Source: an optimization exercise on an open RTL-to-GDS flow (aim: small area and a short achievable clock period). Production flows keep margins and buffers that such runs may drop.
Only simulation tests tie the RTL to the original design; equivalence was not proved.
Not every run is shown, and edits may drop behaviour that the tests do not exercise.

## flow/config.mk

```make
export PLATFORM = sky130hd
export DESIGN_NAME = DOUBLY_PIPELINE
export DESIGN_NICKNAME = DOUBLY_PIPELINE
export VERILOG_FILES = /design/flow/design.v
export SDC_FILE = /design/flow/constraint.sdc
export NUM_CORES = 4
export LEC_CHECK = 0
export CAP_MARGIN = 20
export CORE_MARGIN = 2
export CORE_UTILIZATION = 40
export SLEW_MARGIN = 20
```

## flow/constraint.sdc

```tcl
create_clock -name core_clock -period 22.0 [get_ports {clk}]
set_input_delay 4.4000 -clock core_clock [delete_from_list [all_inputs] [get_ports {clk}]]
set_output_delay 4.4000 -clock core_clock [all_outputs]
set_load 0.01 [all_outputs]
```

## flow/design.v

```verilog
module DOUBLY_PIPELINE(clk,xi,yi,r,ang,xf,yf);
input signed[15:0] xi,yi;
input clk;
output reg signed [15:0] r,ang;
output reg signed [15:0] xf,yf;
 wire signed [15:0] ri,angi;
 wire  signed [15:0] xfi,yfi;
wire  signed [15:0] g1,g2,g3,g4,g5,g6,g7,g8;
mycordic x1(clk,xi,yi,g1,g2,g3,g4,g5,g6,g7,g8,xfi,yfi);     
cordic_vec x2(clk,xi,yi,g1,g2,g3,g4,g5,g6,g7,g8,ri,angi);  
always @(*)
begin 
xf<=xfi;
yf<=yfi;  
r<=ri;
ang<=angi;
end
endmodule
module mycordic(clk,xi,yi,a1,a2,a3,a4,a5,a6,a7,a8,xf,yf);
input signed[15:0] xi,yi;
input   signed [15:0] a1,a2,a3,a4,a5,a6,a7,a8;
input clk;
output reg  signed [15:0] xf,yf;
reg  signed [15:0] x1,x2,x3,x4,x5,x6,x7,x8;
reg  signed [15:0] y1,y2,y3,y4,y5,y6,y7,y8;
wire signed [15:0] angle45,angle26,angle14,angle7,angle3_5,angle1_79,angle0_89,angle0_44;
reg  signed [15:0] angle_i [8:0];  
wire signed [15:0] s = 16'd607;
assign angle45 = 16'd4500;           
assign angle26  = 16'd2657;  
assign angle14  = 16'd1404;   
assign angle7   = 16'd713;   
assign angle3_5 = 16'd358;   
assign angle1_79 = 16'd179;  
assign angle0_89 = 16'd89;  
assign angle0_44 = 16'd44;  
always @(posedge clk)
begin  
    angle_i[0] <= angle45 ;
	    x1<= xi + yi;   
		y1<= yi - xi;
	   if (angle_i[0] > a2)
		begin 
		x2<= x1 - (y1>>>1);  
		y2<= y1 + (x1>>>1); 
		angle_i[1] <= angle_i[0] - angle26 ; 
		end 
	   else
		begin 
		x2<= x1+(y1>>>1); 
		y2<= y1-(x1>>>1);
	    angle_i[1] <= angle_i[0] + angle26 ;  
	   end
	 if (angle_i[1] > a3)
	    begin 
		 angle_i[2] <= angle_i[1] - angle14 ;  
		  x3<= x2 - (y2>>>2); 
		  y3<= y2 +(x2>>>2);
		end 
		else 
		begin 
	      angle_i[2] <= angle_i[1] + angle14 ;  
		  x3<= x2+(y2>>>2); 
		  y3<= y2-(x2>>>2);
		end 
	if (angle_i[2] > a4)
	    begin 
		  angle_i[3] <= angle_i[2] - angle7 ;  
		  x4<= x3 - (y3>>>3); 
		  y4<= y3 +(x3>>>3);
		 end 
		else 
		begin 
	     angle_i[3] <= angle_i[2] + angle7 ;  
		  x4<= x3+(y3>>>3); 
		  y4<= y3-(x3>>>3);
		end 
		if (angle_i[3] > a5)
	    begin 
			angle_i[4] <= angle_i[3] - angle3_5 ;  
			x5<= x4 - (y4>>>4); 
			y5<= y4 + (x4>>>4);
		 end 
		else 
		begin
			angle_i[4] <= angle_i[3] + angle3_5 ;  
			x5<= x4+(y4>>>4); 
			y5<= y4-(x4>>>4);
		end 
	   if (angle_i[4] > a6)
	    begin 
			angle_i[5] <= angle_i[4] - angle1_79 ;  
			x6<= x5 - (y5>>>5); 
			y6<= y5 +(x5>>>5);
		end
		else 
		begin 
	       angle_i[5] <= angle_i[4] + angle1_79 ;  
		   x6<= x5+(y5>>>5); 
		   y6<= y5-(x5>>>5);
		end 
		if (angle_i[5] > a7)
	    begin 
			angle_i[6] <= angle_i[5] - angle0_89 ;  
			x7<= x6 - (y6>>>6); 
			y7<= y6 +(x6>>>6);
		end
		else 
		begin 
			angle_i[6] <= angle_i[5] + angle0_89;  
			x7<= x6+(y6>>>6); 
			y7<= y6-(x6>>>6);
		end 
		if (angle_i[6] > a8)
	     begin 
			angle_i[7] <= angle_i[6] - angle0_44 ;  
			x8<= x7 - (y7>>>7); 
			y8<= y7 +(x7>>>7);
		 end 
		 else 
         begin 	     
			angle_i[7] <= angle_i[6] + angle0_44 ;  
			x8<= x7+(y7>>>7); 
			y8<= y7-(x7>>>7);
		 end  
      xf <=  (s*x8)/1000 ;
      yf <=  (s*y8)/1000 ;	  
end 
endmodule
module cordic_vec(clk,a0,b0,ang1,ang2,ang3,ang4,ang5,ang6,ang7,ang8,r,ang);
input signed[15:0]a0,b0;
input clk;
  output reg signed [15:0]r,ang;  
  output reg signed[15:0] ang1,ang2,ang3,ang4,ang5,ang6,ang7,ang8;  
  reg signed [15:0] a1,a2,a3,a4,a5,a6,a7,a8;
  reg signed [15:0] b1,b2,b3,b4,b5,b6,b7,b8;
  reg signed[15:0] angle_x1,angle_x2,angle_x3,angle_x4,angle_x5,angle_x6,angle_x7,angle_x8;
wire signed [15:0] v;
assign v=16'd0607;
wire [15:0]angle[7:0];
  assign angle[0]=16'd4500;
  assign angle[1]=16'd2657;
  assign angle[2]=16'd1404;
  assign angle[3]=16'd713;
  assign angle[4]=16'd358;
  assign angle[5]=16'd179;
  assign angle[6]=16'd089;
  assign angle[7]=16'd044;
  always @ (posedge clk)
   begin
      a1<=a0+b0;
      b1<=b0-a0;
      angle_x1 <= angle[0];
	  ang1 <= angle_x1;
    if(b1 < 0)  
   begin
      a2<= a1 - (b1>>>1);
      b2<= b1 + (a1>>>1);
     angle_x2<=angle_x1-angle[1];
	   ang2<= angle_x2;
     end
    else
   begin
      a2<=a1+(b1>>>1);
      b2<=b1-(a1>>>1);
      angle_x2<=angle_x1+angle[1];
	  ang2<= angle_x2;
    end
     if(b2<0)
	begin
     a3<=a2-(b2>>>2);
     b3<=b2+(a2>>>2);
     angle_x3<=angle_x2-angle[2];
	  ang3<= angle_x3;
     end
  	else
  	begin
      a3<=a2+(b2>>>2);
      b3<=b2-(a2>>>2);
      angle_x3<=angle_x2+angle[2];
	  ang3<= angle_x3;
	end
     if(b3<0)
	begin
     a4<=a3-(b3>>>3);
     b4<=b3+(a3>>>3);
     angle_x4<=angle_x3-angle[3];
	 ang4<=angle_x4;
     end
  	else
  	begin
      a4<=a3+(b3>>>3);
      b4<=b3-(a3>>>3);
     angle_x4<=angle_x3+angle[3];
	 ang4<=angle_x4;
	end
     if(b4<0)
	begin
     a5<=a4-(b4>>>4);
     b5<=b4+(a4>>>4);
      angle_x5<=angle_x4-angle[4];
	   ang5<=angle_x5;
     end
  	else
  	begin
      a5<=a4+(b4>>>4);
      b5<=b4-(a4>>>4);
      angle_x5<=angle_x4+angle[4];
	   ang5<=angle_x5;
	end
     if(b5<0)
	begin
     a6<=a5-(b5>>>5);
     b6<=b5+(a5>>>5);
    angle_x6<=angle_x5-angle[5];
	 ang6<=angle_x6;
     end
  	else
  	begin
      a6<=a5+(b5>>>5);
      b6<=b5-(a5>>>5);
      angle_x6<=angle_x5+angle[5];
	  ang6<=angle_x6;
	end
     if(b6<0)
	begin
     a7<=a6-(b6>>>6);
     b7<=b6+(a6>>>6);
     angle_x7<=angle_x6-angle[6];
	 ang7<=angle_x7;
     end
  	else
  	begin
     a7<=a6+(b6>>>6);
     b7<=b6-(a6>>>6);
      angle_x7<=angle_x6+angle[6];
	  ang7<=angle_x7;
 	 end
     if(b7<0)
	begin
      a8<=a7-(b7>>>7);
      b8<=b7+(a7>>>7);
      angle_x8<=angle_x7-angle[7];
	  ang8<=angle_x8;
     end
  	else
      begin
      a8<=a7+(b7>>>7);
      b8<=b7-(a7>>>7);
       angle_x8<=angle_x7-angle[7];
	   ang8<=angle_x8;
     end
r<=v*a8/1000;
ang<=angle_x8;
end
endmodule
```

## flow/run.sh

```bash
#!/bin/bash
# synth_recipe.tcl (not shown) runs the flow's synth.tcl, then flattens the netlist and writes it again
# the make line also repeats each setting of config.mk as NAME=value (left out here)
make -C /OpenROAD-flow-scripts/flow DESIGN_CONFIG=/design/flow/config.mk WORK_HOME=/design/flow/orfs CLKGATE_MAP_FILE= SYNTH_SCRIPT=/design/flow/synth_recipe.tcl finish
```

Fig. 1: run 1, signal wires on met1
(1.5 px per um)
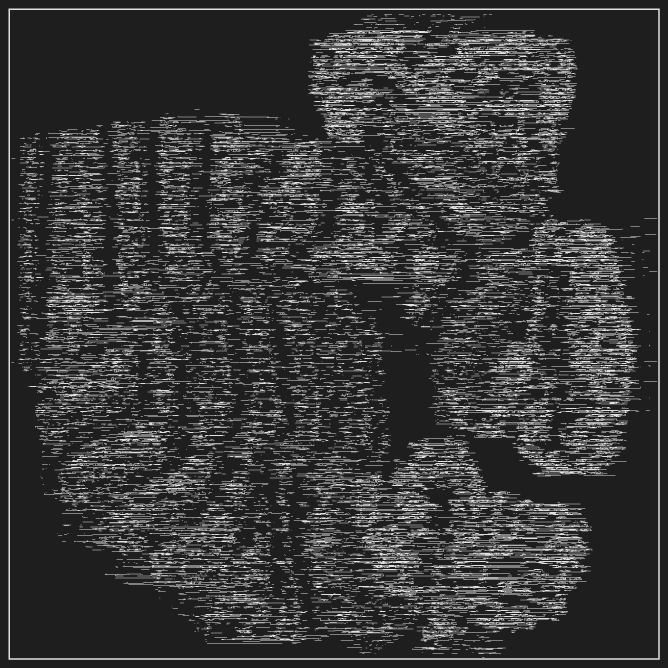
main direction: horizontal
nets with wire on the layer: 9544
wire length on this layer: 77.1 mm
share of all routed wire: 46%

Fig. 2: run 1, signal wires on met3
(1 px per um)
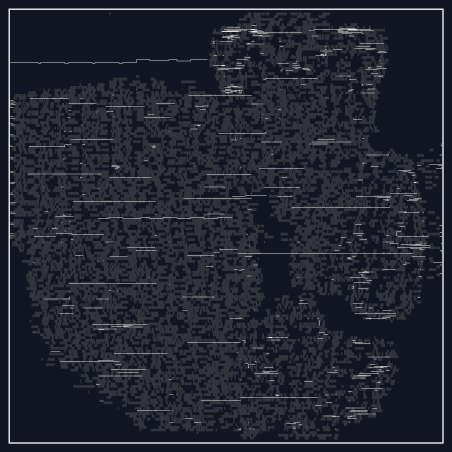
longest straight run: 175 um
nets with wire on the layer: 389
wire length on this layer: 5210 um

Fig. 3: run 1, zoomed window
Window x 88 to 128, y 88 to 128 um. Cells in grey, sequential cells in the stronger grey; small squares are vias.
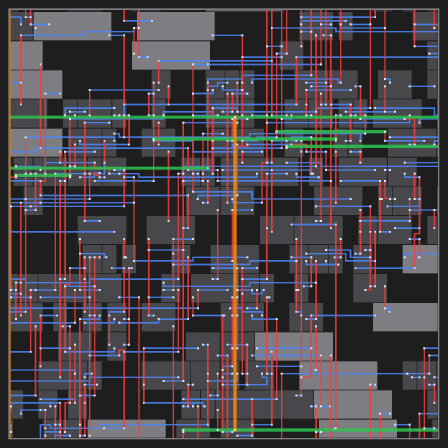
| colour | layer |
|---|---|
| blue | M1 |
| orange | M4 |
| red | M2 |
| green | M3 |
netlist names of flops here include: x2.a4 (3), x2.a5 (3), x2.b5 (3)
most frequent: a21oi_1 (16), xnor2_1 (15), ha_1 (14)
cells with their middle in the window: 114
sequential cells in the window: 11

==> impl_metrics.py, run 1 <==
metrics = {
    "floorplan": {
        "dieArea_um2": 187000,
        "rows": 157,
        "ios": 97,
        "die_height_um": 432,
        "initial_core_util_pct": 40.2,
    },
    "synth": {
        "seq_area_frac_synth_pct": 20.5,
        "synthAdderAreaFrac_pct": 22.7,
        "synthTopCellsByArea": "dfxtp_1 20%, ha_1 16%, xnor2_1 8.0%",
        "synth_ff_type": "dfxtp_1",
        "synth_top_family_by_area": "adder cells",
        "synth_top_area_cell": "dfxtp_1",
        "async_flop_share_pct": 0,
        "synth_edf_count": 0,
        "synth_seq_cells": 750,
        "synth_top_area_share_pct": 20.5,
        "synth-simple-area-share_pct": 13.6,
        "synth_mux_area_share_pct": 2.56,
        "syn_avg_cell_area_um2": 8.41,
        "syn-num-nets": 9923,
    },
    "timing": {
        "rsz0062_at_grt": "no",
        "max-slew-margin-rel_pct": 28.5,
        "max_freq_mhz": 49.0,
        "whs_ps": 323,
        "setup_viol": 0,
        "hold_violations": 0,
    },
    "cts": {
        "cts_tree": "built",
        "cts.clk_slew.worst_paths_ps": 60,
        "cts_root_buf": "clkbuf_16",
        "clk_latency_ps": 700,
        "htreeDepth": 3,
        "cts_buffer_depth": 3,
        "hold_buffers": 0,
        "clock_sinks": 750,
    },
    "drt": {
        "avgRoutedWirePerCell_um": 15.0,
        "drc": 0,
        "first_pass_iters": 5,
        "dr_total_vias": 59480,
        "dr_wl_met3_um": 5210,
        "met2_length_um": 81200,
        "dr.first_iter.drc_count": 2962,
    },
    "final_layout": {
        "regMostFlops": "x1.angle_i",
        "final_cells": 11199,
        "synthToLayoutAreaGrowth_pct": 8.61,
        "layout-drive-gt1-share_pct": 5.04,
        "register_area_um2": 15000,
        "fill_cells": 18042,
        "nets": 9946,
    },
    "grt": {
        "grt_max_degree": 42,
        "grt_first_pass_wirelength_um": 284000,
        "gr-total-overflow": 0,
    },
    "placement": {
        "place_hpwl_um": 138000,
        "dp.cells": 11044,
        "placed_cell_area_um2": 76700,
        "place.port_buffers": 95,
        "globalplace.congestion": 0.895,
    },
    "critical_path": {
        "worstPathRequired_ps": 22560,
        "worstSetupEndpointType": "flop",
        "reg2reg_from": "x2.a8[15]$_DFF_P_",
        "crit_start": "x2.a8[15]$_DFF_P_",
        "path_max_fanout": 15,
        "r2r_setup_slack_ps": 1600,
        "slowest_delay_ps": 880,
        "critPathArrivalTime_ps": 20960,
        "r2r_cells": 59,
        "setup.worst_path.start_class": "flop",
    },
    "flow_run": {
        "drv_cap": 0,
    },
    "outcome": {
        "status": "finished clean",
    },
    "min_path": {
        "hp-start": "x2.angle_x8[12]$_DFF_P_",
        "hold_class": "reg -> reg",
        "whs_endpoint": "x2.ang8[12]$_DFF_P_",
        "holdPathStages": 0,
    },
}
## run 1: area by class of cell
cell class	instances	share of cell area, %
Sequential cell	750	18.8
Inverter	1006	4.74
Timing Repair Buffer	126	1.49
Tap cell	2385	3.75
Multi-Input combinational cell	6777	67.4
Clock buffer	107	2.95
Clock inverter	48	0.809
## run 1: worst max-delay path, delay by kind of cell, from the launching register on
family / cells / cell delay, ps
AOI/OAI and AO/OA: 29 / 10280
xor gates and xnor gates: 5 / 990
adders and majority gates: 6 / 2500
buffers and inverters: 3 / 430
DFF: 1 / 690
muxes: 7 / 2410
and+or+nand+nor: 9 / 2960
## run 1: stage by stage
| step | utilization (%) | setup slack (ps) |
|---|---|---|
| floorplan | - | 4850 |
| global placement | 42.0 | 2350 |
| detailed placement | 42.0 | 1830 |
| CTS | 43.6 | 1750 |
| global route | 43.6 | 33.9 |
| finish | 43.6 | 1600 |
## run 1: routing by layer
metal	track usage, %	vias to the layer above
met5	0	-
met4	5.53	0
met3	1.82	227
met2	31.5	900
met1	22.5	27777
li1	-	30576
## run 1: timing repair
item | CTS | global route
endpoints found under the setup margin | 0 | 1
buffers inserted | 0 | 0
gates resized for setup | 0 | 1
--- run 2 (diff from run 1) ---
==> flow/design.v (replaced) <==
module DOUBLY_PIPELINE(clk,xi,yi,r,ang,xf,yf);
input signed [15:0] xi,yi;
input clk;
output signed [15:0] r,ang;
output signed [15:0] xf,yf;
function [15:0] scale;
  input signed [15:0] v;
  reg signed [27:0] e, s;
  begin
    e = v;
    s = (e>>>11) - (e>>>9) - (e>>>7) + (e>>>5) + (e>>>2)
      - (e<<1) - (e<<3) - (e<<6) + (e<<9) + (e<<11)
      + (v[15] ? 28'sd4093 : 28'sd1);
    scale = s[27:12];
  end
endfunction
reg signed [15:0] a1,b1;
reg signed [15:0] a2,a3,a4,a5,a6,a7,a8;
reg signed [15:0] b2,b3,b4,b5,b6,b7;
reg        t2;
reg [1:0]  t3;
reg [2:0]  t4;
reg [3:0]  t5;
reg [4:0]  t6;
reg [5:0]  t7;
reg [5:0]  t8;
reg signed [15:0] x2,x3,x4,x5,x6,x7,x8;
reg signed [15:0] y2,y3,y4,y5,y6,y7,y8;
reg signed [15:0] r_q, xf_q, yf_q;
reg [13:0] ang_q;
wire [13:0] ang_half = 14'd4928 - (t8[0] ? 14'd2657 : 14'd0) - (t8[1] ? 14'd1404 : 14'd0)
                     - (t8[2] ? 14'd713 : 14'd0) - (t8[3] ? 14'd358 : 14'd0)
                     - (t8[4] ? 14'd179 : 14'd0) - (t8[5] ? 14'd89 : 14'd0);
always @(posedge clk) begin
  a1 <= xi + yi;
  b1 <= yi - xi;
  a2 <= b1[15] ? a1 - (b1>>>1) : a1 + (b1>>>1);
  b2 <= b1[15] ? b1 + (a1>>>1) : b1 - (a1>>>1);
  a3 <= b2[15] ? a2 - (b2>>>2) : a2 + (b2>>>2);
  b3 <= b2[15] ? b2 + (a2>>>2) : b2 - (a2>>>2);
  a4 <= b3[15] ? a3 - (b3>>>3) : a3 + (b3>>>3);
  b4 <= b3[15] ? b3 + (a3>>>3) : b3 - (a3>>>3);
  a5 <= b4[15] ? a4 - (b4>>>4) : a4 + (b4>>>4);
  b5 <= b4[15] ? b4 + (a4>>>4) : b4 - (a4>>>4);
  a6 <= b5[15] ? a5 - (b5>>>5) : a5 + (b5>>>5);
  b6 <= b5[15] ? b5 + (a5>>>5) : b5 - (a5>>>5);
  a7 <= b6[15] ? a6 - (b6>>>6) : a6 + (b6>>>6);
  b7 <= b6[15] ? b6 + (a6>>>6) : b6 - (a6>>>6);
  a8 <= b7[15] ? a7 - (b7>>>7) : a7 + (b7>>>7);
  t2 <= b1[15];
  t3 <= {b2[15], t2};
  t4 <= {b3[15], t3};
  t5 <= {b4[15], t4};
  t6 <= {b5[15], t5};
  t7 <= {b6[15], t6};
  t8 <= t7;
  x2 <= t3[0] ? a1 - (b1>>>1) : a1 + (b1>>>1);
  y2 <= t3[0] ? b1 + (a1>>>1) : b1 - (a1>>>1);
  x3 <= t4[1] ? x2 - (y2>>>2) : x2 + (y2>>>2);
  y3 <= t4[1] ? y2 + (x2>>>2) : y2 - (x2>>>2);
  x4 <= t5[2] ? x3 - (y3>>>3) : x3 + (y3>>>3);
  y4 <= t5[2] ? y3 + (x3>>>3) : y3 - (x3>>>3);
  x5 <= t6[3] ? x4 - (y4>>>4) : x4 + (y4>>>4);
  y5 <= t6[3] ? y4 + (x4>>>4) : y4 - (x4>>>4);
  x6 <= t7[4] ? x5 - (y5>>>5) : x5 + (y5>>>5);
  y6 <= t7[4] ? y5 + (x5>>>5) : y5 - (x5>>>5);
  x7 <= t8[5] ? x6 - (y6>>>6) : x6 + (y6>>>6);
  y7 <= t8[5] ? y6 + (x6>>>6) : y6 - (x6>>>6);
  x8 <= x7 - (y7>>>7);
  y8 <= y7 + (x7>>>7);
  r_q   <= scale(a8);
  xf_q  <= scale(x8);
  yf_q  <= scale(y8);
  ang_q <= ang_half;
end
assign r = r_q;
assign xf = xf_q;
assign yf = yf_q;
assign ang = {ang_q[13], ang_q, 1'b0};
endmodule
Fig. 4: run 2, zoomed window
Window x 68 to 108, y 68 to 108 um. Cells in grey, sequential cells in the stronger grey; small squares are vias.
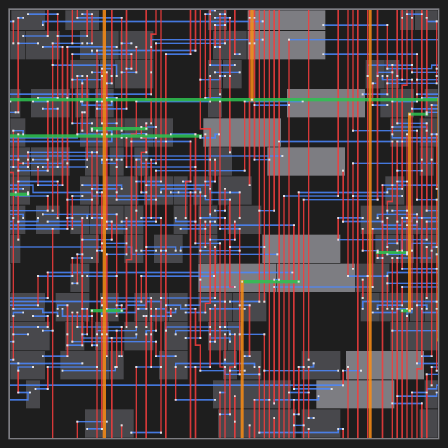
| colour | layer |
|---|---|
| blue | M1 |
| orange | M4 |
| green | M3 |
| red | M2 |
sequential cells in the window: 10
netlist names of flops here include: x2 (7), y2 (3)
most frequent: a21oi_1 (15), nor2_1 (12), xnor2_1 (11)
cells with their middle in the window: 106

==> run 2 against run 1 <==
  * Still clean
  * Synthesized cell count down 38%
  * Die area is 34% lower
  * First-iteration DRC count is 49% lower
  * Flip-flop and latch count down 207
  * Count of clock-buffer cells in the layout fell by 18
  * Largest cell class unchanged
==> impl_metrics.py, run 2 <==
metrics = {
    "synth": {
        "syn-num-nets": 6415,
        "synthTopCellsByArea": "dfxtp_1 23%, ha_1 17%, fa_1 14%",
        "seq_area_frac_synth_pct": 22.5,
        "synth_seq_cells": 543,
        "ys_warn_count": 1,
        "syn_avg_cell_area_um2": 9.00,
        "synth_top_area_share_pct": 22.5,
        "ys_top_cells_by_count": "769 x inv_1, 669 x ha_1, 543 x dfxtp_1, 431 x xnor2_1, 425 x nor2_1",
        "synth_edf_count": 0,
        "syn_area_um2": 48300,
        "synth_top_area_cell": "dfxtp_1",
        "yosysUniqueCellTypes": 82,
        "async_flop_share_pct": 0,
        "synth_ff_type": "dfxtp_1",
    },
    "drt": {
        "drc": 0,
        "met2_length_um": 53600,
        "dr_total_vias": 35673,
        "avgRoutedWirePerCell_um": 14.9,
        "dr.first_iter.drc_count": 1510,
        "dr_wl_met3_um": 2960,
        "first_pass_iters": 7,
        "viasPerCell": 5.00,
    },
    "cts": {
        "hold_buffers": 0,
        "ctsResizeCount": 0,
        "cts.clk_slew.worst_paths_ps": 50,
        "clk_latency_ps": 650,
        "cts_buffers": 68,
        "clock_sinks": 543,
        "htreeDepth": 3,
        "cts_tree": "built",
        "post_cts_buffers": 0,
        "cts_buffer_depth": 3,
        "cts_root_buf": "clkbuf_16",
    },
    "timing": {
        "drv_slew": 0,
        "worst_slew_pin_slew_ps": 972,
        "rsz0062_at_grt": "no",
        "max_freq_mhz": 147,
        "whs_ps": 316,
        "max-slew-margin-rel_pct": 35.2,
        "fin_ws_ps": 15200,
        "min_period_ps": 6800,
        "setup_viol": 0,
        "hold_violations": 0,
        "tns_ps": 0,
    },
    "critical_path": {
        "worstSetupEndpointType": "flop",
        "crit_type": "in -> reg",
        "critPathArrivalTime_ps": 7380,
        "crit_start": "xi[1]",
        "path_max_fanout": 4,
        "worstPathRequired_ps": 22570,
        "setup.worst_path.start_class": "input pin",
        "crit_path_end": "a1[15]$_DFF_P_",
        "reg2reg_from": "x8[15]$_DFF_P_",
        "r2r_setup_slack_ps": 16210,
        "r2r_cells": 19,
    },
    "placement": {
        "dp_slack_ps": 14560,
        "globalplace.congestion": 0.903,
        "place.port_buffers": 95,
        "place_hpwl_um": 88100,
        "placed_cell_area_um2": 51000,
        "dp.cells": 7017,
    },
    "final_layout": {
        "multi_input_gates": 3978,
        "multi_input_area_share_pct": 64.0,
        "synthToLayoutAreaGrowth_pct": 10.5,
        "clk_share_pct": 4.36,
        "num-nonclk-inverters": 770,
        "register_area_um2": 10900,
        "layout_common_cells": "769 x inv_1, 669 x ha_1, 543 x dfxtp_1",
        "clkbuf_count": 89,
        "area_dominant_class": "multi-input combinational cells",
        "multi_input_area_um2": 34200,
        "buf_share_pct": 2.05,
        "seq_cell_count": 543,
        "layout-drive-gt1-share_pct": 3.51,
        "seq_share_pct": 20.4,
        "signal_buffers": 114,
        "fill_cells": 11742,
        "nets": 6523,
    },
    "min_path": {
        "whs_endpoint": "t4[1]$_DFF_P_",
        "hold_class": "reg -> reg",
        "hp-start": "t3[1]$_DFF_P_",
        "holdPathStages": 0,
    },
    "grt": {
        "grt_max_degree": 35,
        "met1_usage_pct": 21.0,
        "gr-usage-met3_pct": 2.09,
        "busiest_layer": "met2",
        "grt_first_pass_wirelength_um": 179000,
        "gr-total-overflow": 0,
        "met2_usage_pct": 32.4,
    },
    "floorplan": {
        "n_tap_cell": 1612,
        "die_w_um": 351,
        "ios": 97,
        "initial_core_util_pct": 40.3,
        "die_height_um": 351,
        "dieArea_um2": 124000,
    },
    "outcome": {
        "status": "finished clean",
    },
    "flow_run": {
        "drv_cap": 0,
    },
}
Fig. 5: run 2, full-chip view from the flow's report step
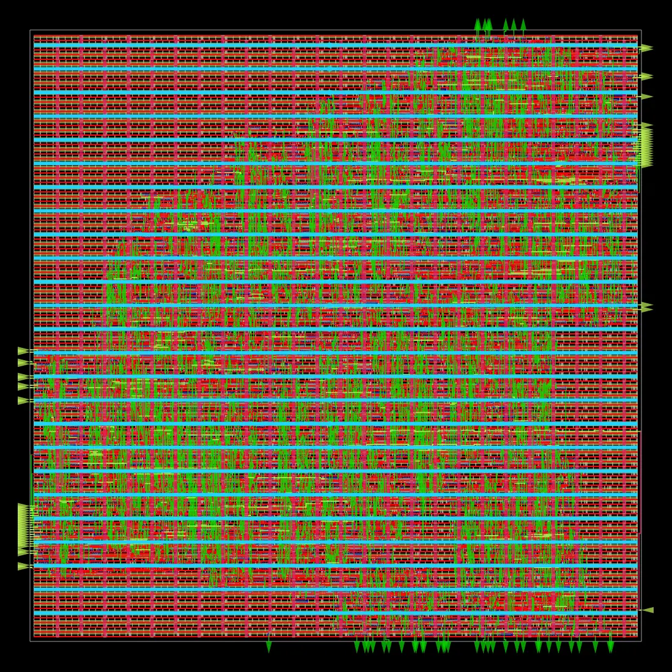
fin area: 53400 um^2
utilization after layout: 44.5%
# rows: 127
Post-Layout Cell Count: 7137

==> run 2: changes by cell type after synthesis, sizes merged, moves of 78 or more <==
| cell | previous run | this run |
|---|---|---|
| a21oi | 727 | 423 |
| xnor2 | 675 | 431 |
| nand2 | 399 | 158 |
| ha | 909 | 669 |
| inv | 1004 | 770 |
| o21ai | 416 | 194 |
| nor2 | 634 | 425 |
| dfxtp | 750 | 543 |
| xor2 | 370 | 208 |
| o21bai | 190 | 48 |
| nand3 | 153 | 49 |
| fa | 256 | 346 |
| a21o | 211 | 130 |
| mux2i | 123 | 45 |
==> run 2: worst max-delay path, stage by stage <==
cell and delay (ps):
clkdlybuf4s50_1 540, inv_1 100, ha_1 290, nand2b_1 100
a21oi_1 70, o21ai_0 190, a21oi_1 120, o41ai_2 540
a21oi_1 240, or4b_2 670, nand3_1 110
==> run 2: cells by family after synthesis <==
group | after synthesis | share of synthesized area (%)
and+or+nand+nor | 1135 | 11.5
AOI/OAI and AO/OA | 1124 | 14.7
other | 1 | 0.00777
adders and majority gates | 1015 | 31.7
buffers and inverters | 846 | 6.72
DFF | 543 | 22.5
xor gates and xnor gates | 639 | 11.6
muxes | 64 | 1.38
## Run 3: files that changed since run 2, shown whole
==> flow/design.v <==
module DOUBLY_PIPELINE(clk,xi,yi,r,ang,xf,yf);
input signed [15:0] xi,yi;
input clk;
output signed [15:0] r,ang;
output signed [15:0] xf,yf;
function [15:0] scale;
  input signed [15:0] v;
  reg signed [27:0] e, s;
  begin
    e = v;
    s = (e>>>11) - (e>>>9) - (e>>>7) + (e>>>5) + (e>>>2)
      - (e<<1) - (e<<3) - (e<<6) + (e<<9) + (e<<11)
      + (v[15] ? 28'sd4093 : 28'sd1);
    scale = s[27:12];
  end
endfunction
reg signed [15:0] xr, yr;
reg signed [15:0] a2,a3,a4,a5,a6,a7,a8;
reg signed [15:0] b2,b3,b4,b5,b6,b7;
reg        t2;
reg [1:0]  t3;
reg [2:0]  t4;
reg [3:0]  t5;
reg [4:0]  t6;
reg [5:0]  t7;
reg [5:0]  t8;
reg signed [15:0] x2,x3,x4,x5,x6,x7,x8;
reg signed [15:0] y2,y3,y4,y5,y6,y7,y8;
reg signed [15:0] r_q, xf_q, yf_q;
reg [13:0] ang_q;
wire signed [15:0] a1, b1;
wire c_a1, c_b1;
add_skl16 u_a1(.a(xr), .b(yr), .cin(1'b0), .s(a1), .cout(c_a1));
add_skl16 u_b1(.a(yr), .b(~xr), .cin(1'b1), .s(b1), .cout(c_b1));
wire signed [15:0] sh_a2 = b1 >>> 1;
wire [15:0] n_a2; wire co_a2;
add_skl16 u_a2(.a(a1), .b(sh_a2 ^ {16{b1[15]}}), .cin(b1[15]), .s(n_a2), .cout(co_a2));
wire signed [15:0] sh_b2 = a1 >>> 1;
wire [15:0] n_b2; wire co_b2;
add_skl16 u_b2(.a(b1), .b(sh_b2 ^ {16{~b1[15]}}), .cin(~b1[15]), .s(n_b2), .cout(co_b2));
wire signed [15:0] sh_x2 = b1 >>> 1;
wire [15:0] n_x2; wire co_x2;
add_skl16 u_x2(.a(a1), .b(sh_x2 ^ {16{t3[0]}}), .cin(t3[0]), .s(n_x2), .cout(co_x2));
wire signed [15:0] sh_y2 = a1 >>> 1;
wire [15:0] n_y2; wire co_y2;
add_skl16 u_y2(.a(b1), .b(sh_y2 ^ {16{~t3[0]}}), .cin(~t3[0]), .s(n_y2), .cout(co_y2));
wire signed [15:0] sh_a3 = b2 >>> 2;
wire [15:0] n_a3; wire co_a3;
add_skl8 u_a3(.a(a2), .b(sh_a3 ^ {16{b2[15]}}), .cin(b2[15]), .s(n_a3), .cout(co_a3));
wire signed [15:0] sh_b3 = a2 >>> 2;
wire [15:0] n_b3; wire co_b3;
add_skl8 u_b3(.a(b2), .b(sh_b3 ^ {16{~b2[15]}}), .cin(~b2[15]), .s(n_b3), .cout(co_b3));
wire signed [15:0] sh_a4 = b3 >>> 3;
wire [15:0] n_a4; wire co_a4;
add_skl8 u_a4(.a(a3), .b(sh_a4 ^ {16{b3[15]}}), .cin(b3[15]), .s(n_a4), .cout(co_a4));
wire signed [15:0] sh_b4 = a3 >>> 3;
wire [15:0] n_b4; wire co_b4;
add_skl8 u_b4(.a(b3), .b(sh_b4 ^ {16{~b3[15]}}), .cin(~b3[15]), .s(n_b4), .cout(co_b4));
wire signed [15:0] sh_a5 = b4 >>> 4;
wire [15:0] n_a5; wire co_a5;
add_skl8 u_a5(.a(a4), .b(sh_a5 ^ {16{b4[15]}}), .cin(b4[15]), .s(n_a5), .cout(co_a5));
wire signed [15:0] sh_b5 = a4 >>> 4;
wire [15:0] n_b5; wire co_b5;
add_skl8 u_b5(.a(b4), .b(sh_b5 ^ {16{~b4[15]}}), .cin(~b4[15]), .s(n_b5), .cout(co_b5));
wire signed [15:0] sh_a6 = b5 >>> 5;
wire [15:0] n_a6; wire co_a6;
add_skl8 u_a6(.a(a5), .b(sh_a6 ^ {16{b5[15]}}), .cin(b5[15]), .s(n_a6), .cout(co_a6));
wire signed [15:0] sh_b6 = a5 >>> 5;
wire [15:0] n_b6; wire co_b6;
add_skl8 u_b6(.a(b5), .b(sh_b6 ^ {16{~b5[15]}}), .cin(~b5[15]), .s(n_b6), .cout(co_b6));
wire signed [15:0] sh_a7 = b6 >>> 6;
wire [15:0] n_a7; wire co_a7;
add_skl8 u_a7(.a(a6), .b(sh_a7 ^ {16{b6[15]}}), .cin(b6[15]), .s(n_a7), .cout(co_a7));
wire signed [15:0] sh_b7 = a6 >>> 6;
wire [15:0] n_b7; wire co_b7;
add_skl8 u_b7(.a(b6), .b(sh_b7 ^ {16{~b6[15]}}), .cin(~b6[15]), .s(n_b7), .cout(co_b7));
wire signed [15:0] sh_a8 = b7 >>> 7;
wire [15:0] n_a8; wire co_a8;
add_skl8 u_a8(.a(a7), .b(sh_a8 ^ {16{b7[15]}}), .cin(b7[15]), .s(n_a8), .cout(co_a8));
wire signed [15:0] sh_x3 = y2 >>> 2;
wire [15:0] n_x3; wire co_x3;
add_skl8 u_x3(.a(x2), .b(sh_x3 ^ {16{t4[1]}}), .cin(t4[1]), .s(n_x3), .cout(co_x3));
wire signed [15:0] sh_y3 = x2 >>> 2;
wire [15:0] n_y3; wire co_y3;
add_skl8 u_y3(.a(y2), .b(sh_y3 ^ {16{~t4[1]}}), .cin(~t4[1]), .s(n_y3), .cout(co_y3));
wire signed [15:0] sh_x4 = y3 >>> 3;
wire [15:0] n_x4; wire co_x4;
add_skl8 u_x4(.a(x3), .b(sh_x4 ^ {16{t5[2]}}), .cin(t5[2]), .s(n_x4), .cout(co_x4));
wire signed [15:0] sh_y4 = x3 >>> 3;
wire [15:0] n_y4; wire co_y4;
add_skl8 u_y4(.a(y3), .b(sh_y4 ^ {16{~t5[2]}}), .cin(~t5[2]), .s(n_y4), .cout(co_y4));
wire signed [15:0] sh_x5 = y4 >>> 4;
wire [15:0] n_x5; wire co_x5;
add_skl8 u_x5(.a(x4), .b(sh_x5 ^ {16{t6[3]}}), .cin(t6[3]), .s(n_x5), .cout(co_x5));
wire signed [15:0] sh_y5 = x4 >>> 4;
wire [15:0] n_y5; wire co_y5;
add_skl8 u_y5(.a(y4), .b(sh_y5 ^ {16{~t6[3]}}), .cin(~t6[3]), .s(n_y5), .cout(co_y5));
wire signed [15:0] sh_x6 = y5 >>> 5;
wire [15:0] n_x6; wire co_x6;
add_skl8 u_x6(.a(x5), .b(sh_x6 ^ {16{t7[4]}}), .cin(t7[4]), .s(n_x6), .cout(co_x6));
wire signed [15:0] sh_y6 = x5 >>> 5;
wire [15:0] n_y6; wire co_y6;
add_skl8 u_y6(.a(y5), .b(sh_y6 ^ {16{~t7[4]}}), .cin(~t7[4]), .s(n_y6), .cout(co_y6));
wire signed [15:0] sh_x7 = y6 >>> 6;
wire [15:0] n_x7; wire co_x7;
add_skl8 u_x7(.a(x6), .b(sh_x7 ^ {16{t8[5]}}), .cin(t8[5]), .s(n_x7), .cout(co_x7));
wire signed [15:0] sh_y7 = x6 >>> 6;
wire [15:0] n_y7; wire co_y7;
add_skl8 u_y7(.a(y6), .b(sh_y7 ^ {16{~t8[5]}}), .cin(~t8[5]), .s(n_y7), .cout(co_y7));
wire signed [15:0] sh_x8 = y7 >>> 7;
wire [15:0] n_x8; wire co_x8;
add_skl8 u_x8(.a(x7), .b(sh_x8 ^ {16{1'b1}}), .cin(1'b1), .s(n_x8), .cout(co_x8));
wire signed [15:0] sh_y8 = x7 >>> 7;
wire [15:0] n_y8; wire co_y8;
add_skl8 u_y8(.a(y7), .b(sh_y8 ^ {16{1'b0}}), .cin(1'b0), .s(n_y8), .cout(co_y8));
wire [13:0] ang_half = 14'd4928 - (t8[0] ? 14'd2657 : 14'd0) - (t8[1] ? 14'd1404 : 14'd0)
                     - (t8[2] ? 14'd713 : 14'd0) - (t8[3] ? 14'd358 : 14'd0)
                     - (t8[4] ? 14'd179 : 14'd0) - (t8[5] ? 14'd89 : 14'd0);
always @(posedge clk) begin
  xr <= xi;
  yr <= yi;
  a2 <= n_a2; b2 <= n_b2;
  a3 <= n_a3; b3 <= n_b3;
  a4 <= n_a4; b4 <= n_b4;
  a5 <= n_a5; b5 <= n_b5;
  a6 <= n_a6; b6 <= n_b6;
  a7 <= n_a7; b7 <= n_b7;
  a8 <= n_a8;
  t2 <= b1[15];
  t3 <= {b2[15], t2};
  t4 <= {b3[15], t3};
  t5 <= {b4[15], t4};
  t6 <= {b5[15], t5};
  t7 <= {b6[15], t6};
  t8 <= t7;
  x2 <= n_x2; y2 <= n_y2;
  x3 <= n_x3; y3 <= n_y3;
  x4 <= n_x4; y4 <= n_y4;
  x5 <= n_x5; y5 <= n_y5;
  x6 <= n_x6; y6 <= n_y6;
  x7 <= n_x7; y7 <= n_y7;
  x8 <= n_x8; y8 <= n_y8;
  r_q   <= scale(a8);
  xf_q  <= scale(x8);
  yf_q  <= scale(y8);
  ang_q <= ang_half;
end
assign r = r_q;
assign xf = xf_q;
assign yf = yf_q;
assign ang = {ang_q[13], ang_q, 1'b0};
endmodule
module add_skl16(input [15:0] a, b, input cin, output [15:0] s, output cout);
wire [15:0] p = a ^ b; wire [15:0] g = a & b;
wire gg0 = g[0] | (p[0] & cin);
wire gg1 = g[2] | (p[2] & g[1]); wire pp1 = p[2] & p[1];
wire gg2 = g[4] | (p[4] & g[3]); wire pp2 = p[4] & p[3];
wire gg3 = g[6] | (p[6] & g[5]); wire pp3 = p[6] & p[5];
wire gg4 = g[8] | (p[8] & g[7]); wire pp4 = p[8] & p[7];
wire gg5 = g[10] | (p[10] & g[9]); wire pp5 = p[10] & p[9];
wire gg6 = g[12] | (p[12] & g[11]); wire pp6 = p[12] & p[11];
wire gg7 = g[14] | (p[14] & g[13]); wire pp7 = p[14] & p[13];
wire gg8 = g[1] | (p[1] & gg0);
wire gg9 = gg1 | (pp1 & gg0);
wire gg10 = g[5] | (p[5] & gg2); wire pp10 = p[5] & pp2;
wire gg11 = gg3 | (pp3 & gg2); wire pp11 = pp3 & pp2;
wire gg12 = g[9] | (p[9] & gg4); wire pp12 = p[9] & pp4;
wire gg13 = gg5 | (pp5 & gg4); wire pp13 = pp5 & pp4;
wire gg14 = g[13] | (p[13] & gg6); wire pp14 = p[13] & pp6;
wire gg15 = gg7 | (pp7 & gg6); wire pp15 = pp7 & pp6;
wire gg16 = g[3] | (p[3] & gg9);
wire gg17 = gg2 | (pp2 & gg9);
wire gg18 = gg10 | (pp10 & gg9);
wire gg19 = gg11 | (pp11 & gg9);
wire gg20 = g[11] | (p[11] & gg13); wire pp20 = p[11] & pp13;
wire gg21 = gg6 | (pp6 & gg13); wire pp21 = pp6 & pp13;
wire gg22 = gg14 | (pp14 & gg13); wire pp22 = pp14 & pp13;
wire gg23 = gg15 | (pp15 & gg13); wire pp23 = pp15 & pp13;
wire gg24 = g[7] | (p[7] & gg19);
wire gg25 = gg4 | (pp4 & gg19);
wire gg26 = gg12 | (pp12 & gg19);
wire gg27 = gg13 | (pp13 & gg19);
wire gg28 = gg20 | (pp20 & gg19);
wire gg29 = gg21 | (pp21 & gg19);
wire gg30 = gg22 | (pp22 & gg19);
wire gg31 = gg23 | (pp23 & gg19);
wire gg32 = g[15] | (p[15] & gg31);
assign s[0] = p[0] ^ cin;
assign s[1] = p[1] ^ gg0;
assign s[2] = p[2] ^ gg8;
assign s[3] = p[3] ^ gg9;
assign s[4] = p[4] ^ gg16;
assign s[5] = p[5] ^ gg17;
assign s[6] = p[6] ^ gg18;
assign s[7] = p[7] ^ gg19;
assign s[8] = p[8] ^ gg24;
assign s[9] = p[9] ^ gg25;
assign s[10] = p[10] ^ gg26;
assign s[11] = p[11] ^ gg27;
assign s[12] = p[12] ^ gg28;
assign s[13] = p[13] ^ gg29;
assign s[14] = p[14] ^ gg30;
assign s[15] = p[15] ^ gg31;
assign cout = gg32;
endmodule
module add_skl8(input [15:0] a, b, input cin, output [15:0] s, output cout);
wire [15:0] p = a ^ b; wire [15:0] g = a & b;
wire gg0 = g[0] | (p[0] & cin);
wire gg1 = g[2] | (p[2] & g[1]); wire pp1 = p[2] & p[1];
wire gg2 = g[4] | (p[4] & g[3]); wire pp2 = p[4] & p[3];
wire gg3 = g[6] | (p[6] & g[5]); wire pp3 = p[6] & p[5];
wire gg4 = g[1] | (p[1] & gg0);
wire gg5 = gg1 | (pp1 & gg0);
wire gg6 = g[5] | (p[5] & gg2); wire pp6 = p[5] & pp2;
wire gg7 = gg3 | (pp3 & gg2); wire pp7 = pp3 & pp2;
wire gg8 = g[3] | (p[3] & gg5);
wire gg9 = gg2 | (pp2 & gg5);
wire gg10 = gg6 | (pp6 & gg5);
wire gg11 = gg7 | (pp7 & gg5);
wire gg12 = g[7] | (p[7] & gg11);
assign s[0] = p[0] ^ cin;
assign s[1] = p[1] ^ gg0;
assign s[2] = p[2] ^ gg4;
assign s[3] = p[3] ^ gg5;
assign s[4] = p[4] ^ gg8;
assign s[5] = p[5] ^ gg9;
assign s[6] = p[6] ^ gg10;
assign s[7] = p[7] ^ gg11;
wire [16:8] c; assign c[8] = gg12;
assign s[8] = a[8]^b[8]^c[8]; assign c[9] = (a[8]&b[8]) | (c[8]&(a[8]^b[8]));
assign s[9] = a[9]^b[9]^c[9]; assign c[10] = (a[9]&b[9]) | (c[9]&(a[9]^b[9]));
assign s[10] = a[10]^b[10]^c[10]; assign c[11] = (a[10]&b[10]) | (c[10]&(a[10]^b[10]));
assign s[11] = a[11]^b[11]^c[11]; assign c[12] = (a[11]&b[11]) | (c[11]&(a[11]^b[11]));
assign s[12] = a[12]^b[12]^c[12]; assign c[13] = (a[12]&b[12]) | (c[12]&(a[12]^b[12]));
assign s[13] = a[13]^b[13]^c[13]; assign c[14] = (a[13]&b[13]) | (c[13]&(a[13]^b[13]));
assign s[14] = a[14]^b[14]^c[14]; assign c[15] = (a[14]&b[14]) | (c[14]&(a[14]^b[14]));
assign s[15] = a[15]^b[15]^c[15]; assign c[16] = (a[15]&b[15]) | (c[15]&(a[15]^b[15]));
assign cout = c[16];
endmodule
Fig. 6: run 3, signal wires on met1
(2 px per um)
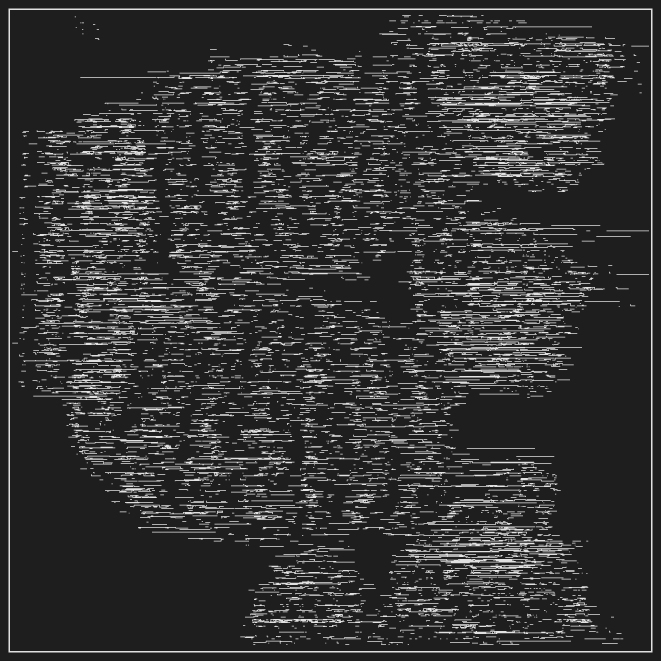
wire length on this layer: 30.6 mm
main direction: horizontal
drt total wl: 72300 um
DR vias: 23261

==> run 3 against run 2 <==
  * Maximum frequency is 7.5% higher
  * Non-clock buffer count increased by 1
  * Register-to-register slack got worse by 540 ps
  * Global-route usage shrank 2.7 points
  * Via count down 35%
  * Area after synthesis decreased by 17%
  * Core utilization grew 0.46 points
==> impl_metrics.py, run 3 <==
metrics = {
    "outcome": {
        "status": "finished clean",
    },
    "final_layout": {
        "fill_cells": 9302,
        "final_util_pct": 45.0,
        "register_area_um2": 10900,
        "final_cells": 5249,
    },
    "cts": {
        "cts_buffers": 67,
        "hold_buffers": 0,
        "htreeDepth": 3,
    },
    "grt": {
        "grt_first_pass_wirelength_um": 123000,
        "gr-total-overflow": 0,
        "met1_usage_pct": 17.7,
        "met2_usage_pct": 27.0,
        "grt_max_degree": 30,
    },
    "drt": {
        "first_pass_iters": 5,
        "dr_wl_met3_um": 2260,
        "avgRoutedWirePerCell_um": 13.8,
    },
    "timing": {
        "setup_viol": 0,
        "fin_ws_ps": 15670,
        "worst_slew_pin_slew_ps": 985,
        "min_period_ps": 6330,
        "whs_ps": 326,
        "hold_violations": 0,
        "rsz0062_at_grt": "no",
    },
    "critical_path": {
        "crit_type": "reg -> reg",
        "path_common_cell": "fa_1",
        "crit_chain": "buf_4 > clkinv_1 > ha_1 > inv_1 > fa_1 > inv_1 > fa_1 > fa_1 > ha_1 > a2111oi_0 > o221ai_1 > o211a_1 > o211ai_1 > a21boi_0 > o311a_1 > o41a_1 > xor2_1",
        "worstPathRequired_ps": 22490,
        "setup.worst_path.start_class": "flop",
        "slowest_stage": "clkinv_1",
    },
    "synth": {
        "synth_ff_type": "dfxtp_1",
        "synth_top_family_by_area": "adder cells",
        "synth_top_area_cell": "dfxtp_1",
        "yosysUniqueCellTypes": 77,
        "syn_area_um2": 40100,
        "seq_area_frac_synth_pct": 27.3,
        "synth_xor_area_share_pct": 11.4,
        "synth-simple-area-share_pct": 4.21,
        "ys_warn_count": 1,
        "ys_top_cells_by_count": "904 x inv_1, 546 x dfxtp_1, 534 x fa_1, 469 x ha_1, 270 x xnor2_1",
    },
    "floorplan": {
        "dieArea_um2": 103000,
        "die_height_um": 320,
        "ios": 97,
    },
    "placement": {
        "dp.cells": 5128,
        "place_hpwl_um": 59800,
        "placed_cell_area_um2": 42600,
    },
}
Fig. 7: run 3, signal wires on met3
(1 px per um)
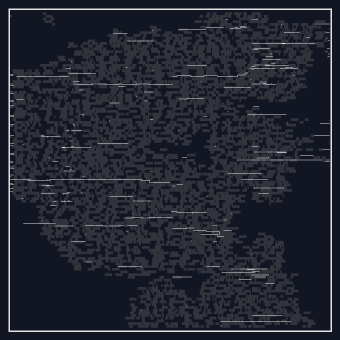
GRT met3 Usage: 2.42%

run 3: cell type report:
class	count	area share [%]
clock buffers	85	4.15
clock inverters	36	0.898
inverters	907	7.60
multi-input cells	2262	56.9
flip-flops and latches	546	24.4
well taps	1298	3.62
repair buffers	115	2.45
run 3: cell families after synthesis:
kind of cell | count (synthesis)
buffers and inverters | 947
AOI/OAI and AO/OA | 373
and+or+nand+nor | 347
muxes | 22
DFF | 546
adders and majority gates | 1003
other | 1
xor gates and xnor gates | 516
run 3: final timing paths:
| path | endpoint | cells past startpoint | slack [ps] | startpoint |
|---|---|---|---|---|
| min reg2reg | t5[2]$_DFF_P_ | 0 | 330 | t4[2]$_DFF_P_ |
| max | r_q[14]$_DFF_P_ | 17 | 15670 | a8[15]$_DFF_P_ |
| min | t5[2]$_DFF_P_ | 0 | 330 | t4[2]$_DFF_P_ |
| max reg2reg | r_q[14]$_DFF_P_ | 17 | 15670 | a8[15]$_DFF_P_ |
==> run 4: a larger rewrite; changed files in full <==
==> flow/design.v <==
module DOUBLY_PIPELINE(clk,xi,yi,r,ang,xf,yf);
input signed [15:0] xi,yi;
input clk;
output signed [15:0] r,ang;
output signed [15:0] xf,yf;
reg signed [15:0] xr, yr;
reg signed [15:0] a2,a3,a4,a5,a6,a7,a8;
reg signed [15:0] b2,b3,b4,b5,b6,b7;
reg        t2;
reg [1:0]  t3;
reg [2:0]  t4;
reg [3:0]  t5;
reg [4:0]  t6;
reg [5:0]  t7;
reg [5:0]  t8;
reg signed [15:0] x2,x3,x4,x5,x6,x7,x8;
reg signed [15:0] y2,y3,y4,y5,y6,y7,y8;
reg signed [15:0] r_q, xf_q, yf_q;
reg [13:0] ang_q;
wire [15:0] sc_r, sc_x, sc_y;
scale16 u_sr(.v(a8), .q(sc_r));
scale16 u_sx(.v(x8), .q(sc_x));
scale16 u_sy(.v(y8), .q(sc_y));
wire signed [15:0] a1, b1;
wire c_a1, c_b1;
add_skl16 u_a1(.a(xr), .b(yr), .cin(1'b0), .s(a1), .cout(c_a1));
add_skl16 u_b1(.a(yr), .b(~xr), .cin(1'b1), .s(b1), .cout(c_b1));
wire signed [15:0] sh_a2 = b1 >>> 1;
wire [15:0] n_a2; wire co_a2;
add_skl16 u_a2(.a(a1), .b(sh_a2 ^ {16{b1[15]}}), .cin(b1[15]), .s(n_a2), .cout(co_a2));
wire signed [15:0] sh_b2 = a1 >>> 1;
wire [15:0] n_b2; wire co_b2;
add_skl16 u_b2(.a(b1), .b(sh_b2 ^ {16{~b1[15]}}), .cin(~b1[15]), .s(n_b2), .cout(co_b2));
wire signed [15:0] sh_x2 = b1 >>> 1;
wire [15:0] n_x2; wire co_x2;
add_skl16 u_x2(.a(a1), .b(sh_x2 ^ {16{t3[0]}}), .cin(t3[0]), .s(n_x2), .cout(co_x2));
wire signed [15:0] sh_y2 = a1 >>> 1;
wire [15:0] n_y2; wire co_y2;
add_skl16 u_y2(.a(b1), .b(sh_y2 ^ {16{~t3[0]}}), .cin(~t3[0]), .s(n_y2), .cout(co_y2));
wire signed [15:0] sh_a3 = b2 >>> 2;
wire [15:0] n_a3; wire co_a3;
add_skl8 u_a3(.a(a2), .b(sh_a3 ^ {16{b2[15]}}), .cin(b2[15]), .s(n_a3), .cout(co_a3));
wire signed [15:0] sh_b3 = a2 >>> 2;
wire [15:0] n_b3; wire co_b3;
add_skl8 u_b3(.a(b2), .b(sh_b3 ^ {16{~b2[15]}}), .cin(~b2[15]), .s(n_b3), .cout(co_b3));
wire signed [15:0] sh_a4 = b3 >>> 3;
wire [15:0] n_a4; wire co_a4;
add_skl8 u_a4(.a(a3), .b(sh_a4 ^ {16{b3[15]}}), .cin(b3[15]), .s(n_a4), .cout(co_a4));
wire signed [15:0] sh_b4 = a3 >>> 3;
wire [15:0] n_b4; wire co_b4;
add_skl8 u_b4(.a(b3), .b(sh_b4 ^ {16{~b3[15]}}), .cin(~b3[15]), .s(n_b4), .cout(co_b4));
wire signed [15:0] sh_a5 = b4 >>> 4;
wire [15:0] n_a5; wire co_a5;
add_skl8 u_a5(.a(a4), .b(sh_a5 ^ {16{b4[15]}}), .cin(b4[15]), .s(n_a5), .cout(co_a5));
wire signed [15:0] sh_b5 = a4 >>> 4;
wire [15:0] n_b5; wire co_b5;
add_skl8 u_b5(.a(b4), .b(sh_b5 ^ {16{~b4[15]}}), .cin(~b4[15]), .s(n_b5), .cout(co_b5));
wire signed [15:0] sh_a6 = b5 >>> 5;
wire [15:0] n_a6; wire co_a6;
add_skl8 u_a6(.a(a5), .b(sh_a6 ^ {16{b5[15]}}), .cin(b5[15]), .s(n_a6), .cout(co_a6));
wire signed [15:0] sh_b6 = a5 >>> 5;
wire [15:0] n_b6; wire co_b6;
add_skl8 u_b6(.a(b5), .b(sh_b6 ^ {16{~b5[15]}}), .cin(~b5[15]), .s(n_b6), .cout(co_b6));
wire signed [15:0] sh_a7 = b6 >>> 6;
wire [15:0] n_a7; wire co_a7;
add_skl8 u_a7(.a(a6), .b(sh_a7 ^ {16{b6[15]}}), .cin(b6[15]), .s(n_a7), .cout(co_a7));
wire signed [15:0] sh_b7 = a6 >>> 6;
wire [15:0] n_b7; wire co_b7;
add_skl8 u_b7(.a(b6), .b(sh_b7 ^ {16{~b6[15]}}), .cin(~b6[15]), .s(n_b7), .cout(co_b7));
wire signed [15:0] sh_a8 = b7 >>> 7;
wire [15:0] n_a8; wire co_a8;
add_skl8 u_a8(.a(a7), .b(sh_a8 ^ {16{b7[15]}}), .cin(b7[15]), .s(n_a8), .cout(co_a8));
wire signed [15:0] sh_x3 = y2 >>> 2;
wire [15:0] n_x3; wire co_x3;
add_skl8 u_x3(.a(x2), .b(sh_x3 ^ {16{t4[1]}}), .cin(t4[1]), .s(n_x3), .cout(co_x3));
wire signed [15:0] sh_y3 = x2 >>> 2;
wire [15:0] n_y3; wire co_y3;
add_skl8 u_y3(.a(y2), .b(sh_y3 ^ {16{~t4[1]}}), .cin(~t4[1]), .s(n_y3), .cout(co_y3));
wire signed [15:0] sh_x4 = y3 >>> 3;
wire [15:0] n_x4; wire co_x4;
add_skl8 u_x4(.a(x3), .b(sh_x4 ^ {16{t5[2]}}), .cin(t5[2]), .s(n_x4), .cout(co_x4));
wire signed [15:0] sh_y4 = x3 >>> 3;
wire [15:0] n_y4; wire co_y4;
add_skl8 u_y4(.a(y3), .b(sh_y4 ^ {16{~t5[2]}}), .cin(~t5[2]), .s(n_y4), .cout(co_y4));
wire signed [15:0] sh_x5 = y4 >>> 4;
wire [15:0] n_x5; wire co_x5;
add_skl8 u_x5(.a(x4), .b(sh_x5 ^ {16{t6[3]}}), .cin(t6[3]), .s(n_x5), .cout(co_x5));
wire signed [15:0] sh_y5 = x4 >>> 4;
wire [15:0] n_y5; wire co_y5;
add_skl8 u_y5(.a(y4), .b(sh_y5 ^ {16{~t6[3]}}), .cin(~t6[3]), .s(n_y5), .cout(co_y5));
wire signed [15:0] sh_x6 = y5 >>> 5;
wire [15:0] n_x6; wire co_x6;
add_skl8 u_x6(.a(x5), .b(sh_x6 ^ {16{t7[4]}}), .cin(t7[4]), .s(n_x6), .cout(co_x6));
wire signed [15:0] sh_y6 = x5 >>> 5;
wire [15:0] n_y6; wire co_y6;
add_skl8 u_y6(.a(y5), .b(sh_y6 ^ {16{~t7[4]}}), .cin(~t7[4]), .s(n_y6), .cout(co_y6));
wire signed [15:0] sh_x7 = y6 >>> 6;
wire [15:0] n_x7; wire co_x7;
add_skl8 u_x7(.a(x6), .b(sh_x7 ^ {16{t8[5]}}), .cin(t8[5]), .s(n_x7), .cout(co_x7));
wire signed [15:0] sh_y7 = x6 >>> 6;
wire [15:0] n_y7; wire co_y7;
add_skl8 u_y7(.a(y6), .b(sh_y7 ^ {16{~t8[5]}}), .cin(~t8[5]), .s(n_y7), .cout(co_y7));
wire signed [15:0] sh_x8 = y7 >>> 7;
wire [15:0] n_x8; wire co_x8;
add_skl8 u_x8(.a(x7), .b(sh_x8 ^ {16{1'b1}}), .cin(1'b1), .s(n_x8), .cout(co_x8));
wire signed [15:0] sh_y8 = x7 >>> 7;
wire [15:0] n_y8; wire co_y8;
add_skl8 u_y8(.a(y7), .b(sh_y8 ^ {16{1'b0}}), .cin(1'b0), .s(n_y8), .cout(co_y8));
wire [13:0] ang_half = 14'd4928 - (t8[0] ? 14'd2657 : 14'd0) - (t8[1] ? 14'd1404 : 14'd0)
                     - (t8[2] ? 14'd713 : 14'd0) - (t8[3] ? 14'd358 : 14'd0)
                     - (t8[4] ? 14'd179 : 14'd0) - (t8[5] ? 14'd89 : 14'd0);
always @(posedge clk) begin
  xr <= xi;
  yr <= yi;
  a2 <= n_a2; b2 <= n_b2;
  a3 <= n_a3; b3 <= n_b3;
  a4 <= n_a4; b4 <= n_b4;
  a5 <= n_a5; b5 <= n_b5;
  a6 <= n_a6; b6 <= n_b6;
  a7 <= n_a7; b7 <= n_b7;
  a8 <= n_a8;
  t2 <= b1[15];
  t3 <= {b2[15], t2};
  t4 <= {b3[15], t3};
  t5 <= {b4[15], t4};
  t6 <= {b5[15], t5};
  t7 <= {b6[15], t6};
  t8 <= t7;
  x2 <= n_x2; y2 <= n_y2;
  x3 <= n_x3; y3 <= n_y3;
  x4 <= n_x4; y4 <= n_y4;
  x5 <= n_x5; y5 <= n_y5;
  x6 <= n_x6; y6 <= n_y6;
  x7 <= n_x7; y7 <= n_y7;
  x8 <= n_x8; y8 <= n_y8;
  r_q   <= sc_r;
  xf_q  <= sc_x;
  yf_q  <= sc_y;
  ang_q <= ang_half;
end
assign r = r_q;
assign xf = xf_q;
assign yf = yf_q;
assign ang = {ang_q[13], ang_q, 1'b0};
endmodule
module add_skl16(input [15:0] a, b, input cin, output [15:0] s, output cout);
wire [15:0] p = a ^ b; wire [15:0] g = a & b;
wire gg0 = g[0] | (p[0] & cin);
wire gg1 = g[2] | (p[2] & g[1]); wire pp1 = p[2] & p[1];
wire gg2 = g[4] | (p[4] & g[3]); wire pp2 = p[4] & p[3];
wire gg3 = g[6] | (p[6] & g[5]); wire pp3 = p[6] & p[5];
wire gg4 = g[8] | (p[8] & g[7]); wire pp4 = p[8] & p[7];
wire gg5 = g[10] | (p[10] & g[9]); wire pp5 = p[10] & p[9];
wire gg6 = g[12] | (p[12] & g[11]); wire pp6 = p[12] & p[11];
wire gg7 = g[14] | (p[14] & g[13]); wire pp7 = p[14] & p[13];
wire gg8 = g[1] | (p[1] & gg0);
wire gg9 = gg1 | (pp1 & gg0);
wire gg10 = g[5] | (p[5] & gg2); wire pp10 = p[5] & pp2;
wire gg11 = gg3 | (pp3 & gg2); wire pp11 = pp3 & pp2;
wire gg12 = g[9] | (p[9] & gg4); wire pp12 = p[9] & pp4;
wire gg13 = gg5 | (pp5 & gg4); wire pp13 = pp5 & pp4;
wire gg14 = g[13] | (p[13] & gg6); wire pp14 = p[13] & pp6;
wire gg15 = gg7 | (pp7 & gg6); wire pp15 = pp7 & pp6;
wire gg16 = g[3] | (p[3] & gg9);
wire gg17 = gg2 | (pp2 & gg9);
wire gg18 = gg10 | (pp10 & gg9);
wire gg19 = gg11 | (pp11 & gg9);
wire gg20 = g[11] | (p[11] & gg13); wire pp20 = p[11] & pp13;
wire gg21 = gg6 | (pp6 & gg13); wire pp21 = pp6 & pp13;
wire gg22 = gg14 | (pp14 & gg13); wire pp22 = pp14 & pp13;
wire gg23 = gg15 | (pp15 & gg13); wire pp23 = pp15 & pp13;
wire gg24 = g[7] | (p[7] & gg19);
wire gg25 = gg4 | (pp4 & gg19);
wire gg26 = gg12 | (pp12 & gg19);
wire gg27 = gg13 | (pp13 & gg19);
wire gg28 = gg20 | (pp20 & gg19);
wire gg29 = gg21 | (pp21 & gg19);
wire gg30 = gg22 | (pp22 & gg19);
wire gg31 = gg23 | (pp23 & gg19);
wire gg32 = g[15] | (p[15] & gg31);
assign s[0] = p[0] ^ cin;
assign s[1] = p[1] ^ gg0;
assign s[2] = p[2] ^ gg8;
assign s[3] = p[3] ^ gg9;
assign s[4] = p[4] ^ gg16;
assign s[5] = p[5] ^ gg17;
assign s[6] = p[6] ^ gg18;
assign s[7] = p[7] ^ gg19;
assign s[8] = p[8] ^ gg24;
assign s[9] = p[9] ^ gg25;
assign s[10] = p[10] ^ gg26;
assign s[11] = p[11] ^ gg27;
assign s[12] = p[12] ^ gg28;
assign s[13] = p[13] ^ gg29;
assign s[14] = p[14] ^ gg30;
assign s[15] = p[15] ^ gg31;
assign cout = gg32;
endmodule
module add_skl8(input [15:0] a, b, input cin, output [15:0] s, output cout);
wire [15:0] p = a ^ b; wire [15:0] g = a & b;
wire gg0 = g[0] | (p[0] & cin);
wire gg1 = g[2] | (p[2] & g[1]); wire pp1 = p[2] & p[1];
wire gg2 = g[4] | (p[4] & g[3]); wire pp2 = p[4] & p[3];
wire gg3 = g[6] | (p[6] & g[5]); wire pp3 = p[6] & p[5];
wire gg4 = g[1] | (p[1] & gg0);
wire gg5 = gg1 | (pp1 & gg0);
wire gg6 = g[5] | (p[5] & gg2); wire pp6 = p[5] & pp2;
wire gg7 = gg3 | (pp3 & gg2); wire pp7 = pp3 & pp2;
wire gg8 = g[3] | (p[3] & gg5);
wire gg9 = gg2 | (pp2 & gg5);
wire gg10 = gg6 | (pp6 & gg5);
wire gg11 = gg7 | (pp7 & gg5);
wire gg12 = g[7] | (p[7] & gg11);
assign s[0] = p[0] ^ cin;
assign s[1] = p[1] ^ gg0;
assign s[2] = p[2] ^ gg4;
assign s[3] = p[3] ^ gg5;
assign s[4] = p[4] ^ gg8;
assign s[5] = p[5] ^ gg9;
assign s[6] = p[6] ^ gg10;
assign s[7] = p[7] ^ gg11;
wire [16:8] c; assign c[8] = gg12;
assign s[8] = a[8]^b[8]^c[8]; assign c[9] = (a[8]&b[8]) | (c[8]&(a[8]^b[8]));
assign s[9] = a[9]^b[9]^c[9]; assign c[10] = (a[9]&b[9]) | (c[9]&(a[9]^b[9]));
assign s[10] = a[10]^b[10]^c[10]; assign c[11] = (a[10]&b[10]) | (c[10]&(a[10]^b[10]));
assign s[11] = a[11]^b[11]^c[11]; assign c[12] = (a[11]&b[11]) | (c[11]&(a[11]^b[11]));
assign s[12] = a[12]^b[12]^c[12]; assign c[13] = (a[12]&b[12]) | (c[12]&(a[12]^b[12]));
assign s[13] = a[13]^b[13]^c[13]; assign c[14] = (a[13]&b[13]) | (c[13]&(a[13]^b[13]));
assign s[14] = a[14]^b[14]^c[14]; assign c[15] = (a[14]&b[14]) | (c[14]&(a[14]^b[14]));
assign s[15] = a[15]^b[15]^c[15]; assign c[16] = (a[15]&b[15]) | (c[15]&(a[15]^b[15]));
assign cout = c[16];
endmodule
module scale16(input [15:0] v, output [15:0] q);
wire fs0 = v[13] ^ v[7]; wire fc0 = v[13] & v[7];
wire fs1 = v[14] ^ v[8] ^ v[5]; wire fc1 = (v[14] & v[8]) | (v[14] & v[5]) | (v[8] & v[5]);
wire fs2 = ~v[12] ^ ~v[10]; wire fc2 = ~v[12] & ~v[10];
wire fs3 = v[9] ^ v[6] ^ ~v[15]; wire fc3 = (v[9] & v[6]) | (v[9] & ~v[15]) | (v[6] & ~v[15]);
wire fs4 = v[13] ^ v[11] ^ v[3]; wire fc4 = (v[13] & v[11]) | (v[13] & v[3]) | (v[11] & v[3]);
wire fs5 = v[10] ^ v[7] ^ ~v[14]; wire fc5 = (v[10] & v[7]) | (v[10] & ~v[14]) | (v[7] & ~v[14]);
wire fs6 = ~v[12] ^ ~v[4]; wire fc6 = ~v[12] & ~v[4];
wire fs7 = v[15] ^ v[11] ^ v[8]; wire fc7 = (v[15] & v[11]) | (v[15] & v[8]) | (v[11] & v[8]);
wire fs8 = v[13] ^ v[5] ^ v[3]; wire fc8 = (v[13] & v[5]) | (v[13] & v[3]) | (v[5] & v[3]);
wire fs9 = v[12] ^ v[9] ^ ~v[14]; wire fc9 = (v[12] & v[9]) | (v[12] & ~v[14]) | (v[9] & ~v[14]);
wire fs10 = ~v[6] ^ ~v[4]; wire fc10 = ~v[6] & ~v[4];
wire fs11 = v[15] ^ v[13] ^ v[10]; wire fc11 = (v[15] & v[13]) | (v[15] & v[10]) | (v[13] & v[10]);
wire fs12 = v[14] ^ v[11] ^ v[0]; wire fc12 = (v[14] & v[11]) | (v[14] & v[0]) | (v[11] & v[0]);
wire fs13 = v[12] ^ v[1]; wire fc13 = v[12] & v[1];
wire fs14 = v[13] ^ v[2] ^ v[0]; wire fc14 = (v[13] & v[2]) | (v[13] & v[0]) | (v[2] & v[0]);
wire fs15 = v[14] ^ v[3] ^ v[1]; wire fc15 = (v[14] & v[3]) | (v[14] & v[1]) | (v[3] & v[1]);
wire fs16 = v[15] ^ ~v[11]; wire fc16 = v[15] & ~v[11];
wire fs17 = v[4] ^ v[2] ^ ~v[15]; wire fc17 = (v[4] & v[2]) | (v[4] & ~v[15]) | (v[2] & ~v[15]);
wire fs18 = v[5] ^ v[3]; wire fc18 = v[5] & v[3];
wire fs19 = v[6] ^ v[4]; wire fc19 = v[6] & v[4];
wire fs20 = v[11] ^ v[5] ^ v[2]; wire fc20 = (v[11] & v[5]) | (v[11] & v[2]) | (v[5] & v[2]);
wire fs21 = v[12] ^ v[6] ^ v[3]; wire fc21 = (v[12] & v[6]) | (v[12] & v[3]) | (v[6] & v[3]);
wire fs22 = ~v[10] ^ ~v[8]; wire fc22 = ~v[10] & ~v[8];
wire fs23 = fs0 ^ v[4] ^ ~v[11]; wire fc23 = (fs0 & v[4]) | (fs0 & ~v[11]) | (v[4] & ~v[11]);
wire fs24 = v[9] ^ v[1] ^ v[15]; wire fc24 = (v[9] & v[1]) | (v[9] & v[15]) | (v[1] & v[15]);
wire fs25 = fc0 ^ fs1 ^ fs2; wire fc25 = (fc0 & fs1) | (fc0 & fs2) | (fs1 & fs2);
wire fs26 = v[2] ^ v[0] ^ ~1'b1; wire fc26 = (v[2] & v[0]) | (v[2] & ~1'b1) | (v[0] & ~1'b1);
wire fs27 = fc1 ^ fc2 ^ fs3; wire fc27 = (fc1 & fc2) | (fc1 & fs3) | (fc2 & fs3);
wire fs28 = fs4 ^ v[1] ^ ~1'b1; wire fc28 = (fs4 & v[1]) | (fs4 & ~1'b1) | (v[1] & ~1'b1);
wire fs29 = fc3 ^ fs5 ^ fs6; wire fc29 = (fc3 & fs5) | (fc3 & fs6) | (fs5 & fs6);
wire fs30 = fc4 ^ v[2] ^ ~1'b1; wire fc30 = (fc4 & v[2]) | (fc4 & ~1'b1) | (v[2] & ~1'b1);
wire fs31 = fc5 ^ fc6 ^ fs7; wire fc31 = (fc5 & fc6) | (fc5 & fs7) | (fc6 & fs7);
wire fs32 = fs8 ^ v[0] ^ ~1'b1; wire fc32 = (fs8 & v[0]) | (fs8 & ~1'b1) | (v[0] & ~1'b1);
wire fs33 = fc7 ^ fs9 ^ fs10; wire fc33 = (fc7 & fs9) | (fc7 & fs10) | (fs9 & fs10);
wire fs34 = fc8 ^ v[1] ^ ~1'b1; wire fc34 = (fc8 & v[1]) | (fc8 & ~1'b1) | (v[1] & ~1'b1);
wire fs35 = fc9 ^ fc10 ^ fs11; wire fc35 = (fc9 & fc10) | (fc9 & fs11) | (fc10 & fs11);
wire fs36 = v[7] ^ v[5] ^ v[2]; wire fc36 = (v[7] & v[5]) | (v[7] & v[2]) | (v[5] & v[2]);
wire fs37 = fc11 ^ fs12 ^ ~v[8]; wire fc37 = (fc11 & fs12) | (fc11 & ~v[8]) | (fs12 & ~v[8]);
wire fs38 = v[6] ^ v[3] ^ ~1'b1; wire fc38 = (v[6] & v[3]) | (v[6] & ~1'b1) | (v[3] & ~1'b1);
wire fs39 = fc12 ^ fs13 ^ ~v[15]; wire fc39 = (fc12 & fs13) | (fc12 & ~v[15]) | (fs13 & ~v[15]);
wire fs40 = v[9] ^ v[7] ^ v[4]; wire fc40 = (v[9] & v[7]) | (v[9] & v[4]) | (v[7] & v[4]);
wire fs41 = fc13 ^ fs14 ^ ~v[10]; wire fc41 = (fc13 & fs14) | (fc13 & ~v[10]) | (fs14 & ~v[10]);
wire fs42 = v[8] ^ v[5] ^ ~1'b1; wire fc42 = (v[8] & v[5]) | (v[8] & ~1'b1) | (v[5] & ~1'b1);
wire fs43 = fc14 ^ fs15 ^ fs16; wire fc43 = (fc14 & fs15) | (fc14 & fs16) | (fs15 & fs16);
wire fs44 = v[9] ^ v[6] ^ ~1'b1; wire fc44 = (v[9] & v[6]) | (v[9] & ~1'b1) | (v[6] & ~1'b1);
wire fs45 = fc15 ^ fc16 ^ fs17; wire fc45 = (fc15 & fc16) | (fc15 & fs17) | (fc16 & fs17);
wire fs46 = v[12] ^ v[10] ^ v[7]; wire fc46 = (v[12] & v[10]) | (v[12] & v[7]) | (v[10] & v[7]);
wire fs47 = fc17 ^ fs18 ^ ~v[13]; wire fc47 = (fc17 & fs18) | (fc17 & ~v[13]) | (fs18 & ~v[13]);
wire fs48 = v[11] ^ v[8] ^ ~1'b1; wire fc48 = (v[11] & v[8]) | (v[11] & ~1'b1) | (v[8] & ~1'b1);
wire fs49 = fc18 ^ fs19 ^ ~v[14]; wire fc49 = (fc18 & fs19) | (fc18 & ~v[14]) | (fs19 & ~v[14]);
wire fs50 = v[12] ^ v[9] ^ ~1'b1; wire fc50 = (v[12] & v[9]) | (v[12] & ~1'b1) | (v[9] & ~1'b1);
wire fs51 = fc19 ^ v[15] ^ v[7]; wire fc51 = (fc19 & v[15]) | (fc19 & v[7]) | (v[15] & v[7]);
wire fs52 = ~v[5] ^ v[13] ^ v[10]; wire fc52 = (~v[5] & v[13]) | (~v[5] & v[10]) | (v[13] & v[10]);
wire fs53 = v[8] ^ v[6] ^ ~v[14]; wire fc53 = (v[8] & v[6]) | (v[8] & ~v[14]) | (v[6] & ~v[14]);
wire fs54 = ~v[11] ^ 1'b1; wire fc54 = ~v[11] & 1'b1;
wire fs55 = v[15] ^ v[9] ^ v[7]; wire fc55 = (v[15] & v[9]) | (v[15] & v[7]) | (v[9] & v[7]);
wire fs56 = v[10] ^ v[8]; wire fc56 = v[10] & v[8];
wire fs57 = v[11] ^ v[9]; wire fc57 = v[11] & v[9];
wire fs58 = fs20 ^ ~v[9]; wire fc58 = fs20 & ~v[9];
wire fs59 = fc20 ^ fs21 ^ fs22; wire fc59 = (fc20 & fs21) | (fc20 & fs22) | (fs21 & fs22);
wire fs60 = fc21 ^ fc22 ^ fs23; wire fc60 = (fc21 & fc22) | (fc21 & fs23) | (fc22 & fs23);
wire fs61 = fc23 ^ fs25 ^ ~fc24; wire fc61 = (fc23 & fs25) | (fc23 & ~fc24) | (fs25 & ~fc24);
wire fs62 = fc25 ^ fs27 ^ ~fc26; wire fc62 = (fc25 & fs27) | (fc25 & ~fc26) | (fs27 & ~fc26);
wire fs63 = fc27 ^ fs29 ^ ~fc28; wire fc63 = (fc27 & fs29) | (fc27 & ~fc28) | (fs29 & ~fc28);
wire fs64 = fc29 ^ fs31 ^ ~fc30; wire fc64 = (fc29 & fs31) | (fc29 & ~fc30) | (fs31 & ~fc30);
wire fs65 = fc31 ^ fs33 ^ ~fc32; wire fc65 = (fc31 & fs33) | (fc31 & ~fc32) | (fs33 & ~fc32);
wire fs66 = fc33 ^ fs35 ^ ~fc34; wire fc66 = (fc33 & fs35) | (fc33 & ~fc34) | (fs35 & ~fc34);
wire fs67 = fc35 ^ fs37 ^ ~fc36; wire fc67 = (fc35 & fs37) | (fc35 & ~fc36) | (fs37 & ~fc36);
wire fs68 = fc37 ^ fs39 ^ ~fc38; wire fc68 = (fc37 & fs39) | (fc37 & ~fc38) | (fs39 & ~fc38);
wire fs69 = fc39 ^ fs41 ^ ~fc40; wire fc69 = (fc39 & fs41) | (fc39 & ~fc40) | (fs41 & ~fc40);
wire fs70 = fc41 ^ fs43 ^ ~fc42; wire fc70 = (fc41 & fs43) | (fc41 & ~fc42) | (fs43 & ~fc42);
wire fs71 = fc43 ^ fs45 ^ ~fc44; wire fc71 = (fc43 & fs45) | (fc43 & ~fc44) | (fs45 & ~fc44);
wire fs72 = fc45 ^ fs47 ^ ~fc46; wire fc72 = (fc45 & fs47) | (fc45 & ~fc46) | (fs47 & ~fc46);
wire fs73 = fc47 ^ fs49 ^ ~fc48; wire fc73 = (fc47 & fs49) | (fc47 & ~fc48) | (fs49 & ~fc48);
wire fs74 = fc49 ^ fs51 ^ ~fc50; wire fc74 = (fc49 & fs51) | (fc49 & ~fc50) | (fs51 & ~fc50);
wire fs75 = fc51 ^ fs53 ^ fs54; wire fc75 = (fc51 & fs53) | (fc51 & fs54) | (fs53 & fs54);
wire fs76 = fc53 ^ fc54 ^ fs55; wire fc76 = (fc53 & fc54) | (fc53 & fs55) | (fc54 & fs55);
wire fs77 = fc55 ^ fs56 ^ ~v[13]; wire fc77 = (fc55 & fs56) | (fc55 & ~v[13]) | (fs56 & ~v[13]);
wire fs78 = fc56 ^ fs57 ^ ~v[14]; wire fc78 = (fc56 & fs57) | (fc56 & ~v[14]) | (fs57 & ~v[14]);
wire fs79 = fc57 ^ v[15] ^ v[12]; wire fc79 = (fc57 & v[15]) | (fc57 & v[12]) | (v[15] & v[12]);
wire fs80 = v[13] ^ v[11]; wire fc80 = v[13] & v[11];
wire fs81 = v[14] ^ v[12]; wire fc81 = v[14] & v[12];
wire fs82 = fs58 ^ ~v[7]; wire fc82 = fs58 & ~v[7];
wire fs83 = fc58 ^ fs59 ^ ~v[0]; wire fc83 = (fc58 & fs59) | (fc58 & ~v[0]) | (fs59 & ~v[0]);
wire fs84 = fc59 ^ fs60 ^ ~fs24; wire fc84 = (fc59 & fs60) | (fc59 & ~fs24) | (fs60 & ~fs24);
wire fs85 = fc60 ^ fs61 ^ ~fs26; wire fc85 = (fc60 & fs61) | (fc60 & ~fs26) | (fs61 & ~fs26);
wire fs86 = fc61 ^ fs62 ^ ~fs28; wire fc86 = (fc61 & fs62) | (fc61 & ~fs28) | (fs62 & ~fs28);
wire fs87 = fc62 ^ fs63 ^ ~fs30; wire fc87 = (fc62 & fs63) | (fc62 & ~fs30) | (fs63 & ~fs30);
wire fs88 = fc63 ^ fs64 ^ ~fs32; wire fc88 = (fc63 & fs64) | (fc63 & ~fs32) | (fs64 & ~fs32);
wire fs89 = fc64 ^ fs65 ^ ~fs34; wire fc89 = (fc64 & fs65) | (fc64 & ~fs34) | (fs65 & ~fs34);
wire fs90 = fc65 ^ fs66 ^ ~fs36; wire fc90 = (fc65 & fs66) | (fc65 & ~fs36) | (fs66 & ~fs36);
wire fs91 = fc66 ^ fs67 ^ ~fs38; wire fc91 = (fc66 & fs67) | (fc66 & ~fs38) | (fs67 & ~fs38);
wire fs92 = fc67 ^ fs68 ^ ~fs40; wire fc92 = (fc67 & fs68) | (fc67 & ~fs40) | (fs68 & ~fs40);
wire fs93 = fc68 ^ fs69 ^ ~fs42; wire fc93 = (fc68 & fs69) | (fc68 & ~fs42) | (fs69 & ~fs42);
wire fs94 = fc69 ^ fs70 ^ ~fs44; wire fc94 = (fc69 & fs70) | (fc69 & ~fs44) | (fs70 & ~fs44);
wire fs95 = fc70 ^ fs71 ^ ~fs46; wire fc95 = (fc70 & fs71) | (fc70 & ~fs46) | (fs71 & ~fs46);
wire fs96 = fc71 ^ fs72 ^ ~fs48; wire fc96 = (fc71 & fs72) | (fc71 & ~fs48) | (fs72 & ~fs48);
wire fs97 = fc72 ^ fs73 ^ ~fs50; wire fc97 = (fc72 & fs73) | (fc72 & ~fs50) | (fs73 & ~fs50);
wire fs98 = fc73 ^ fs74 ^ ~fs52; wire fc98 = (fc73 & fs74) | (fc73 & ~fs52) | (fs74 & ~fs52);
wire fs99 = fc74 ^ fs75 ^ ~fc52; wire fc99 = (fc74 & fs75) | (fc74 & ~fc52) | (fs75 & ~fc52);
wire fs100 = fc75 ^ fs76 ^ ~v[12]; wire fc100 = (fc75 & fs76) | (fc75 & ~v[12]) | (fs76 & ~v[12]);
wire fs101 = fc76 ^ fs77 ^ 1'b1; wire fc101 = (fc76 & fs77) | (fc76 & 1'b1) | (fs77 & 1'b1);
wire fs102 = fc77 ^ fs78 ^ 1'b1; wire fc102 = (fc77 & fs78) | (fc77 & 1'b1) | (fs78 & 1'b1);
wire fs103 = fc78 ^ fs79 ^ v[10]; wire fc103 = (fc78 & fs79) | (fc78 & v[10]) | (fs79 & v[10]);
wire fs104 = fc79 ^ fs80 ^ 1'b1; wire fc104 = (fc79 & fs80) | (fc79 & 1'b1) | (fs80 & 1'b1);
wire fs105 = fc80 ^ fs81 ^ 1'b1; wire fc105 = (fc80 & fs81) | (fc80 & 1'b1) | (fs81 & 1'b1);
wire fs106 = fc81 ^ v[13] ^ ~v[15]; wire fc106 = (fc81 & v[13]) | (fc81 & ~v[15]) | (v[13] & ~v[15]);
wire fs107 = v[14] ^ 1'b1; wire fc107 = v[14] & 1'b1;
wire [27:0] ra = {1'b1, fc107, fc106, fc105, fc104, fc103, fc102, fc101, fc100, fc99, fc98, fc97, fc96, fc95, fc94, fc93, fc92, fc91, fc90, fc89, fc88, fc87, fc86, fc85, fc84, fc83, fc82, fs82};
wire [27:0] rb = {1'b0, ~v[15], fs107, fs106, fs105, fs104, fs103, fs102, fs101, fs100, fs99, fs98, fs97, fs96, fs95, fs94, fs93, fs92, fs91, fs90, fs89, fs88, fs87, fs86, fs85, fs84, fs83, 1'b1};
wire [27:0] rs; wire rco;
scale16_fin u_fin(.a(ra), .b(rb), .cin(1'b0), .s(rs), .cout(rco));
assign q = rs[27:12];
endmodule
module scale16_fin(input [27:0] a, b, input cin, output [27:0] s, output cout);
wire [27:0] p = a ^ b; wire [27:0] g = a & b;
wire gg0 = g[0] | (p[0] & cin);
wire gg1 = g[2] | (p[2] & g[1]); wire pp1 = p[2] & p[1];
wire gg2 = g[4] | (p[4] & g[3]); wire pp2 = p[4] & p[3];
wire gg3 = g[6] | (p[6] & g[5]); wire pp3 = p[6] & p[5];
wire gg4 = g[8] | (p[8] & g[7]); wire pp4 = p[8] & p[7];
wire gg5 = g[10] | (p[10] & g[9]); wire pp5 = p[10] & p[9];
wire gg6 = g[12] | (p[12] & g[11]); wire pp6 = p[12] & p[11];
wire gg7 = g[14] | (p[14] & g[13]); wire pp7 = p[14] & p[13];
wire gg8 = g[16] | (p[16] & g[15]); wire pp8 = p[16] & p[15];
wire gg9 = g[18] | (p[18] & g[17]); wire pp9 = p[18] & p[17];
wire gg10 = g[20] | (p[20] & g[19]); wire pp10 = p[20] & p[19];
wire gg11 = g[22] | (p[22] & g[21]); wire pp11 = p[22] & p[21];
wire gg12 = g[24] | (p[24] & g[23]); wire pp12 = p[24] & p[23];
wire gg13 = g[26] | (p[26] & g[25]); wire pp13 = p[26] & p[25];
wire gg14 = g[1] | (p[1] & gg0);
wire gg15 = gg1 | (pp1 & gg0);
wire gg16 = g[5] | (p[5] & gg2); wire pp16 = p[5] & pp2;
wire gg17 = gg3 | (pp3 & gg2); wire pp17 = pp3 & pp2;
wire gg18 = g[9] | (p[9] & gg4); wire pp18 = p[9] & pp4;
wire gg19 = gg5 | (pp5 & gg4); wire pp19 = pp5 & pp4;
wire gg20 = g[13] | (p[13] & gg6); wire pp20 = p[13] & pp6;
wire gg21 = gg7 | (pp7 & gg6); wire pp21 = pp7 & pp6;
wire gg22 = g[17] | (p[17] & gg8); wire pp22 = p[17] & pp8;
wire gg23 = gg9 | (pp9 & gg8); wire pp23 = pp9 & pp8;
wire gg24 = g[21] | (p[21] & gg10); wire pp24 = p[21] & pp10;
wire gg25 = gg11 | (pp11 & gg10); wire pp25 = pp11 & pp10;
wire gg26 = g[25] | (p[25] & gg12); wire pp26 = p[25] & pp12;
wire gg27 = gg13 | (pp13 & gg12); wire pp27 = pp13 & pp12;
wire gg28 = g[3] | (p[3] & gg15);
wire gg29 = gg2 | (pp2 & gg15);
wire gg30 = gg16 | (pp16 & gg15);
wire gg31 = gg17 | (pp17 & gg15);
wire gg32 = g[11] | (p[11] & gg19); wire pp32 = p[11] & pp19;
wire gg33 = gg6 | (pp6 & gg19); wire pp33 = pp6 & pp19;
wire gg34 = gg20 | (pp20 & gg19); wire pp34 = pp20 & pp19;
wire gg35 = gg21 | (pp21 & gg19); wire pp35 = pp21 & pp19;
wire gg36 = g[19] | (p[19] & gg23); wire pp36 = p[19] & pp23;
wire gg37 = gg10 | (pp10 & gg23); wire pp37 = pp10 & pp23;
wire gg38 = gg24 | (pp24 & gg23); wire pp38 = pp24 & pp23;
wire gg39 = gg25 | (pp25 & gg23); wire pp39 = pp25 & pp23;
wire gg40 = g[27] | (p[27] & gg27); wire pp40 = p[27] & pp27;
wire gg41 = g[7] | (p[7] & gg31);
wire gg42 = gg4 | (pp4 & gg31);
wire gg43 = gg18 | (pp18 & gg31);
wire gg44 = gg19 | (pp19 & gg31);
wire gg45 = gg32 | (pp32 & gg31);
wire gg46 = gg33 | (pp33 & gg31);
wire gg47 = gg34 | (pp34 & gg31);
wire gg48 = gg35 | (pp35 & gg31);
wire gg49 = g[23] | (p[23] & gg39); wire pp49 = p[23] & pp39;
wire gg50 = gg12 | (pp12 & gg39); wire pp50 = pp12 & pp39;
wire gg51 = gg26 | (pp26 & gg39); wire pp51 = pp26 & pp39;
wire gg52 = gg27 | (pp27 & gg39); wire pp52 = pp27 & pp39;
wire gg53 = gg40 | (pp40 & gg39); wire pp53 = pp40 & pp39;
wire gg54 = g[15] | (p[15] & gg48);
wire gg55 = gg8 | (pp8 & gg48);
wire gg56 = gg22 | (pp22 & gg48);
wire gg57 = gg23 | (pp23 & gg48);
wire gg58 = gg36 | (pp36 & gg48);
wire gg59 = gg37 | (pp37 & gg48);
wire gg60 = gg38 | (pp38 & gg48);
wire gg61 = gg39 | (pp39 & gg48);
wire gg62 = gg49 | (pp49 & gg48);
wire gg63 = gg50 | (pp50 & gg48);
wire gg64 = gg51 | (pp51 & gg48);
wire gg65 = gg52 | (pp52 & gg48);
wire gg66 = gg53 | (pp53 & gg48);
assign s[0] = p[0] ^ cin;
assign s[1] = p[1] ^ gg0;
assign s[2] = p[2] ^ gg14;
assign s[3] = p[3] ^ gg15;
assign s[4] = p[4] ^ gg28;
assign s[5] = p[5] ^ gg29;
assign s[6] = p[6] ^ gg30;
assign s[7] = p[7] ^ gg31;
assign s[8] = p[8] ^ gg41;
assign s[9] = p[9] ^ gg42;
assign s[10] = p[10] ^ gg43;
assign s[11] = p[11] ^ gg44;
assign s[12] = p[12] ^ gg45;
assign s[13] = p[13] ^ gg46;
assign s[14] = p[14] ^ gg47;
assign s[15] = p[15] ^ gg48;
assign s[16] = p[16] ^ gg54;
assign s[17] = p[17] ^ gg55;
assign s[18] = p[18] ^ gg56;
assign s[19] = p[19] ^ gg57;
assign s[20] = p[20] ^ gg58;
assign s[21] = p[21] ^ gg59;
assign s[22] = p[22] ^ gg60;
assign s[23] = p[23] ^ gg61;
assign s[24] = p[24] ^ gg62;
assign s[25] = p[25] ^ gg63;
assign s[26] = p[26] ^ gg64;
assign s[27] = p[27] ^ gg65;
assign cout = gg66;
endmodule
==> flow/config.mk <==
export PLATFORM = sky130hd
export DESIGN_NAME = DOUBLY_PIPELINE
export DESIGN_NICKNAME = DOUBLY_PIPELINE
export VERILOG_FILES = /design/flow/design.v
export SDC_FILE = /design/flow/constraint.sdc
export NUM_CORES = 4
export LEC_CHECK = 0
export CAP_MARGIN = 20
export CORE_MARGIN = 2
export CORE_UTILIZATION = 40
export CTS_BUF_LIST = sky130_fd_sc_hd__clkbuf_8
export SLEW_MARGIN = 20
Fig. 8: run 4, signal wires on met1
(2 px per um)
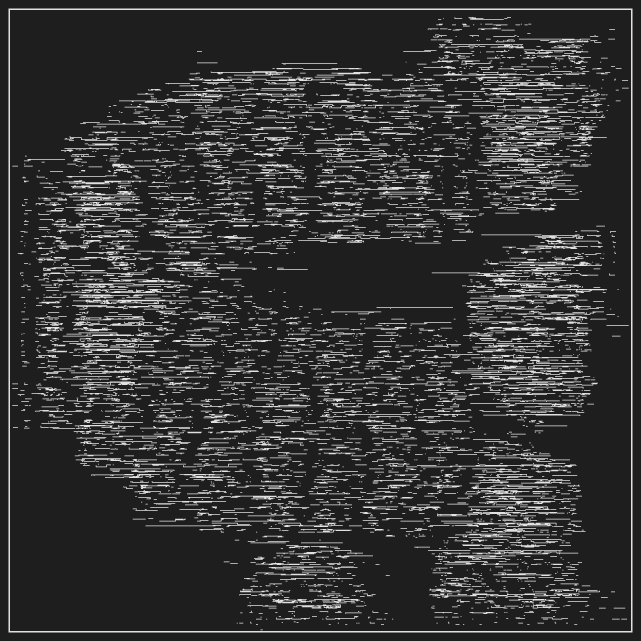
nets with wire on the layer: 4388
main direction: horizontal
share of all routed wire: 44%
wire length on this layer: 29.7 mm
longest straight run: 38.6 um

==> run 4 against run 3 <==
  * Still clean
  * Cell area down 6.2%
  * Register-to-register slack improved by 640 ps
  * Core utilization grew 0.15 points
  * Die area decreased by 6.1%
  * Count of clock-buffer cells in the layout rose by 33
  * Critical path depth fell by 16
  * Global-route usage is 0.45 points lower
  * Flip-flop and latch count did not move
  * Critical endpoint is now ang[15]
==> impl_metrics.py, run 4 <==
metrics = {
    "timing": {
        "worst_slew_pin_slew_ps": 1000,
        "max-slew-margin-rel_pct": 32.7,
        "max_freq_mhz": 168,
        "fin_ws_ps": 16050,
        "whs_ps": 317,
        "setup_viol": 0,
    },
    "synth": {
        "synth_top_area_cell": "dfxtp_1",
        "seq_area_frac_synth_pct": 29.1,
        "async_flop_share_pct": 0,
        "ys_top_cells_by_count": "826 x inv_1, 546 x dfxtp_1, 462 x fa_1, 460 x ha_1, 255 x xnor2_1",
        "synth_top_area_share_pct": 29.1,
        "syn_avg_cell_area_um2": 10.7,
        "synthTopCellsByArea": "dfxtp_1 29%, fa_1 25%, ha_1 15%",
        "synth_ff_type": "dfxtp_1",
    },
    "floorplan": {
        "ios": 97,
        "initial_core_util_pct": 40.3,
        "rows": 112,
    },
    "grt": {
        "grt_max_degree": 30,
        "grt_first_pass_wirelength_um": 114000,
    },
    "drt": {
        "avgRoutedWirePerCell_um": 13.4,
        "first_pass_iters": 4,
        "viasPerCell": 4.34,
        "dr.first_iter.drc_count": 561,
    },
    "cts": {
        "cts_buffers": 98,
        "clk_latency_ps": 700,
        "ctsResizeCount": 0,
        "cts_root_buf": "clkbuf_8",
        "clock_sinks": 546,
        "htreeDepth": 3,
        "cts.clk_slew.worst_paths_ps": 60,
        "post_cts_buffers": 0,
    },
    "critical_path": {
        "crit_path_end": "ang[15]",
        "slowest_delay_ps": 530,
        "critPathArrivalTime_ps": 1550,
        "worstPathBufferInverterCount": 1,
        "r2r_cells": 18,
        "setup.worst_path.start_class": "flop",
        "r2r_setup_slack_ps": 16310,
        "crit_cells": 1,
    },
    "final_layout": {
        "layout_common_cells": "856 x inv_1, 546 x dfxtp_1, 462 x fa_1",
        "layout-drive-gt1-share_pct": 5.28,
        "nets": 4624,
        "fill_cells": 8815,
    },
    "flow_run": {
        "drv_cap": 0,
    },
    "placement": {
        "globalplace.congestion": 0.884,
        "place_hpwl_um": 55800,
    },
    "min_path": {
        "hold_class": "reg -> reg",
        "hp-start": "t5[0]$_DFF_P_",
        "whs_endpoint": "t6[0]$_DFF_P_",
    },
    "outcome": {
        "status": "finished clean",
    },
}
Fig. 9: run 4, signal wires on met3
(1 px per um)
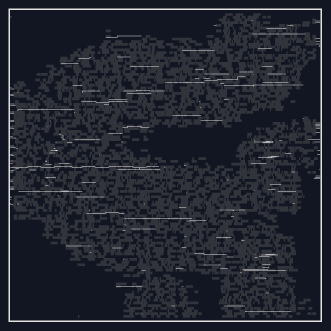
longest straight run: 63.2 um
share of all routed wire: 3.2%

run 4: cell types whose count changed in the layout (fill, tap and decap cells not counted), sizes merged, moves of 9 or more:
cell / before / now
xnor2: 273 / 256
inv: 911 / 859
buf: 20 / 11
fa: 534 / 462
clkbuf: 85 / 118
o21a: 52 / 40
nand2: 51 / 27
nor2: 128 / 109
ha: 469 / 460
run 4: final cells by class:
type / count / area share [%]
inverters: 828 / 7.39
flip-flops and latches: 546 / 26.0
well taps: 1254 / 3.73
diodes: 1 / 0.00595
multi-input cells: 2089 / 55.6
repair buffers: 106 / 2.46
clock inverters: 60 / 1.00
clock buffers: 118 / 3.86
run 4: cells by family after synthesis:
group,synth area share [%]
adder cells (fa/ha/maj),39.9
buffers and inverters,8.67
flip-flops,29.1
XOR/XNOR,11.6
AO/OA/AOI/OAI,6.18
AND/OR/NAND/NOR,4.11
multiplexers,0.383
other,0.00998
run 4: routing by layer:
layer	routed length, um	share of wire (%)	vias to the layer above	global-route usage, %
li1	-	-	11091	-
met3	2130	3.2	131	2.46
met4	1840	2.7	0	4.92
met1	29700	44	10248	17.6
met5	0	0	-	0
met2	33300	50	262	25.6
--- run 5 (diff from run 4) ---
--- a/flow/config.mk
+++ b/flow/config.mk
@@ -9,4 +9,5 @@
 export CORE_MARGIN = 2
 export CORE_UTILIZATION = 40
 export CTS_BUF_LIST = sky130_fd_sc_hd__clkbuf_8
+export CTS_CLUSTER_SIZE = 30
 export SLEW_MARGIN = 20
Fig. 10: run 5, zoomed window
Window x 58 to 98, y 58 to 98 um. Cells in grey, sequential cells in the stronger grey; small squares are vias.
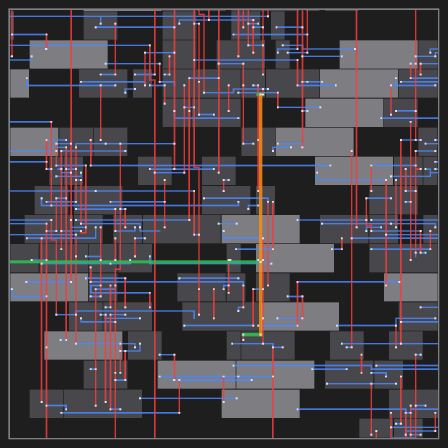
| colour | layer |
|---|---|
| blue | M1 |
| red | M2 |
| orange | M4 |
| green | M3 |
most frequent: dfxtp_1 (16), ha_1 (15), xor2_1 (14)
cells with their middle in the window: 81
netlist names of flops here include: y3 (7), x3 (5), x2 (4)
sequential cells in the window: 16

==> run 5 against run 4 <==
  * Register-to-register slack about the same
  * Synthesized cell count unchanged
  * Cell area unchanged
  * Still clean on timing, DRC and antenna
==> impl_metrics.py, run 5 <==
metrics = {
    "outcome": {
        "status": "finished clean",
    },
    "cts": {
        "cts_root_buf": "clkbuf_8",
        "clk_latency_ps": 700,
        "hold_buffers": 0,
        "cts.clk_slew.worst_paths_ps": 60,
        "ctsResizeCount": 0,
        "cts_buffer_depth": 3,
        "cts_tree": "built",
        "htreeDepth": 3,
    },
    "min_path": {
        "hp-start": "t5[0]$_DFF_P_",
        "whs_endpoint": "t6[0]$_DFF_P_",
        "hold_class": "reg -> reg",
    },
    "critical_path": {
        "setup.worst_path.start_class": "flop",
        "cp_top_family": "buffers and inverters",
        "critPathArrivalTime_ps": 1550,
        "worstPathRequired_ps": 17600,
        "slowest_delay_ps": 530,
        "path_max_fanout": 2,
        "reg2reg_from": "b6[15]$_DFF_P_",
        "r2r_setup_slack_ps": 16310,
        "r2r_cells": 18,
        "crit_type": "reg -> out",
    },
    "placement": {
        "dp.cells": 4823,
        "dp_slack_ps": 16250,
        "placed_cell_area_um2": 40000,
    },
    "synth": {
        "synth_xor_area_share_pct": 11.6,
        "synth_seq_cells": 546,
        "ys_warn_count": 1,
        "synthAdderAreaFrac_pct": 39.9,
        "syn-num-nets": 4455,
        "synth_edf_count": 0,
        "syn_area_um2": 37600,
        "yosysUniqueCellTypes": 72,
        "ys_top_cells_by_count": "826 x inv_1, 546 x dfxtp_1, 462 x fa_1, 460 x ha_1, 255 x xnor2_1",
        "synth_top_family_by_area": "adder cells",
        "syn_avg_cell_area_um2": 10.7,
        "seq_area_frac_synth_pct": 29.1,
        "synthTopCellsByArea": "dfxtp_1 29%, fa_1 25%, ha_1 15%",
        "synth_top_area_cell": "dfxtp_1",
    },
    "timing": {
        "worst_slew_pin_slew_ps": 1000,
        "tns_ps": 0,
        "rsz0062_at_grt": "no",
        "setup_viol": 0,
        "drv_slew": 0,
        "max-slew-margin-rel_pct": 32.7,
        "min_period_ps": 5950,
        "hold_violations": 0,
        "max_freq_mhz": 168,
    },
    "floorplan": {
        "rows": 112,
        "initial_core_util_pct": 40.3,
        "die_w_um": 311,
        "die_height_um": 311,
    },
    "final_layout": {
        "nets": 4624,
        "fill_cells": 8815,
        "layout_common_cells": "856 x inv_1, 546 x dfxtp_1, 462 x fa_1",
    },
    "drt": {
        "dr.first_iter.drc_count": 561,
        "avgRoutedWirePerCell_um": 13.4,
        "first_pass_iters": 4,
        "drc": 0,
    },
    "grt": {
        "gr-total-overflow": 0,
        "grt_first_pass_wirelength_um": 114000,
    },
    "flow_run": {
        "drv_cap": 0,
    },
}
Fig. 11: run 5, full-chip view from the flow's report step
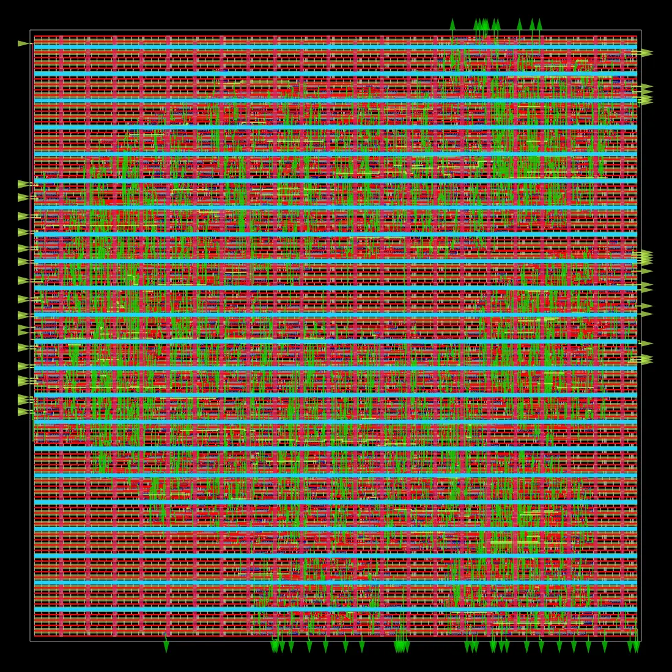
drt total wl: 66900 um
fin area: 42100 um^2
IO Pins: 97

-- run 5: cell counts after synthesis --
No cell type changed its count.
-- run 5: layout make-up --
class,count,area [um^2],share of cell area [%]
repair buffers,106,1030,2.46
flip-flops and latches,546,10900,26.0
clock buffers,118,1620,3.86
well taps,1254,1570,3.73
clock inverters,60,422,1.00
multi-input cells,2089,23400,55.6
inverters,828,3110,7.39
diodes,1,2.50,0.00595
-- run 5: worst max-delay path by stage --
stage                      startpoint        endpoint  slack, ps  depth (start not counted)
floorplan              b5[15]$_DFF_P_  b6[15]$_DFF_P_      15960                         21
global placement       b6[15]$_DFF_P_  b7[15]$_DFF_P_      16340                         18
detailed placement     b6[15]$_DFF_P_  b7[15]$_DFF_P_      16250                         18
CTS                  yf_q[13]$_DFF_P_          yf[13]      15940                          1
global route           b6[15]$_DFF_P_  b7[15]$_DFF_P_      15910                         18
finish              ang_q[13]$_DFF_P_         ang[15]      16050                          1
-- run 5: metal layers --
layer	GRT usage, %	share of wire [%]
met1	17.6	44
met2	25.6	50
met3	2.46	3.2
met4	4.92	2.7
met5	0	0
--- run 6 (diff from run 5) ---
--- a/flow/config.mk
+++ b/flow/config.mk
@@ -8,6 +8,5 @@
 export CAP_MARGIN = 20
 export CORE_MARGIN = 2
 export CORE_UTILIZATION = 40
-export CTS_BUF_LIST = sky130_fd_sc_hd__clkbuf_8
-export CTS_CLUSTER_SIZE = 30
+export CTS_CLUSTER_SIZE = 40
 export SLEW_MARGIN = 20
Fig. 12: run 6, full-chip view from the flow's report step
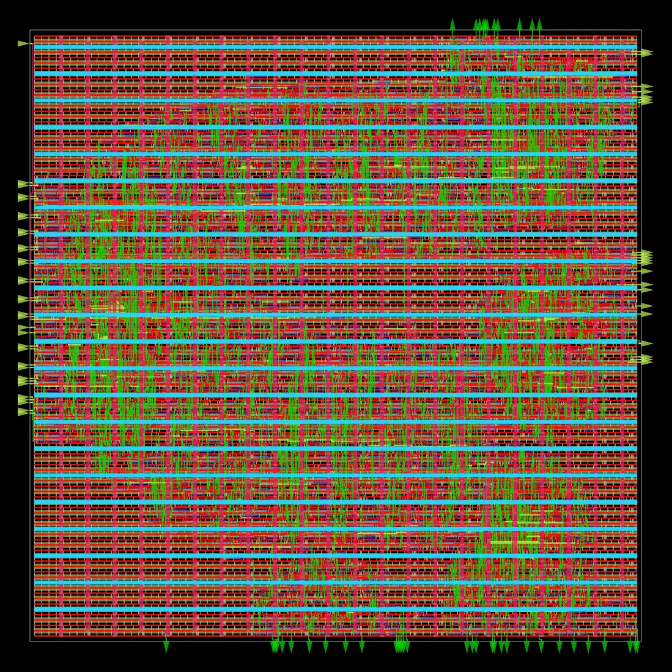
die area: 96400 um^2
Post-Layout Cell Count: 4940
die width: 311 um
utilization after layout: 45.3%

==> run 6 against run 5 <==
  * Register-to-register slack lost 70 ps
  * Non-clock buffer count is the same
  * Area after synthesis is the same
  * Maximum frequency grew 1.7%
  * Count of clock-buffer cells in the layout shrank 23
  * Die area is the same
==> impl_metrics.py, run 6 <==
metrics = {
    "drt": {
        "avgRoutedWirePerCell_um": 13.5,
        "routed_wl_um": 66800,
        "dr.first_iter.drc_count": 635,
        "viasPerCell": 4.37,
        "first_pass_iters": 4,
    },
    "timing": {
        "hold_violations": 0,
        "fin_ws_ps": 16140,
        "min_period_ps": 5860,
        "whs_ps": 319,
        "tns_ps": 0,
        "rsz0062_at_grt": "no",
        "max_freq_mhz": 171,
        "drv_slew": 0,
        "setup_viol": 0,
        "max-slew-margin-rel_pct": 31.4,
    },
    "critical_path": {
        "critPathArrivalTime_ps": 1460,
        "worstSetupEndpointType": "primary output",
        "slowest_delay_ps": 540,
        "r2r_cells": 18,
        "worstPathRequired_ps": 17600,
        "crit_type": "reg -> out",
        "r2r_setup_slack_ps": 16240,
        "worstPathBufferInverterCount": 1,
        "slowest_stage": "clkdlybuf4s50_1",
        "setup.worst_path.start_class": "flop",
        "path_max_fanout": 1,
    },
    "floorplan": {
        "rows": 112,
        "ios": 97,
        "initial_core_util_pct": 40.3,
    },
    "cts": {
        "cts_tree": "built",
        "clock_sinks": 546,
        "cts_buffer_depth": 3,
        "post_cts_buffers": 0,
        "cts.clk_slew.worst_paths_ps": 60,
        "cts_root_buf": "clkbuf_16",
        "htreeDepth": 3,
        "cts_buffers": 67,
    },
    "placement": {
        "dp.cells": 4823,
        "place.port_buffers": 95,
        "globalplace.congestion": 0.884,
        "place_hpwl_um": 55800,
        "dp_slack_ps": 16250,
        "placed_cell_area_um2": 40000,
    },
    "grt": {
        "grt_max_degree": 30,
        "grt_first_pass_wirelength_um": 114000,
    },
    "final_layout": {
        "clk_share_pct": 5.19,
        "seq_share_pct": 25.9,
        "multi_input_area_um2": 23400,
        "synthToLayoutAreaGrowth_pct": 12.4,
        "seq_cell_count": 546,
        "num-nonclk-inverters": 828,
        "multi_input_area_share_pct": 55.4,
        "fill_cells": 8771,
        "diodes": 0,
        "fin_area_um2": 42200,
        "register_area_um2": 10900,
        "buf_share_pct": 2.45,
        "area_dominant_class": "multi-input combinational cells",
        "multi_input_gates": 2089,
        "clkbuf_count": 95,
        "signal_buffers": 106,
        "nets": 4593,
    },
    "synth": {
        "synth-simple-area-share_pct": 4.11,
        "synth_xor_area_share_pct": 11.6,
        "ys_warn_count": 1,
        "syn-num-nets": 4455,
        "synthTopCellsByArea": "dfxtp_1 29%, fa_1 25%, ha_1 15%",
        "syn_avg_cell_area_um2": 10.7,
        "seq_area_frac_synth_pct": 29.1,
        "synth_compound_area_share_pct": 6.18,
        "async_flop_share_pct": 0,
        "synth_top_area_cell": "dfxtp_1",
        "synth_seq_cells": 546,
        "synth_edf_count": 0,
        "ys_top_cells_by_count": "826 x inv_1, 546 x dfxtp_1, 462 x fa_1, 460 x ha_1, 255 x xnor2_1",
        "synth_top_family_by_area": "adder cells",
        "synthAdderAreaFrac_pct": 39.9,
        "synth_mux_area_share_pct": 0.383,
        "yosysUniqueCellTypes": 72,
    },
    "min_path": {
        "holdPathStages": 0,
        "hold_class": "reg -> reg",
    },
    "outcome": {
        "status": "finished clean",
    },
}
Fig. 13: run 6, zoomed window
Window x 58 to 98, y 58 to 98 um. Cells in grey, sequential cells in the stronger grey; small squares are vias.
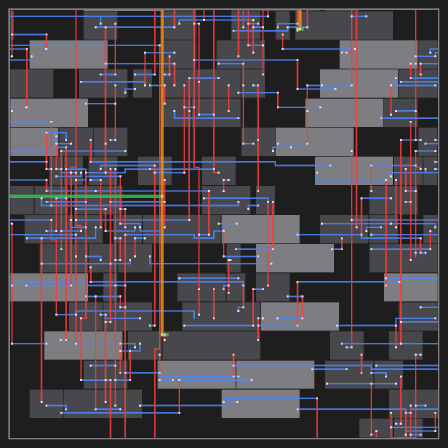
| colour | layer |
|---|---|
| orange | M4 |
| green | M3 |
| blue | M1 |
| red | M2 |
most frequent: dfxtp_1 (17), ha_1 (15), xor2_1 (14)
netlist names of flops here include: y3 (7), x2 (5), x3 (5)
sequential cells in the window: 17
cells with their middle in the window: 80

==> run 6: cell types whose count changed in the layout (fill, tap and decap cells not counted), sizes merged <==
cell      previous run  this run
bufinv               5         4
clkbuf             118        95
clkinv              18        12
clkinvlp             6         2
diode                1         0
inv                859       832
==> run 6: how the worst max path moves through the flow <==
stage,from,end,depth (start not counted)
3_3_place_gp,b6[15]$_DFF_P_,b7[15]$_DFF_P_,18
3_5_place_dp,b6[15]$_DFF_P_,b7[15]$_DFF_P_,18
4_1_cts,ang_q[0]$_DFF_P_,ang[1],1
6_report,ang_q[0]$_DFF_P_,ang[1],1
2_1_floorplan,b5[15]$_DFF_P_,b6[15]$_DFF_P_,21
5_1_grt,b6[15]$_DFF_P_,b7[15]$_DFF_P_,18
==> run 6: per-layer routing <==
layer	up-vias	track usage [%]	wire (um)
met5	-	0	0
met4	0	4.47	1860
met3	121	2.34	1990
met2	251	25.7	33200
met1	10178	17.8	29700
li1	11014	-	-
--- run 7 (diff from run 6) ---
--- a/flow/config.mk
+++ b/flow/config.mk
@@ -8,5 +8,4 @@
 export CAP_MARGIN = 20
 export CORE_MARGIN = 2
 export CORE_UTILIZATION = 40
-export CTS_CLUSTER_SIZE = 40
 export SLEW_MARGIN = 20
Fig. 14: run 7, zoomed window
Window x 58 to 98, y 58 to 98 um. Cells in grey, sequential cells in the stronger grey; small squares are vias.
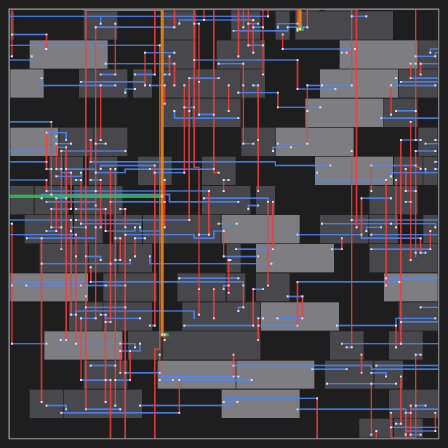
| colour | layer |
|---|---|
| red | M2 |
| blue | M1 |
| orange | M4 |
| green | M3 |
cells with their middle in the window: 79
netlist names of flops here include: y3 (7), x3 (5), x2 (4)
sequential cells in the window: 16
most frequent: dfxtp_1 (16), ha_1 (15), xor2_1 (14)

==> run 7 against run 6 <==
  * Largest cell class unchanged
  * Global-route usage stayed put
  * Critical endpoint unchanged
  * Flip-flop and latch count is the same
  * Die area unchanged
==> impl_metrics.py, run 7 <==
metrics = {
    "synth": {
        "synth-simple-area-share_pct": 4.11,
        "ys_top_cells_by_count": "826 x inv_1, 546 x dfxtp_1, 462 x fa_1, 460 x ha_1, 255 x xnor2_1",
        "synth_top_family_by_area": "adder cells",
        "synth_compound_area_share_pct": 6.18,
        "seq_area_frac_synth_pct": 29.1,
        "yosysUniqueCellTypes": 72,
        "synth_xor_area_share_pct": 11.6,
        "synthAdderAreaFrac_pct": 39.9,
        "ys_warn_count": 1,
        "synth_top_area_cell": "dfxtp_1",
        "synth_mux_area_share_pct": 0.383,
        "synth_top_area_share_pct": 29.1,
        "synth_edf_count": 0,
    },
    "timing": {
        "worst_slew_pin_slew_ps": 1020,
        "setup_viol": 0,
        "tns_ps": 0,
        "max-slew-margin-rel_pct": 31.4,
        "fin_ws_ps": 16140,
        "min_period_ps": 5860,
        "hold_violations": 0,
        "drv_slew": 0,
        "max_freq_mhz": 171,
        "rsz0062_at_grt": "no",
    },
    "floorplan": {
        "die_height_um": 311,
        "die_w_um": 311,
        "initial_core_util_pct": 40.3,
        "rows": 112,
        "ios": 97,
        "dieArea_um2": 96400,
    },
    "critical_path": {
        "reg2reg_to": "b7[15]$_DFF_P_",
        "worstSetupEndpointType": "primary output",
        "path_max_fanout": 1,
        "crit_path_end": "ang[1]",
        "worstPathBufferInverterCount": 1,
        "crit_chain": "clkdlybuf4s50_1",
        "cp_top_family": "buffers and inverters",
        "reg2reg_from": "b6[15]$_DFF_P_",
        "slowest_delay_ps": 540,
        "crit_type": "reg -> out",
        "r2r_setup_slack_ps": 16240,
        "crit_start": "ang_q[0]$_DFF_P_",
        "slowest_stage": "clkdlybuf4s50_1",
        "critPathArrivalTime_ps": 1460,
        "setup.worst_path.start_class": "flop",
    },
    "min_path": {
        "holdPathStages": 0,
        "hp-start": "t7[3]$_DFF_P_",
        "whs_endpoint": "t8[3]$_DFF_P_",
        "hold_class": "reg -> reg",
    },
    "placement": {
        "place_hpwl_um": 55800,
        "dp_slack_ps": 16250,
        "placed_cell_area_um2": 40000,
        "place.port_buffers": 95,
        "globalplace.congestion": 0.884,
    },
    "cts": {
        "post_cts_buffers": 0,
        "htreeDepth": 3,
        "cts_root_buf": "clkbuf_16",
        "hold_buffers": 0,
        "cts_tree": "built",
        "cts_buffers": 67,
        "cts.clk_slew.worst_paths_ps": 60,
        "ctsResizeCount": 0,
        "cts_buffer_depth": 3,
    },
    "final_layout": {
        "layout-drive-gt1-share_pct": 4.15,
        "synthToLayoutAreaGrowth_pct": 12.4,
        "fin_area_um2": 42200,
        "layout_common_cells": "826 x inv_1, 546 x dfxtp_1, 462 x fa_1",
        "diodes": 0,
        "nets": 4593,
    },
    "outcome": {
        "status": "finished clean",
    },
    "grt": {
        "grt_first_pass_wirelength_um": 114000,
        "gr-total-overflow": 0,
        "grt_max_degree": 30,
    },
    "drt": {
        "first_pass_iters": 5,
        "avgRoutedWirePerCell_um": 13.5,
        "viasPerCell": 4.37,
    },
    "flow_run": {
        "drv_cap": 0,
    },
}
Fig. 15: run 7, signal wires on met1
(2 px per um)
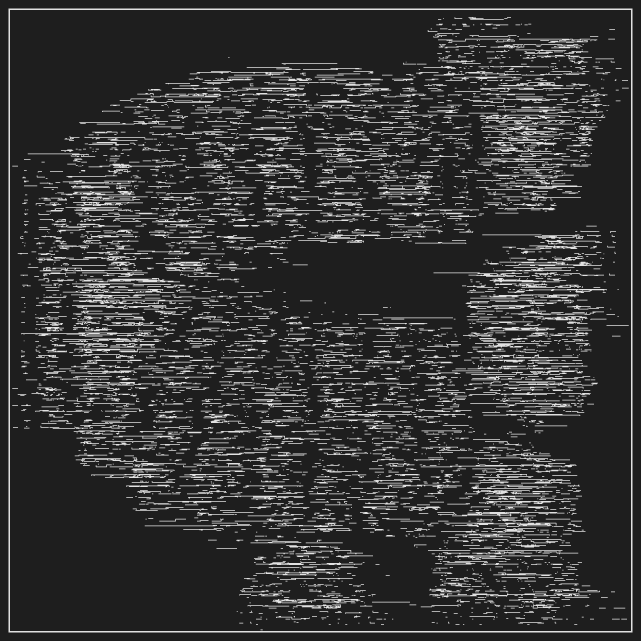
DR vias: 21582
drt total wl: 66900 um
GR Util met1: 17.8%

==> run 7: cell counts after synthesis <==
No cell type changed its count.
==> run 7: stage by stage <==
step	hold WS, ps	util (%)	instances
after global routing	322	45.3	4941
after CTS	318	45.3	4941
after detailed placement	312	43.0	4823
after floorplan	310	-	3500
after global placement	315	43.0	4823
final	319	45.3	4941
==> run 7: cell type report <==
| cell class | count | area (um^2) |
|---|---|---|
| multi-input combinational | 2089 | 23400 |
| fill | 8772 | 51000 |
| timing repair buffer | 106 | 1030 |
| tap | 1254 | 1570 |
| clock buffer | 96 | 1960 |
| inverter | 828 | 3110 |
| clock inverter | 22 | 238 |
| sequential | 546 | 10900 |
==> run 7: layer usage <==
layer	global-route usage (%)	wire [um]
met1	17.8	29800
met2	25.7	33300
met3	2.34	1920
met4	4.49	1880
met5	0	0
--- run 8 (diff from run 7) ---
--- a/flow/config.mk
+++ b/flow/config.mk
@@ -8,4 +8,6 @@
 export CAP_MARGIN = 20
 export CORE_MARGIN = 2
 export CORE_UTILIZATION = 40
+export CTS_CLUSTER_DIAMETER = 150
+export CTS_CLUSTER_SIZE = 20
 export SLEW_MARGIN = 20
Fig. 16: run 8, zoomed window
Window x 58 to 98, y 58 to 98 um. Cells in grey, sequential cells in the stronger grey; small squares are vias.
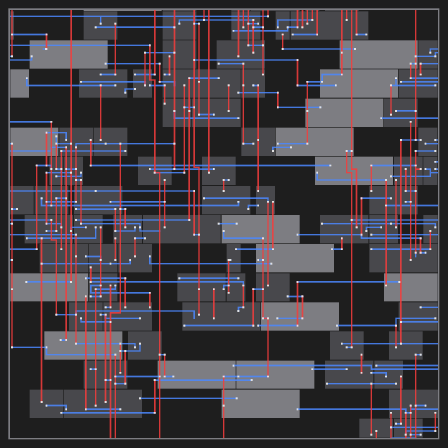

==> run 8 against run 7 <==
  * Maximum frequency is 0.31% lower
  * Synthesized cell count stayed put
==> impl_metrics.py, run 8 <==
metrics = {
    "outcome": {
        "status": "finished clean",
    },
    "grt": {
        "met2_usage_pct": 25.6,
        "busiest_layer": "met2",
        "gr-usage-met3_pct": 1.42,
        "grt_first_pass_wirelength_um": 112000,
        "gr-total-overflow": 0,
        "grt_max_degree": 30,
    },
    "cts": {
        "hold_buffers": 0,
        "clk_latency_ps": 620,
        "cts_root_buf": "clkbuf_16",
        "ctsResizeCount": 0,
        "cts_buffer_depth": 3,
        "clock_sinks": 546,
        "cts_buffers": 31,
        "cts_tree": "built",
    },
    "flow_run": {
        "drv_cap": 0,
    },
    "synth": {
        "syn_area_um2": 37600,
        "async_flop_share_pct": 0,
        "synthAdderAreaFrac_pct": 39.9,
        "synth_compound_area_share_pct": 6.18,
        "ys_top_cells_by_count": "826 x inv_1, 546 x dfxtp_1, 462 x fa_1, 460 x ha_1, 255 x xnor2_1",
        "seq_area_frac_synth_pct": 29.1,
        "synth_mux_area_share_pct": 0.383,
        "syn_avg_cell_area_um2": 10.7,
    },
    "floorplan": {
        "die_height_um": 311,
        "die_w_um": 311,
        "dieArea_um2": 96400,
        "initial_core_util_pct": 40.3,
    },
    "final_layout": {
        "layout_common_cells": "826 x inv_1, 546 x dfxtp_1, 462 x fa_1",
        "multi_input_gates": 2089,
        "seq_share_pct": 26.8,
        "synthToLayoutAreaGrowth_pct": 8.66,
        "area_dominant_class": "multi-input combinational cells",
        "multi_input_area_um2": 23400,
        "signal_buffers": 106,
        "multi_input_area_share_pct": 57.3,
        "diodes": 0,
        "layout-drive-gt1-share_pct": 2.33,
        "final_util_pct": 43.8,
    },
    "timing": {
        "setup_viol": 0,
        "rsz0062_at_grt": "no",
        "min_period_ps": 5870,
        "whs_ps": 327,
        "max_freq_mhz": 170,
        "hold_violations": 0,
        "drv_slew": 0,
        "worst_slew_pin_slew_ps": 1010,
    },
    "critical_path": {
        "slowest_delay_ps": 530,
        "worstPathBufferInverterCount": 1,
        "path_max_fanout": 2,
        "slowest_stage": "clkdlybuf4s50_1",
        "crit_chain": "clkdlybuf4s50_1",
        "cp_top_family": "buffers and inverters",
        "worstPathRequired_ps": 17600,
    },
    "drt": {
        "dr_total_vias": 21249,
        "dr_wl_met3_um": 1460,
        "routed_wl_um": 65600,
        "wirelength_met1_um": 29700,
        "first_pass_iters": 4,
        "met2_length_um": 33100,
        "avgRoutedWirePerCell_um": 13.5,
        "top_layer": "met4",
    },
}
Fig. 17: run 8, full-chip view from the flow's report step
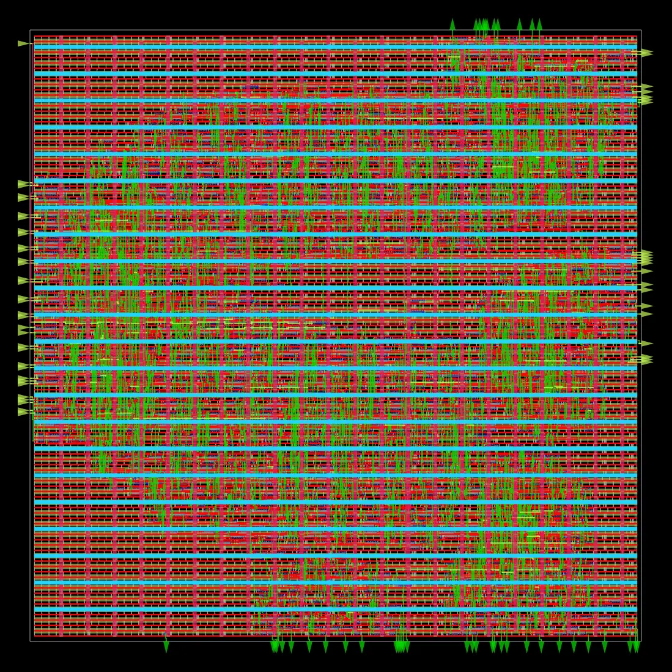
fin area: 40800 um^2
Post-Layout Cell Count: 4857

[run 8: cell count changes in the layout (fill, tap and decap cells not counted), moves of 3 or more]
cell	before	now
clkbuf_8	11	0
clkinvlp_4	3	0
bufinv_16	3	0
clkinv_2	9	0
clkbuf_1	15	0
clkbuf_16	70	31
[run 8: logic make-up after synthesis]
family	after synthesis
multiplexers	13
AND/OR/NAND/NOR	305
AO/OA/AOI/OAI	350
flip-flops	546
buffers and inverters	865
XOR/XNOR	498
other	1
adder cells (fa/ha/maj)	922
[run 8: path summary, 6_finish.rpt]
path	startpoint	to	slack [ps]	depth (start not counted)
setup / recovery	ang_q[13]$_DFF_P_	ang[15]	16130	1
hold / removal	t7[3]$_DFF_P_	t8[3]$_DFF_P_	330	0
setup reg to reg	b6[15]$_DFF_P_	b7[15]$_DFF_P_	16270	18
hold reg to reg	t7[3]$_DFF_P_	t8[3]$_DFF_P_	330	0
[run 8: through the flow]
step / setup slack (ps) / area, um^2
finish: 16130 / 40800
global route: 15900 / 40800
detailed placement: 16250 / 40000
floorplan: 15960 / 37600
global placement: 16340 / 40000
CTS: 16060 / 40800
--- run 9 (diff from run 8) ---
--- a/flow/config.mk
+++ b/flow/config.mk
@@ -8,6 +8,6 @@
 export CAP_MARGIN = 20
 export CORE_MARGIN = 2
 export CORE_UTILIZATION = 40
-export CTS_CLUSTER_DIAMETER = 150
-export CTS_CLUSTER_SIZE = 20
+export CTS_CLUSTER_DIAMETER = 200
+export CTS_CLUSTER_SIZE = 25
 export SLEW_MARGIN = 20
Fig. 18: run 9, signal wires on met1
(2 px per um)
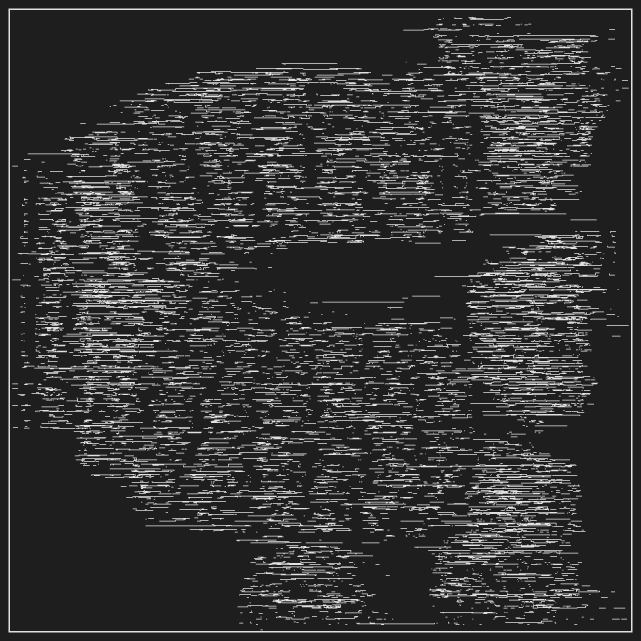
share of all routed wire: 45%
nets with wire on the layer: 4316
drt total wl: 65400 um
DR vias: 21160
GR Util met1: 17.7%

==> run 9 against run 8 <==
  * Die area stayed put
  * Register-to-register slack improved by 30 ps
  * Global-route usage is essentially flat
  * Maximum frequency rose by 0.35%
  * Count of clock-buffer cells in the layout shrank 6
  * Sequential share of layout area rose by 0.096 points
  * Core utilization decreased by 0.16 points
==> impl_metrics.py, run 9 <==
metrics = {
    "outcome": {
        "status": "finished clean",
    },
    "min_path": {
        "hp-start": "t5[1]$_DFF_P_",
        "whs_endpoint": "t6[1]$_DFF_P_",
        "hold_class": "reg -> reg",
    },
    "synth": {
        "synth_ff_type": "dfxtp_1",
        "yosysUniqueCellTypes": 72,
        "synth_edf_count": 0,
        "ys_top_cells_by_count": "826 x inv_1, 546 x dfxtp_1, 462 x fa_1, 460 x ha_1, 255 x xnor2_1",
        "ys_warn_count": 1,
        "seq_area_frac_synth_pct": 29.1,
        "syn_avg_cell_area_um2": 10.7,
        "synthTopCellsByArea": "dfxtp_1 29%, fa_1 25%, ha_1 15%",
        "synth_top_area_share_pct": 29.1,
    },
    "cts": {
        "cts.clk_slew.worst_paths_ps": 100,
        "clk_latency_ps": 590,
        "ctsResizeCount": 0,
        "clock_sinks": 546,
        "cts_buffers": 25,
        "htreeDepth": 1,
        "cts_tree": "built",
    },
    "placement": {
        "dp.cells": 4823,
        "place_hpwl_um": 55800,
        "place.port_buffers": 95,
        "globalplace.congestion": 0.884,
    },
    "grt": {
        "grt_first_pass_wirelength_um": 112000,
        "gr-total-overflow": 0,
        "grt_max_degree": 30,
    },
    "drt": {
        "met2_length_um": 33000,
        "avgRoutedWirePerCell_um": 13.5,
        "wirelength_met1_um": 29600,
        "first_pass_iters": 4,
        "viasPerCell": 4.36,
        "drc": 0,
    },
    "final_layout": {
        "final_cells": 4849,
        "nets": 4551,
        "layout-drive-gt1-share_pct": 2.11,
    },
    "floorplan": {
        "dieArea_um2": 96400,
        "initial_core_util_pct": 40.3,
        "ios": 97,
    },
    "critical_path": {
        "reg2reg_from": "b6[15]$_DFF_P_",
        "reg2reg_to": "b7[15]$_DFF_P_",
        "slowest_stage": "clkdlybuf4s50_1",
        "r2r_setup_slack_ps": 16300,
        "crit_path_end": "yf[12]",
        "crit_start": "yf_q[12]$_DFF_P_",
        "setup.worst_path.start_class": "flop",
        "crit_cells": 1,
        "cp_top_family": "buffers and inverters",
        "path_max_fanout": 1,
        "crit_type": "reg -> out",
        "worstSetupEndpointType": "primary output",
        "crit_chain": "clkdlybuf4s50_1",
        "worstPathBufferInverterCount": 1,
        "slowest_delay_ps": 540,
        "r2r_cells": 18,
    },
    "timing": {
        "max_freq_mhz": 171,
        "rsz0062_at_grt": "no",
        "max-slew-margin-rel_pct": 32.7,
        "tns_ps": 0,
        "whs_ps": 329,
        "drv_slew": 0,
        "worst_slew_pin_slew_ps": 1000,
    },
}
Fig. 19: run 9, full-chip view from the flow's report step
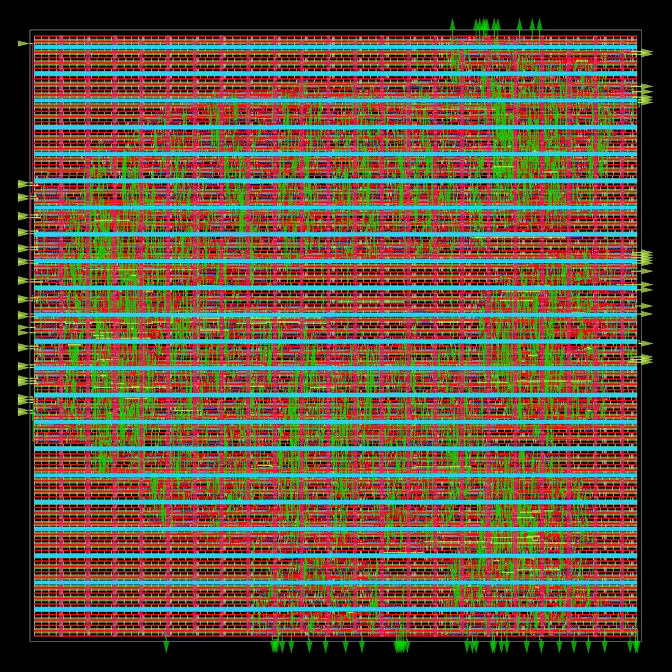
Die Ht: 311 um
fin area: 40700 um^2
# rows: 112

[run 9: changes by cell type in the layout (fill, tap and decap cells not counted)]
cell / before / now
bufinv_16: 0 / 1
clkbuf_16: 31 / 25
clkinv_4: 1 / 0
inv_6: 2 / 0
[run 9: final cells by class]
type,instances,area (um^2)
clock buffers,25,626
clock inverters,1,30.0
fillers,8884,52500
inverters,828,3110
multi-input cells,2089,23400
flip-flops and latches,546,10900
well taps,1254,1570
repair buffers,106,1030
[run 9: logic make-up after synthesis]
kind of cell	Yosys count	synth area share, %
compound gates	350	6.18
simple gates	305	4.11
buf+inv	865	8.67
flops	546	29.1
other cells	1	0.00998
fa+ha+maj	922	39.9
xor+xnor	498	11.6
mux	13	0.383
[run 9: per-stage QoR]
step | util [%] | area (um^2)
after floorplan | - | 37600
after global placement | 43.0 | 40000
after detailed placement | 43.0 | 40000
after CTS | 43.7 | 40700
after global routing | 43.7 | 40700
final | 43.7 | 40700
[run 9: layer usage]
metal	vias to the layer above	track usage, %
met5	-	0
met4	0	3.02
met3	69	1.37
met2	191	25.6
met1	10030	17.7
li1	10870	-
--- run 10 (diff from run 9) ---
==> flow/flow/run.sh (new file) <==
#!/bin/bash
set -euo pipefail
export BUFFER_PORTS_ARGS="-buffer_cell sky130_fd_sc_hd__buf_2"
bash standard.sh > standard_flow.log 2>&1
==> flow/standard.sh (new file) <==
#!/bin/bash
# synth_recipe.tcl (not shown) runs the flow's synth.tcl, then flattens the netlist and writes it again
# the make line also repeats each setting of config.mk as NAME=value (left out here)
make -C /OpenROAD-flow-scripts/flow DESIGN_CONFIG=/design/flow/config.mk WORK_HOME=/design/flow/orfs CLKGATE_MAP_FILE= SYNTH_SCRIPT=/design/flow/synth_recipe.tcl "${@:-finish}"
--- a/flow/config.mk
+++ b/flow/config.mk
@@ -8,6 +8,4 @@
 export CAP_MARGIN = 20
 export CORE_MARGIN = 2
 export CORE_UTILIZATION = 40
-export CTS_CLUSTER_DIAMETER = 200
-export CTS_CLUSTER_SIZE = 25
 export SLEW_MARGIN = 20
removed: flow/run.sh
Fig. 20: run 10, zoomed window
Window x 58 to 98, y 58 to 98 um. Cells in grey, sequential cells in the stronger grey; small squares are vias.
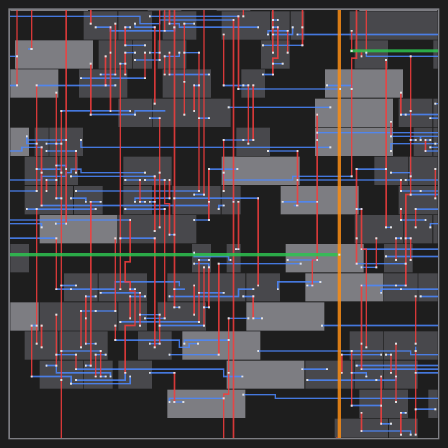

==> run 10 against run 9 <==
  * Register-to-register slack got worse by 450 ps
  * First-iteration DRC count decreased by 4.3%
  * Non-clock buffer count decreased by 1
  * Cell area increased by 3.1%
  * Final cell count increased by 2.0%
  * Critical path type is now reg -> reg
  * Highest routed layer unchanged
==> impl_metrics.py, run 10 <==
metrics = {
    "critical_path": {
        "setup.worst_path.start_class": "flop",
        "path_common_cell": "fa_1",
        "crit_cells": 19,
        "crit_chain": "xnor2_1 > ha_1 > a21o_1 > a21o_1 > a21oi_1 > inv_1 > a21oi_1 > nor2b_1 > o21a_1 > nor2_1 > fa_1 > fa_1 > fa_1 > fa_1 > fa_1 > fa_1 > fa_1 > fa_1 > xor2_1",
        "reg2reg_to": "b6[15]$_DFF_P_",
        "crit_path_end": "b6[15]$_DFF_P_",
        "crit_type": "reg -> reg",
        "cp_top_family": "adder cells",
        "r2r_setup_slack_ps": 15850,
        "critPathArrivalTime_ps": 6630,
        "reg2reg_from": "b5[15]$_DFF_P_",
        "slowest_stage": "dfxtp_1",
        "crit_start": "b5[15]$_DFF_P_",
        "r2r_cells": 19,
    },
    "grt": {
        "met1_usage_pct": 17.5,
        "met2_usage_pct": 25.6,
        "busiest_layer": "met2",
        "grt_max_degree": 30,
        "grt_first_pass_wirelength_um": 113000,
        "gr-total-overflow": 0,
    },
    "final_layout": {
        "nets": 4595,
        "diodes": 0,
        "register_area_um2": 10900,
        "multi_input_area_um2": 23400,
        "layout-drive-gt1-share_pct": 7.02,
        "fill_cells": 8808,
        "final_cells": 4944,
        "layout_common_cells": "826 x inv_1, 546 x dfxtp_1, 462 x fa_1",
    },
    "drt": {
        "avgRoutedWirePerCell_um": 13.5,
        "routed_wl_um": 66700,
        "viasPerCell": 4.38,
        "first_pass_iters": 5,
        "drc": 0,
    },
    "cts": {
        "cts_buffers": 70,
        "cts_tree": "built",
        "cts_buffer_depth": 3,
        "ctsResizeCount": 0,
        "hold_buffers": 0,
        "cts_root_buf": "clkbuf_16",
        "cts.clk_slew.worst_paths_ps": 60,
        "clk_latency_ps": 610,
        "htreeDepth": 3,
    },
    "floorplan": {
        "die_w_um": 311,
        "die_height_um": 311,
        "rows": 112,
        "ios": 97,
    },
    "flow_run": {
        "drv_cap": 0,
    },
    "synth": {
        "ys_warn_count": 1,
        "yosysUniqueCellTypes": 72,
        "seq_area_frac_synth_pct": 29.1,
        "synthTopCellsByArea": "dfxtp_1 29%, fa_1 25%, ha_1 15%",
        "syn_avg_cell_area_um2": 10.7,
        "synth_top_area_cell": "dfxtp_1",
        "synth_seq_cells": 546,
        "syn_area_um2": 37600,
        "ys_top_cells_by_count": "826 x inv_1, 546 x dfxtp_1, 462 x fa_1, 460 x ha_1, 255 x xnor2_1",
        "async_flop_share_pct": 0,
        "syn-num-nets": 4455,
    },
    "timing": {
        "fin_ws_ps": 15850,
        "max_freq_mhz": 163,
        "hold_violations": 0,
        "min_period_ps": 6150,
        "setup_viol": 0,
        "max-slew-margin-rel_pct": 28.2,
        "drv_slew": 0,
        "rsz0062_at_grt": "no",
        "worst_slew_pin_slew_ps": 1080,
    },
    "min_path": {
        "whs_endpoint": "t3[0]$_DFF_P_",
        "hp-start": "t2$_DFF_P_",
        "holdPathStages": 0,
        "hold_class": "reg -> reg",
    },
    "placement": {
        "dp_slack_ps": 15840,
        "dp.cells": 4822,
        "place.port_buffers": 95,
        "place_hpwl_um": 55100,
        "globalplace.congestion": 0.872,
    },
    "outcome": {
        "status": "finished clean",
    },
}
Fig. 21: run 10, signal wires on met3
(1 px per um)
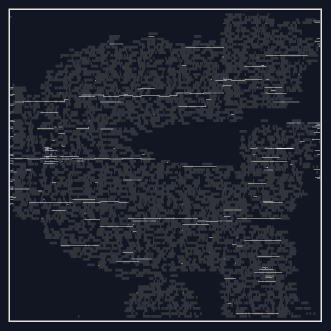
nets with wire on the layer: 111
wire length on this layer: 2060 um
share of all routed wire: 3.1%
longest straight run: 43.9 um
main direction: horizontal

==> run 10: metrics by stage <==
stage,util (%),hold slack (ps),area [um^2]
after floorplan,-,310,37600
after global placement,42.4,311,39600
after detailed placement,42.4,312,39600
after CTS,45.0,320,42000
after global routing,45.0,332,42000
final,45.0,316,42000
==> run 10: logic make-up after synthesis <==
family / synth area share (%)
AOI/OAI and AO/OA: 6.18
xor gates and xnor gates: 11.6
buffers and inverters: 8.67
DFF: 29.1
other: 0.00998
muxes: 0.383
adders and majority gates: 39.9
and+or+nand+nor: 4.11
==> run 10: layout make-up <==
cell class / instances / area share (%)
Sequential cell: 546 / 26.0
Clock buffer: 96 / 4.94
Clock inverter: 26 / 0.823
Inverter: 828 / 7.41
Timing Repair Buffer: 105 / 1.31
Multi-Input combinational cell: 2089 / 55.7
Tap cell: 1254 / 3.74
==> run 10: per-layer routing <==
layer | vias to the layer above | part of all wire, %
li1 | 11023 | -
met1 | 10241 | 45
met2 | 247 | 49
met3 | 124 | 3.1
met4 | 0 | 2.9
met5 | - | 0

==> port drivers added, routing unchanged <==
Ports are ideal in the flow. The routed layouts listed here were re-timed in OpenROAD.
Step 1 assumes that a clkbuf_16 drives the clock port and a buf_2 every other input.
Step 2, shift: input delay + t, output delay - t, t = (earliest + latest rising clock arrival at the registers) / 2. This alone moves slack from input paths to output paths.
Slacks: ideal / step 1 / step 2; pairs: ideal / step 1.
run	t (ns)	slack for setup (ns)	worst register clock-pin slew, ns	worst data-port slew with drivers (ns)	pins driven straight from the clock port
run 1	0.756	1.598 / 1.598 / 1.598	0.07 / 0.07	0.03	1
run 2	0.706	15.197 / 15.244 / 14.538	0.07 / 0.07	0.04	1
run 3	0.673	15.672 / 15.672 / 15.672	0.07 / 0.07	0.03	1
run 4	0.750	16.045 / 15.984 / 16.311	0.07 / 0.07	0.04	1
run 5	0.750	16.045 / 15.984 / 16.311	0.07 / 0.07	0.04	1
run 6	0.663	16.144 / 16.081 / 16.242	0.06 / 0.06	0.04	1
run 7	0.665	16.144 / 16.081 / 16.244	0.06 / 0.06	0.04	1
run 8	0.667	16.125 / 16.065 / 16.270	0.09 / 0.09	0.04	1
run 9	0.645	16.146 / 16.084 / 16.297	0.11 / 0.11	0.04	1
run 10	0.665	15.854 / 15.854 / 15.854	0.07 / 0.07	0.03	1
After both steps every run listed still meets setup and hold. For run 2, which loses most, drivers alone change the setup slack by +0.047 ns; drivers and shift together by -0.659 ns.
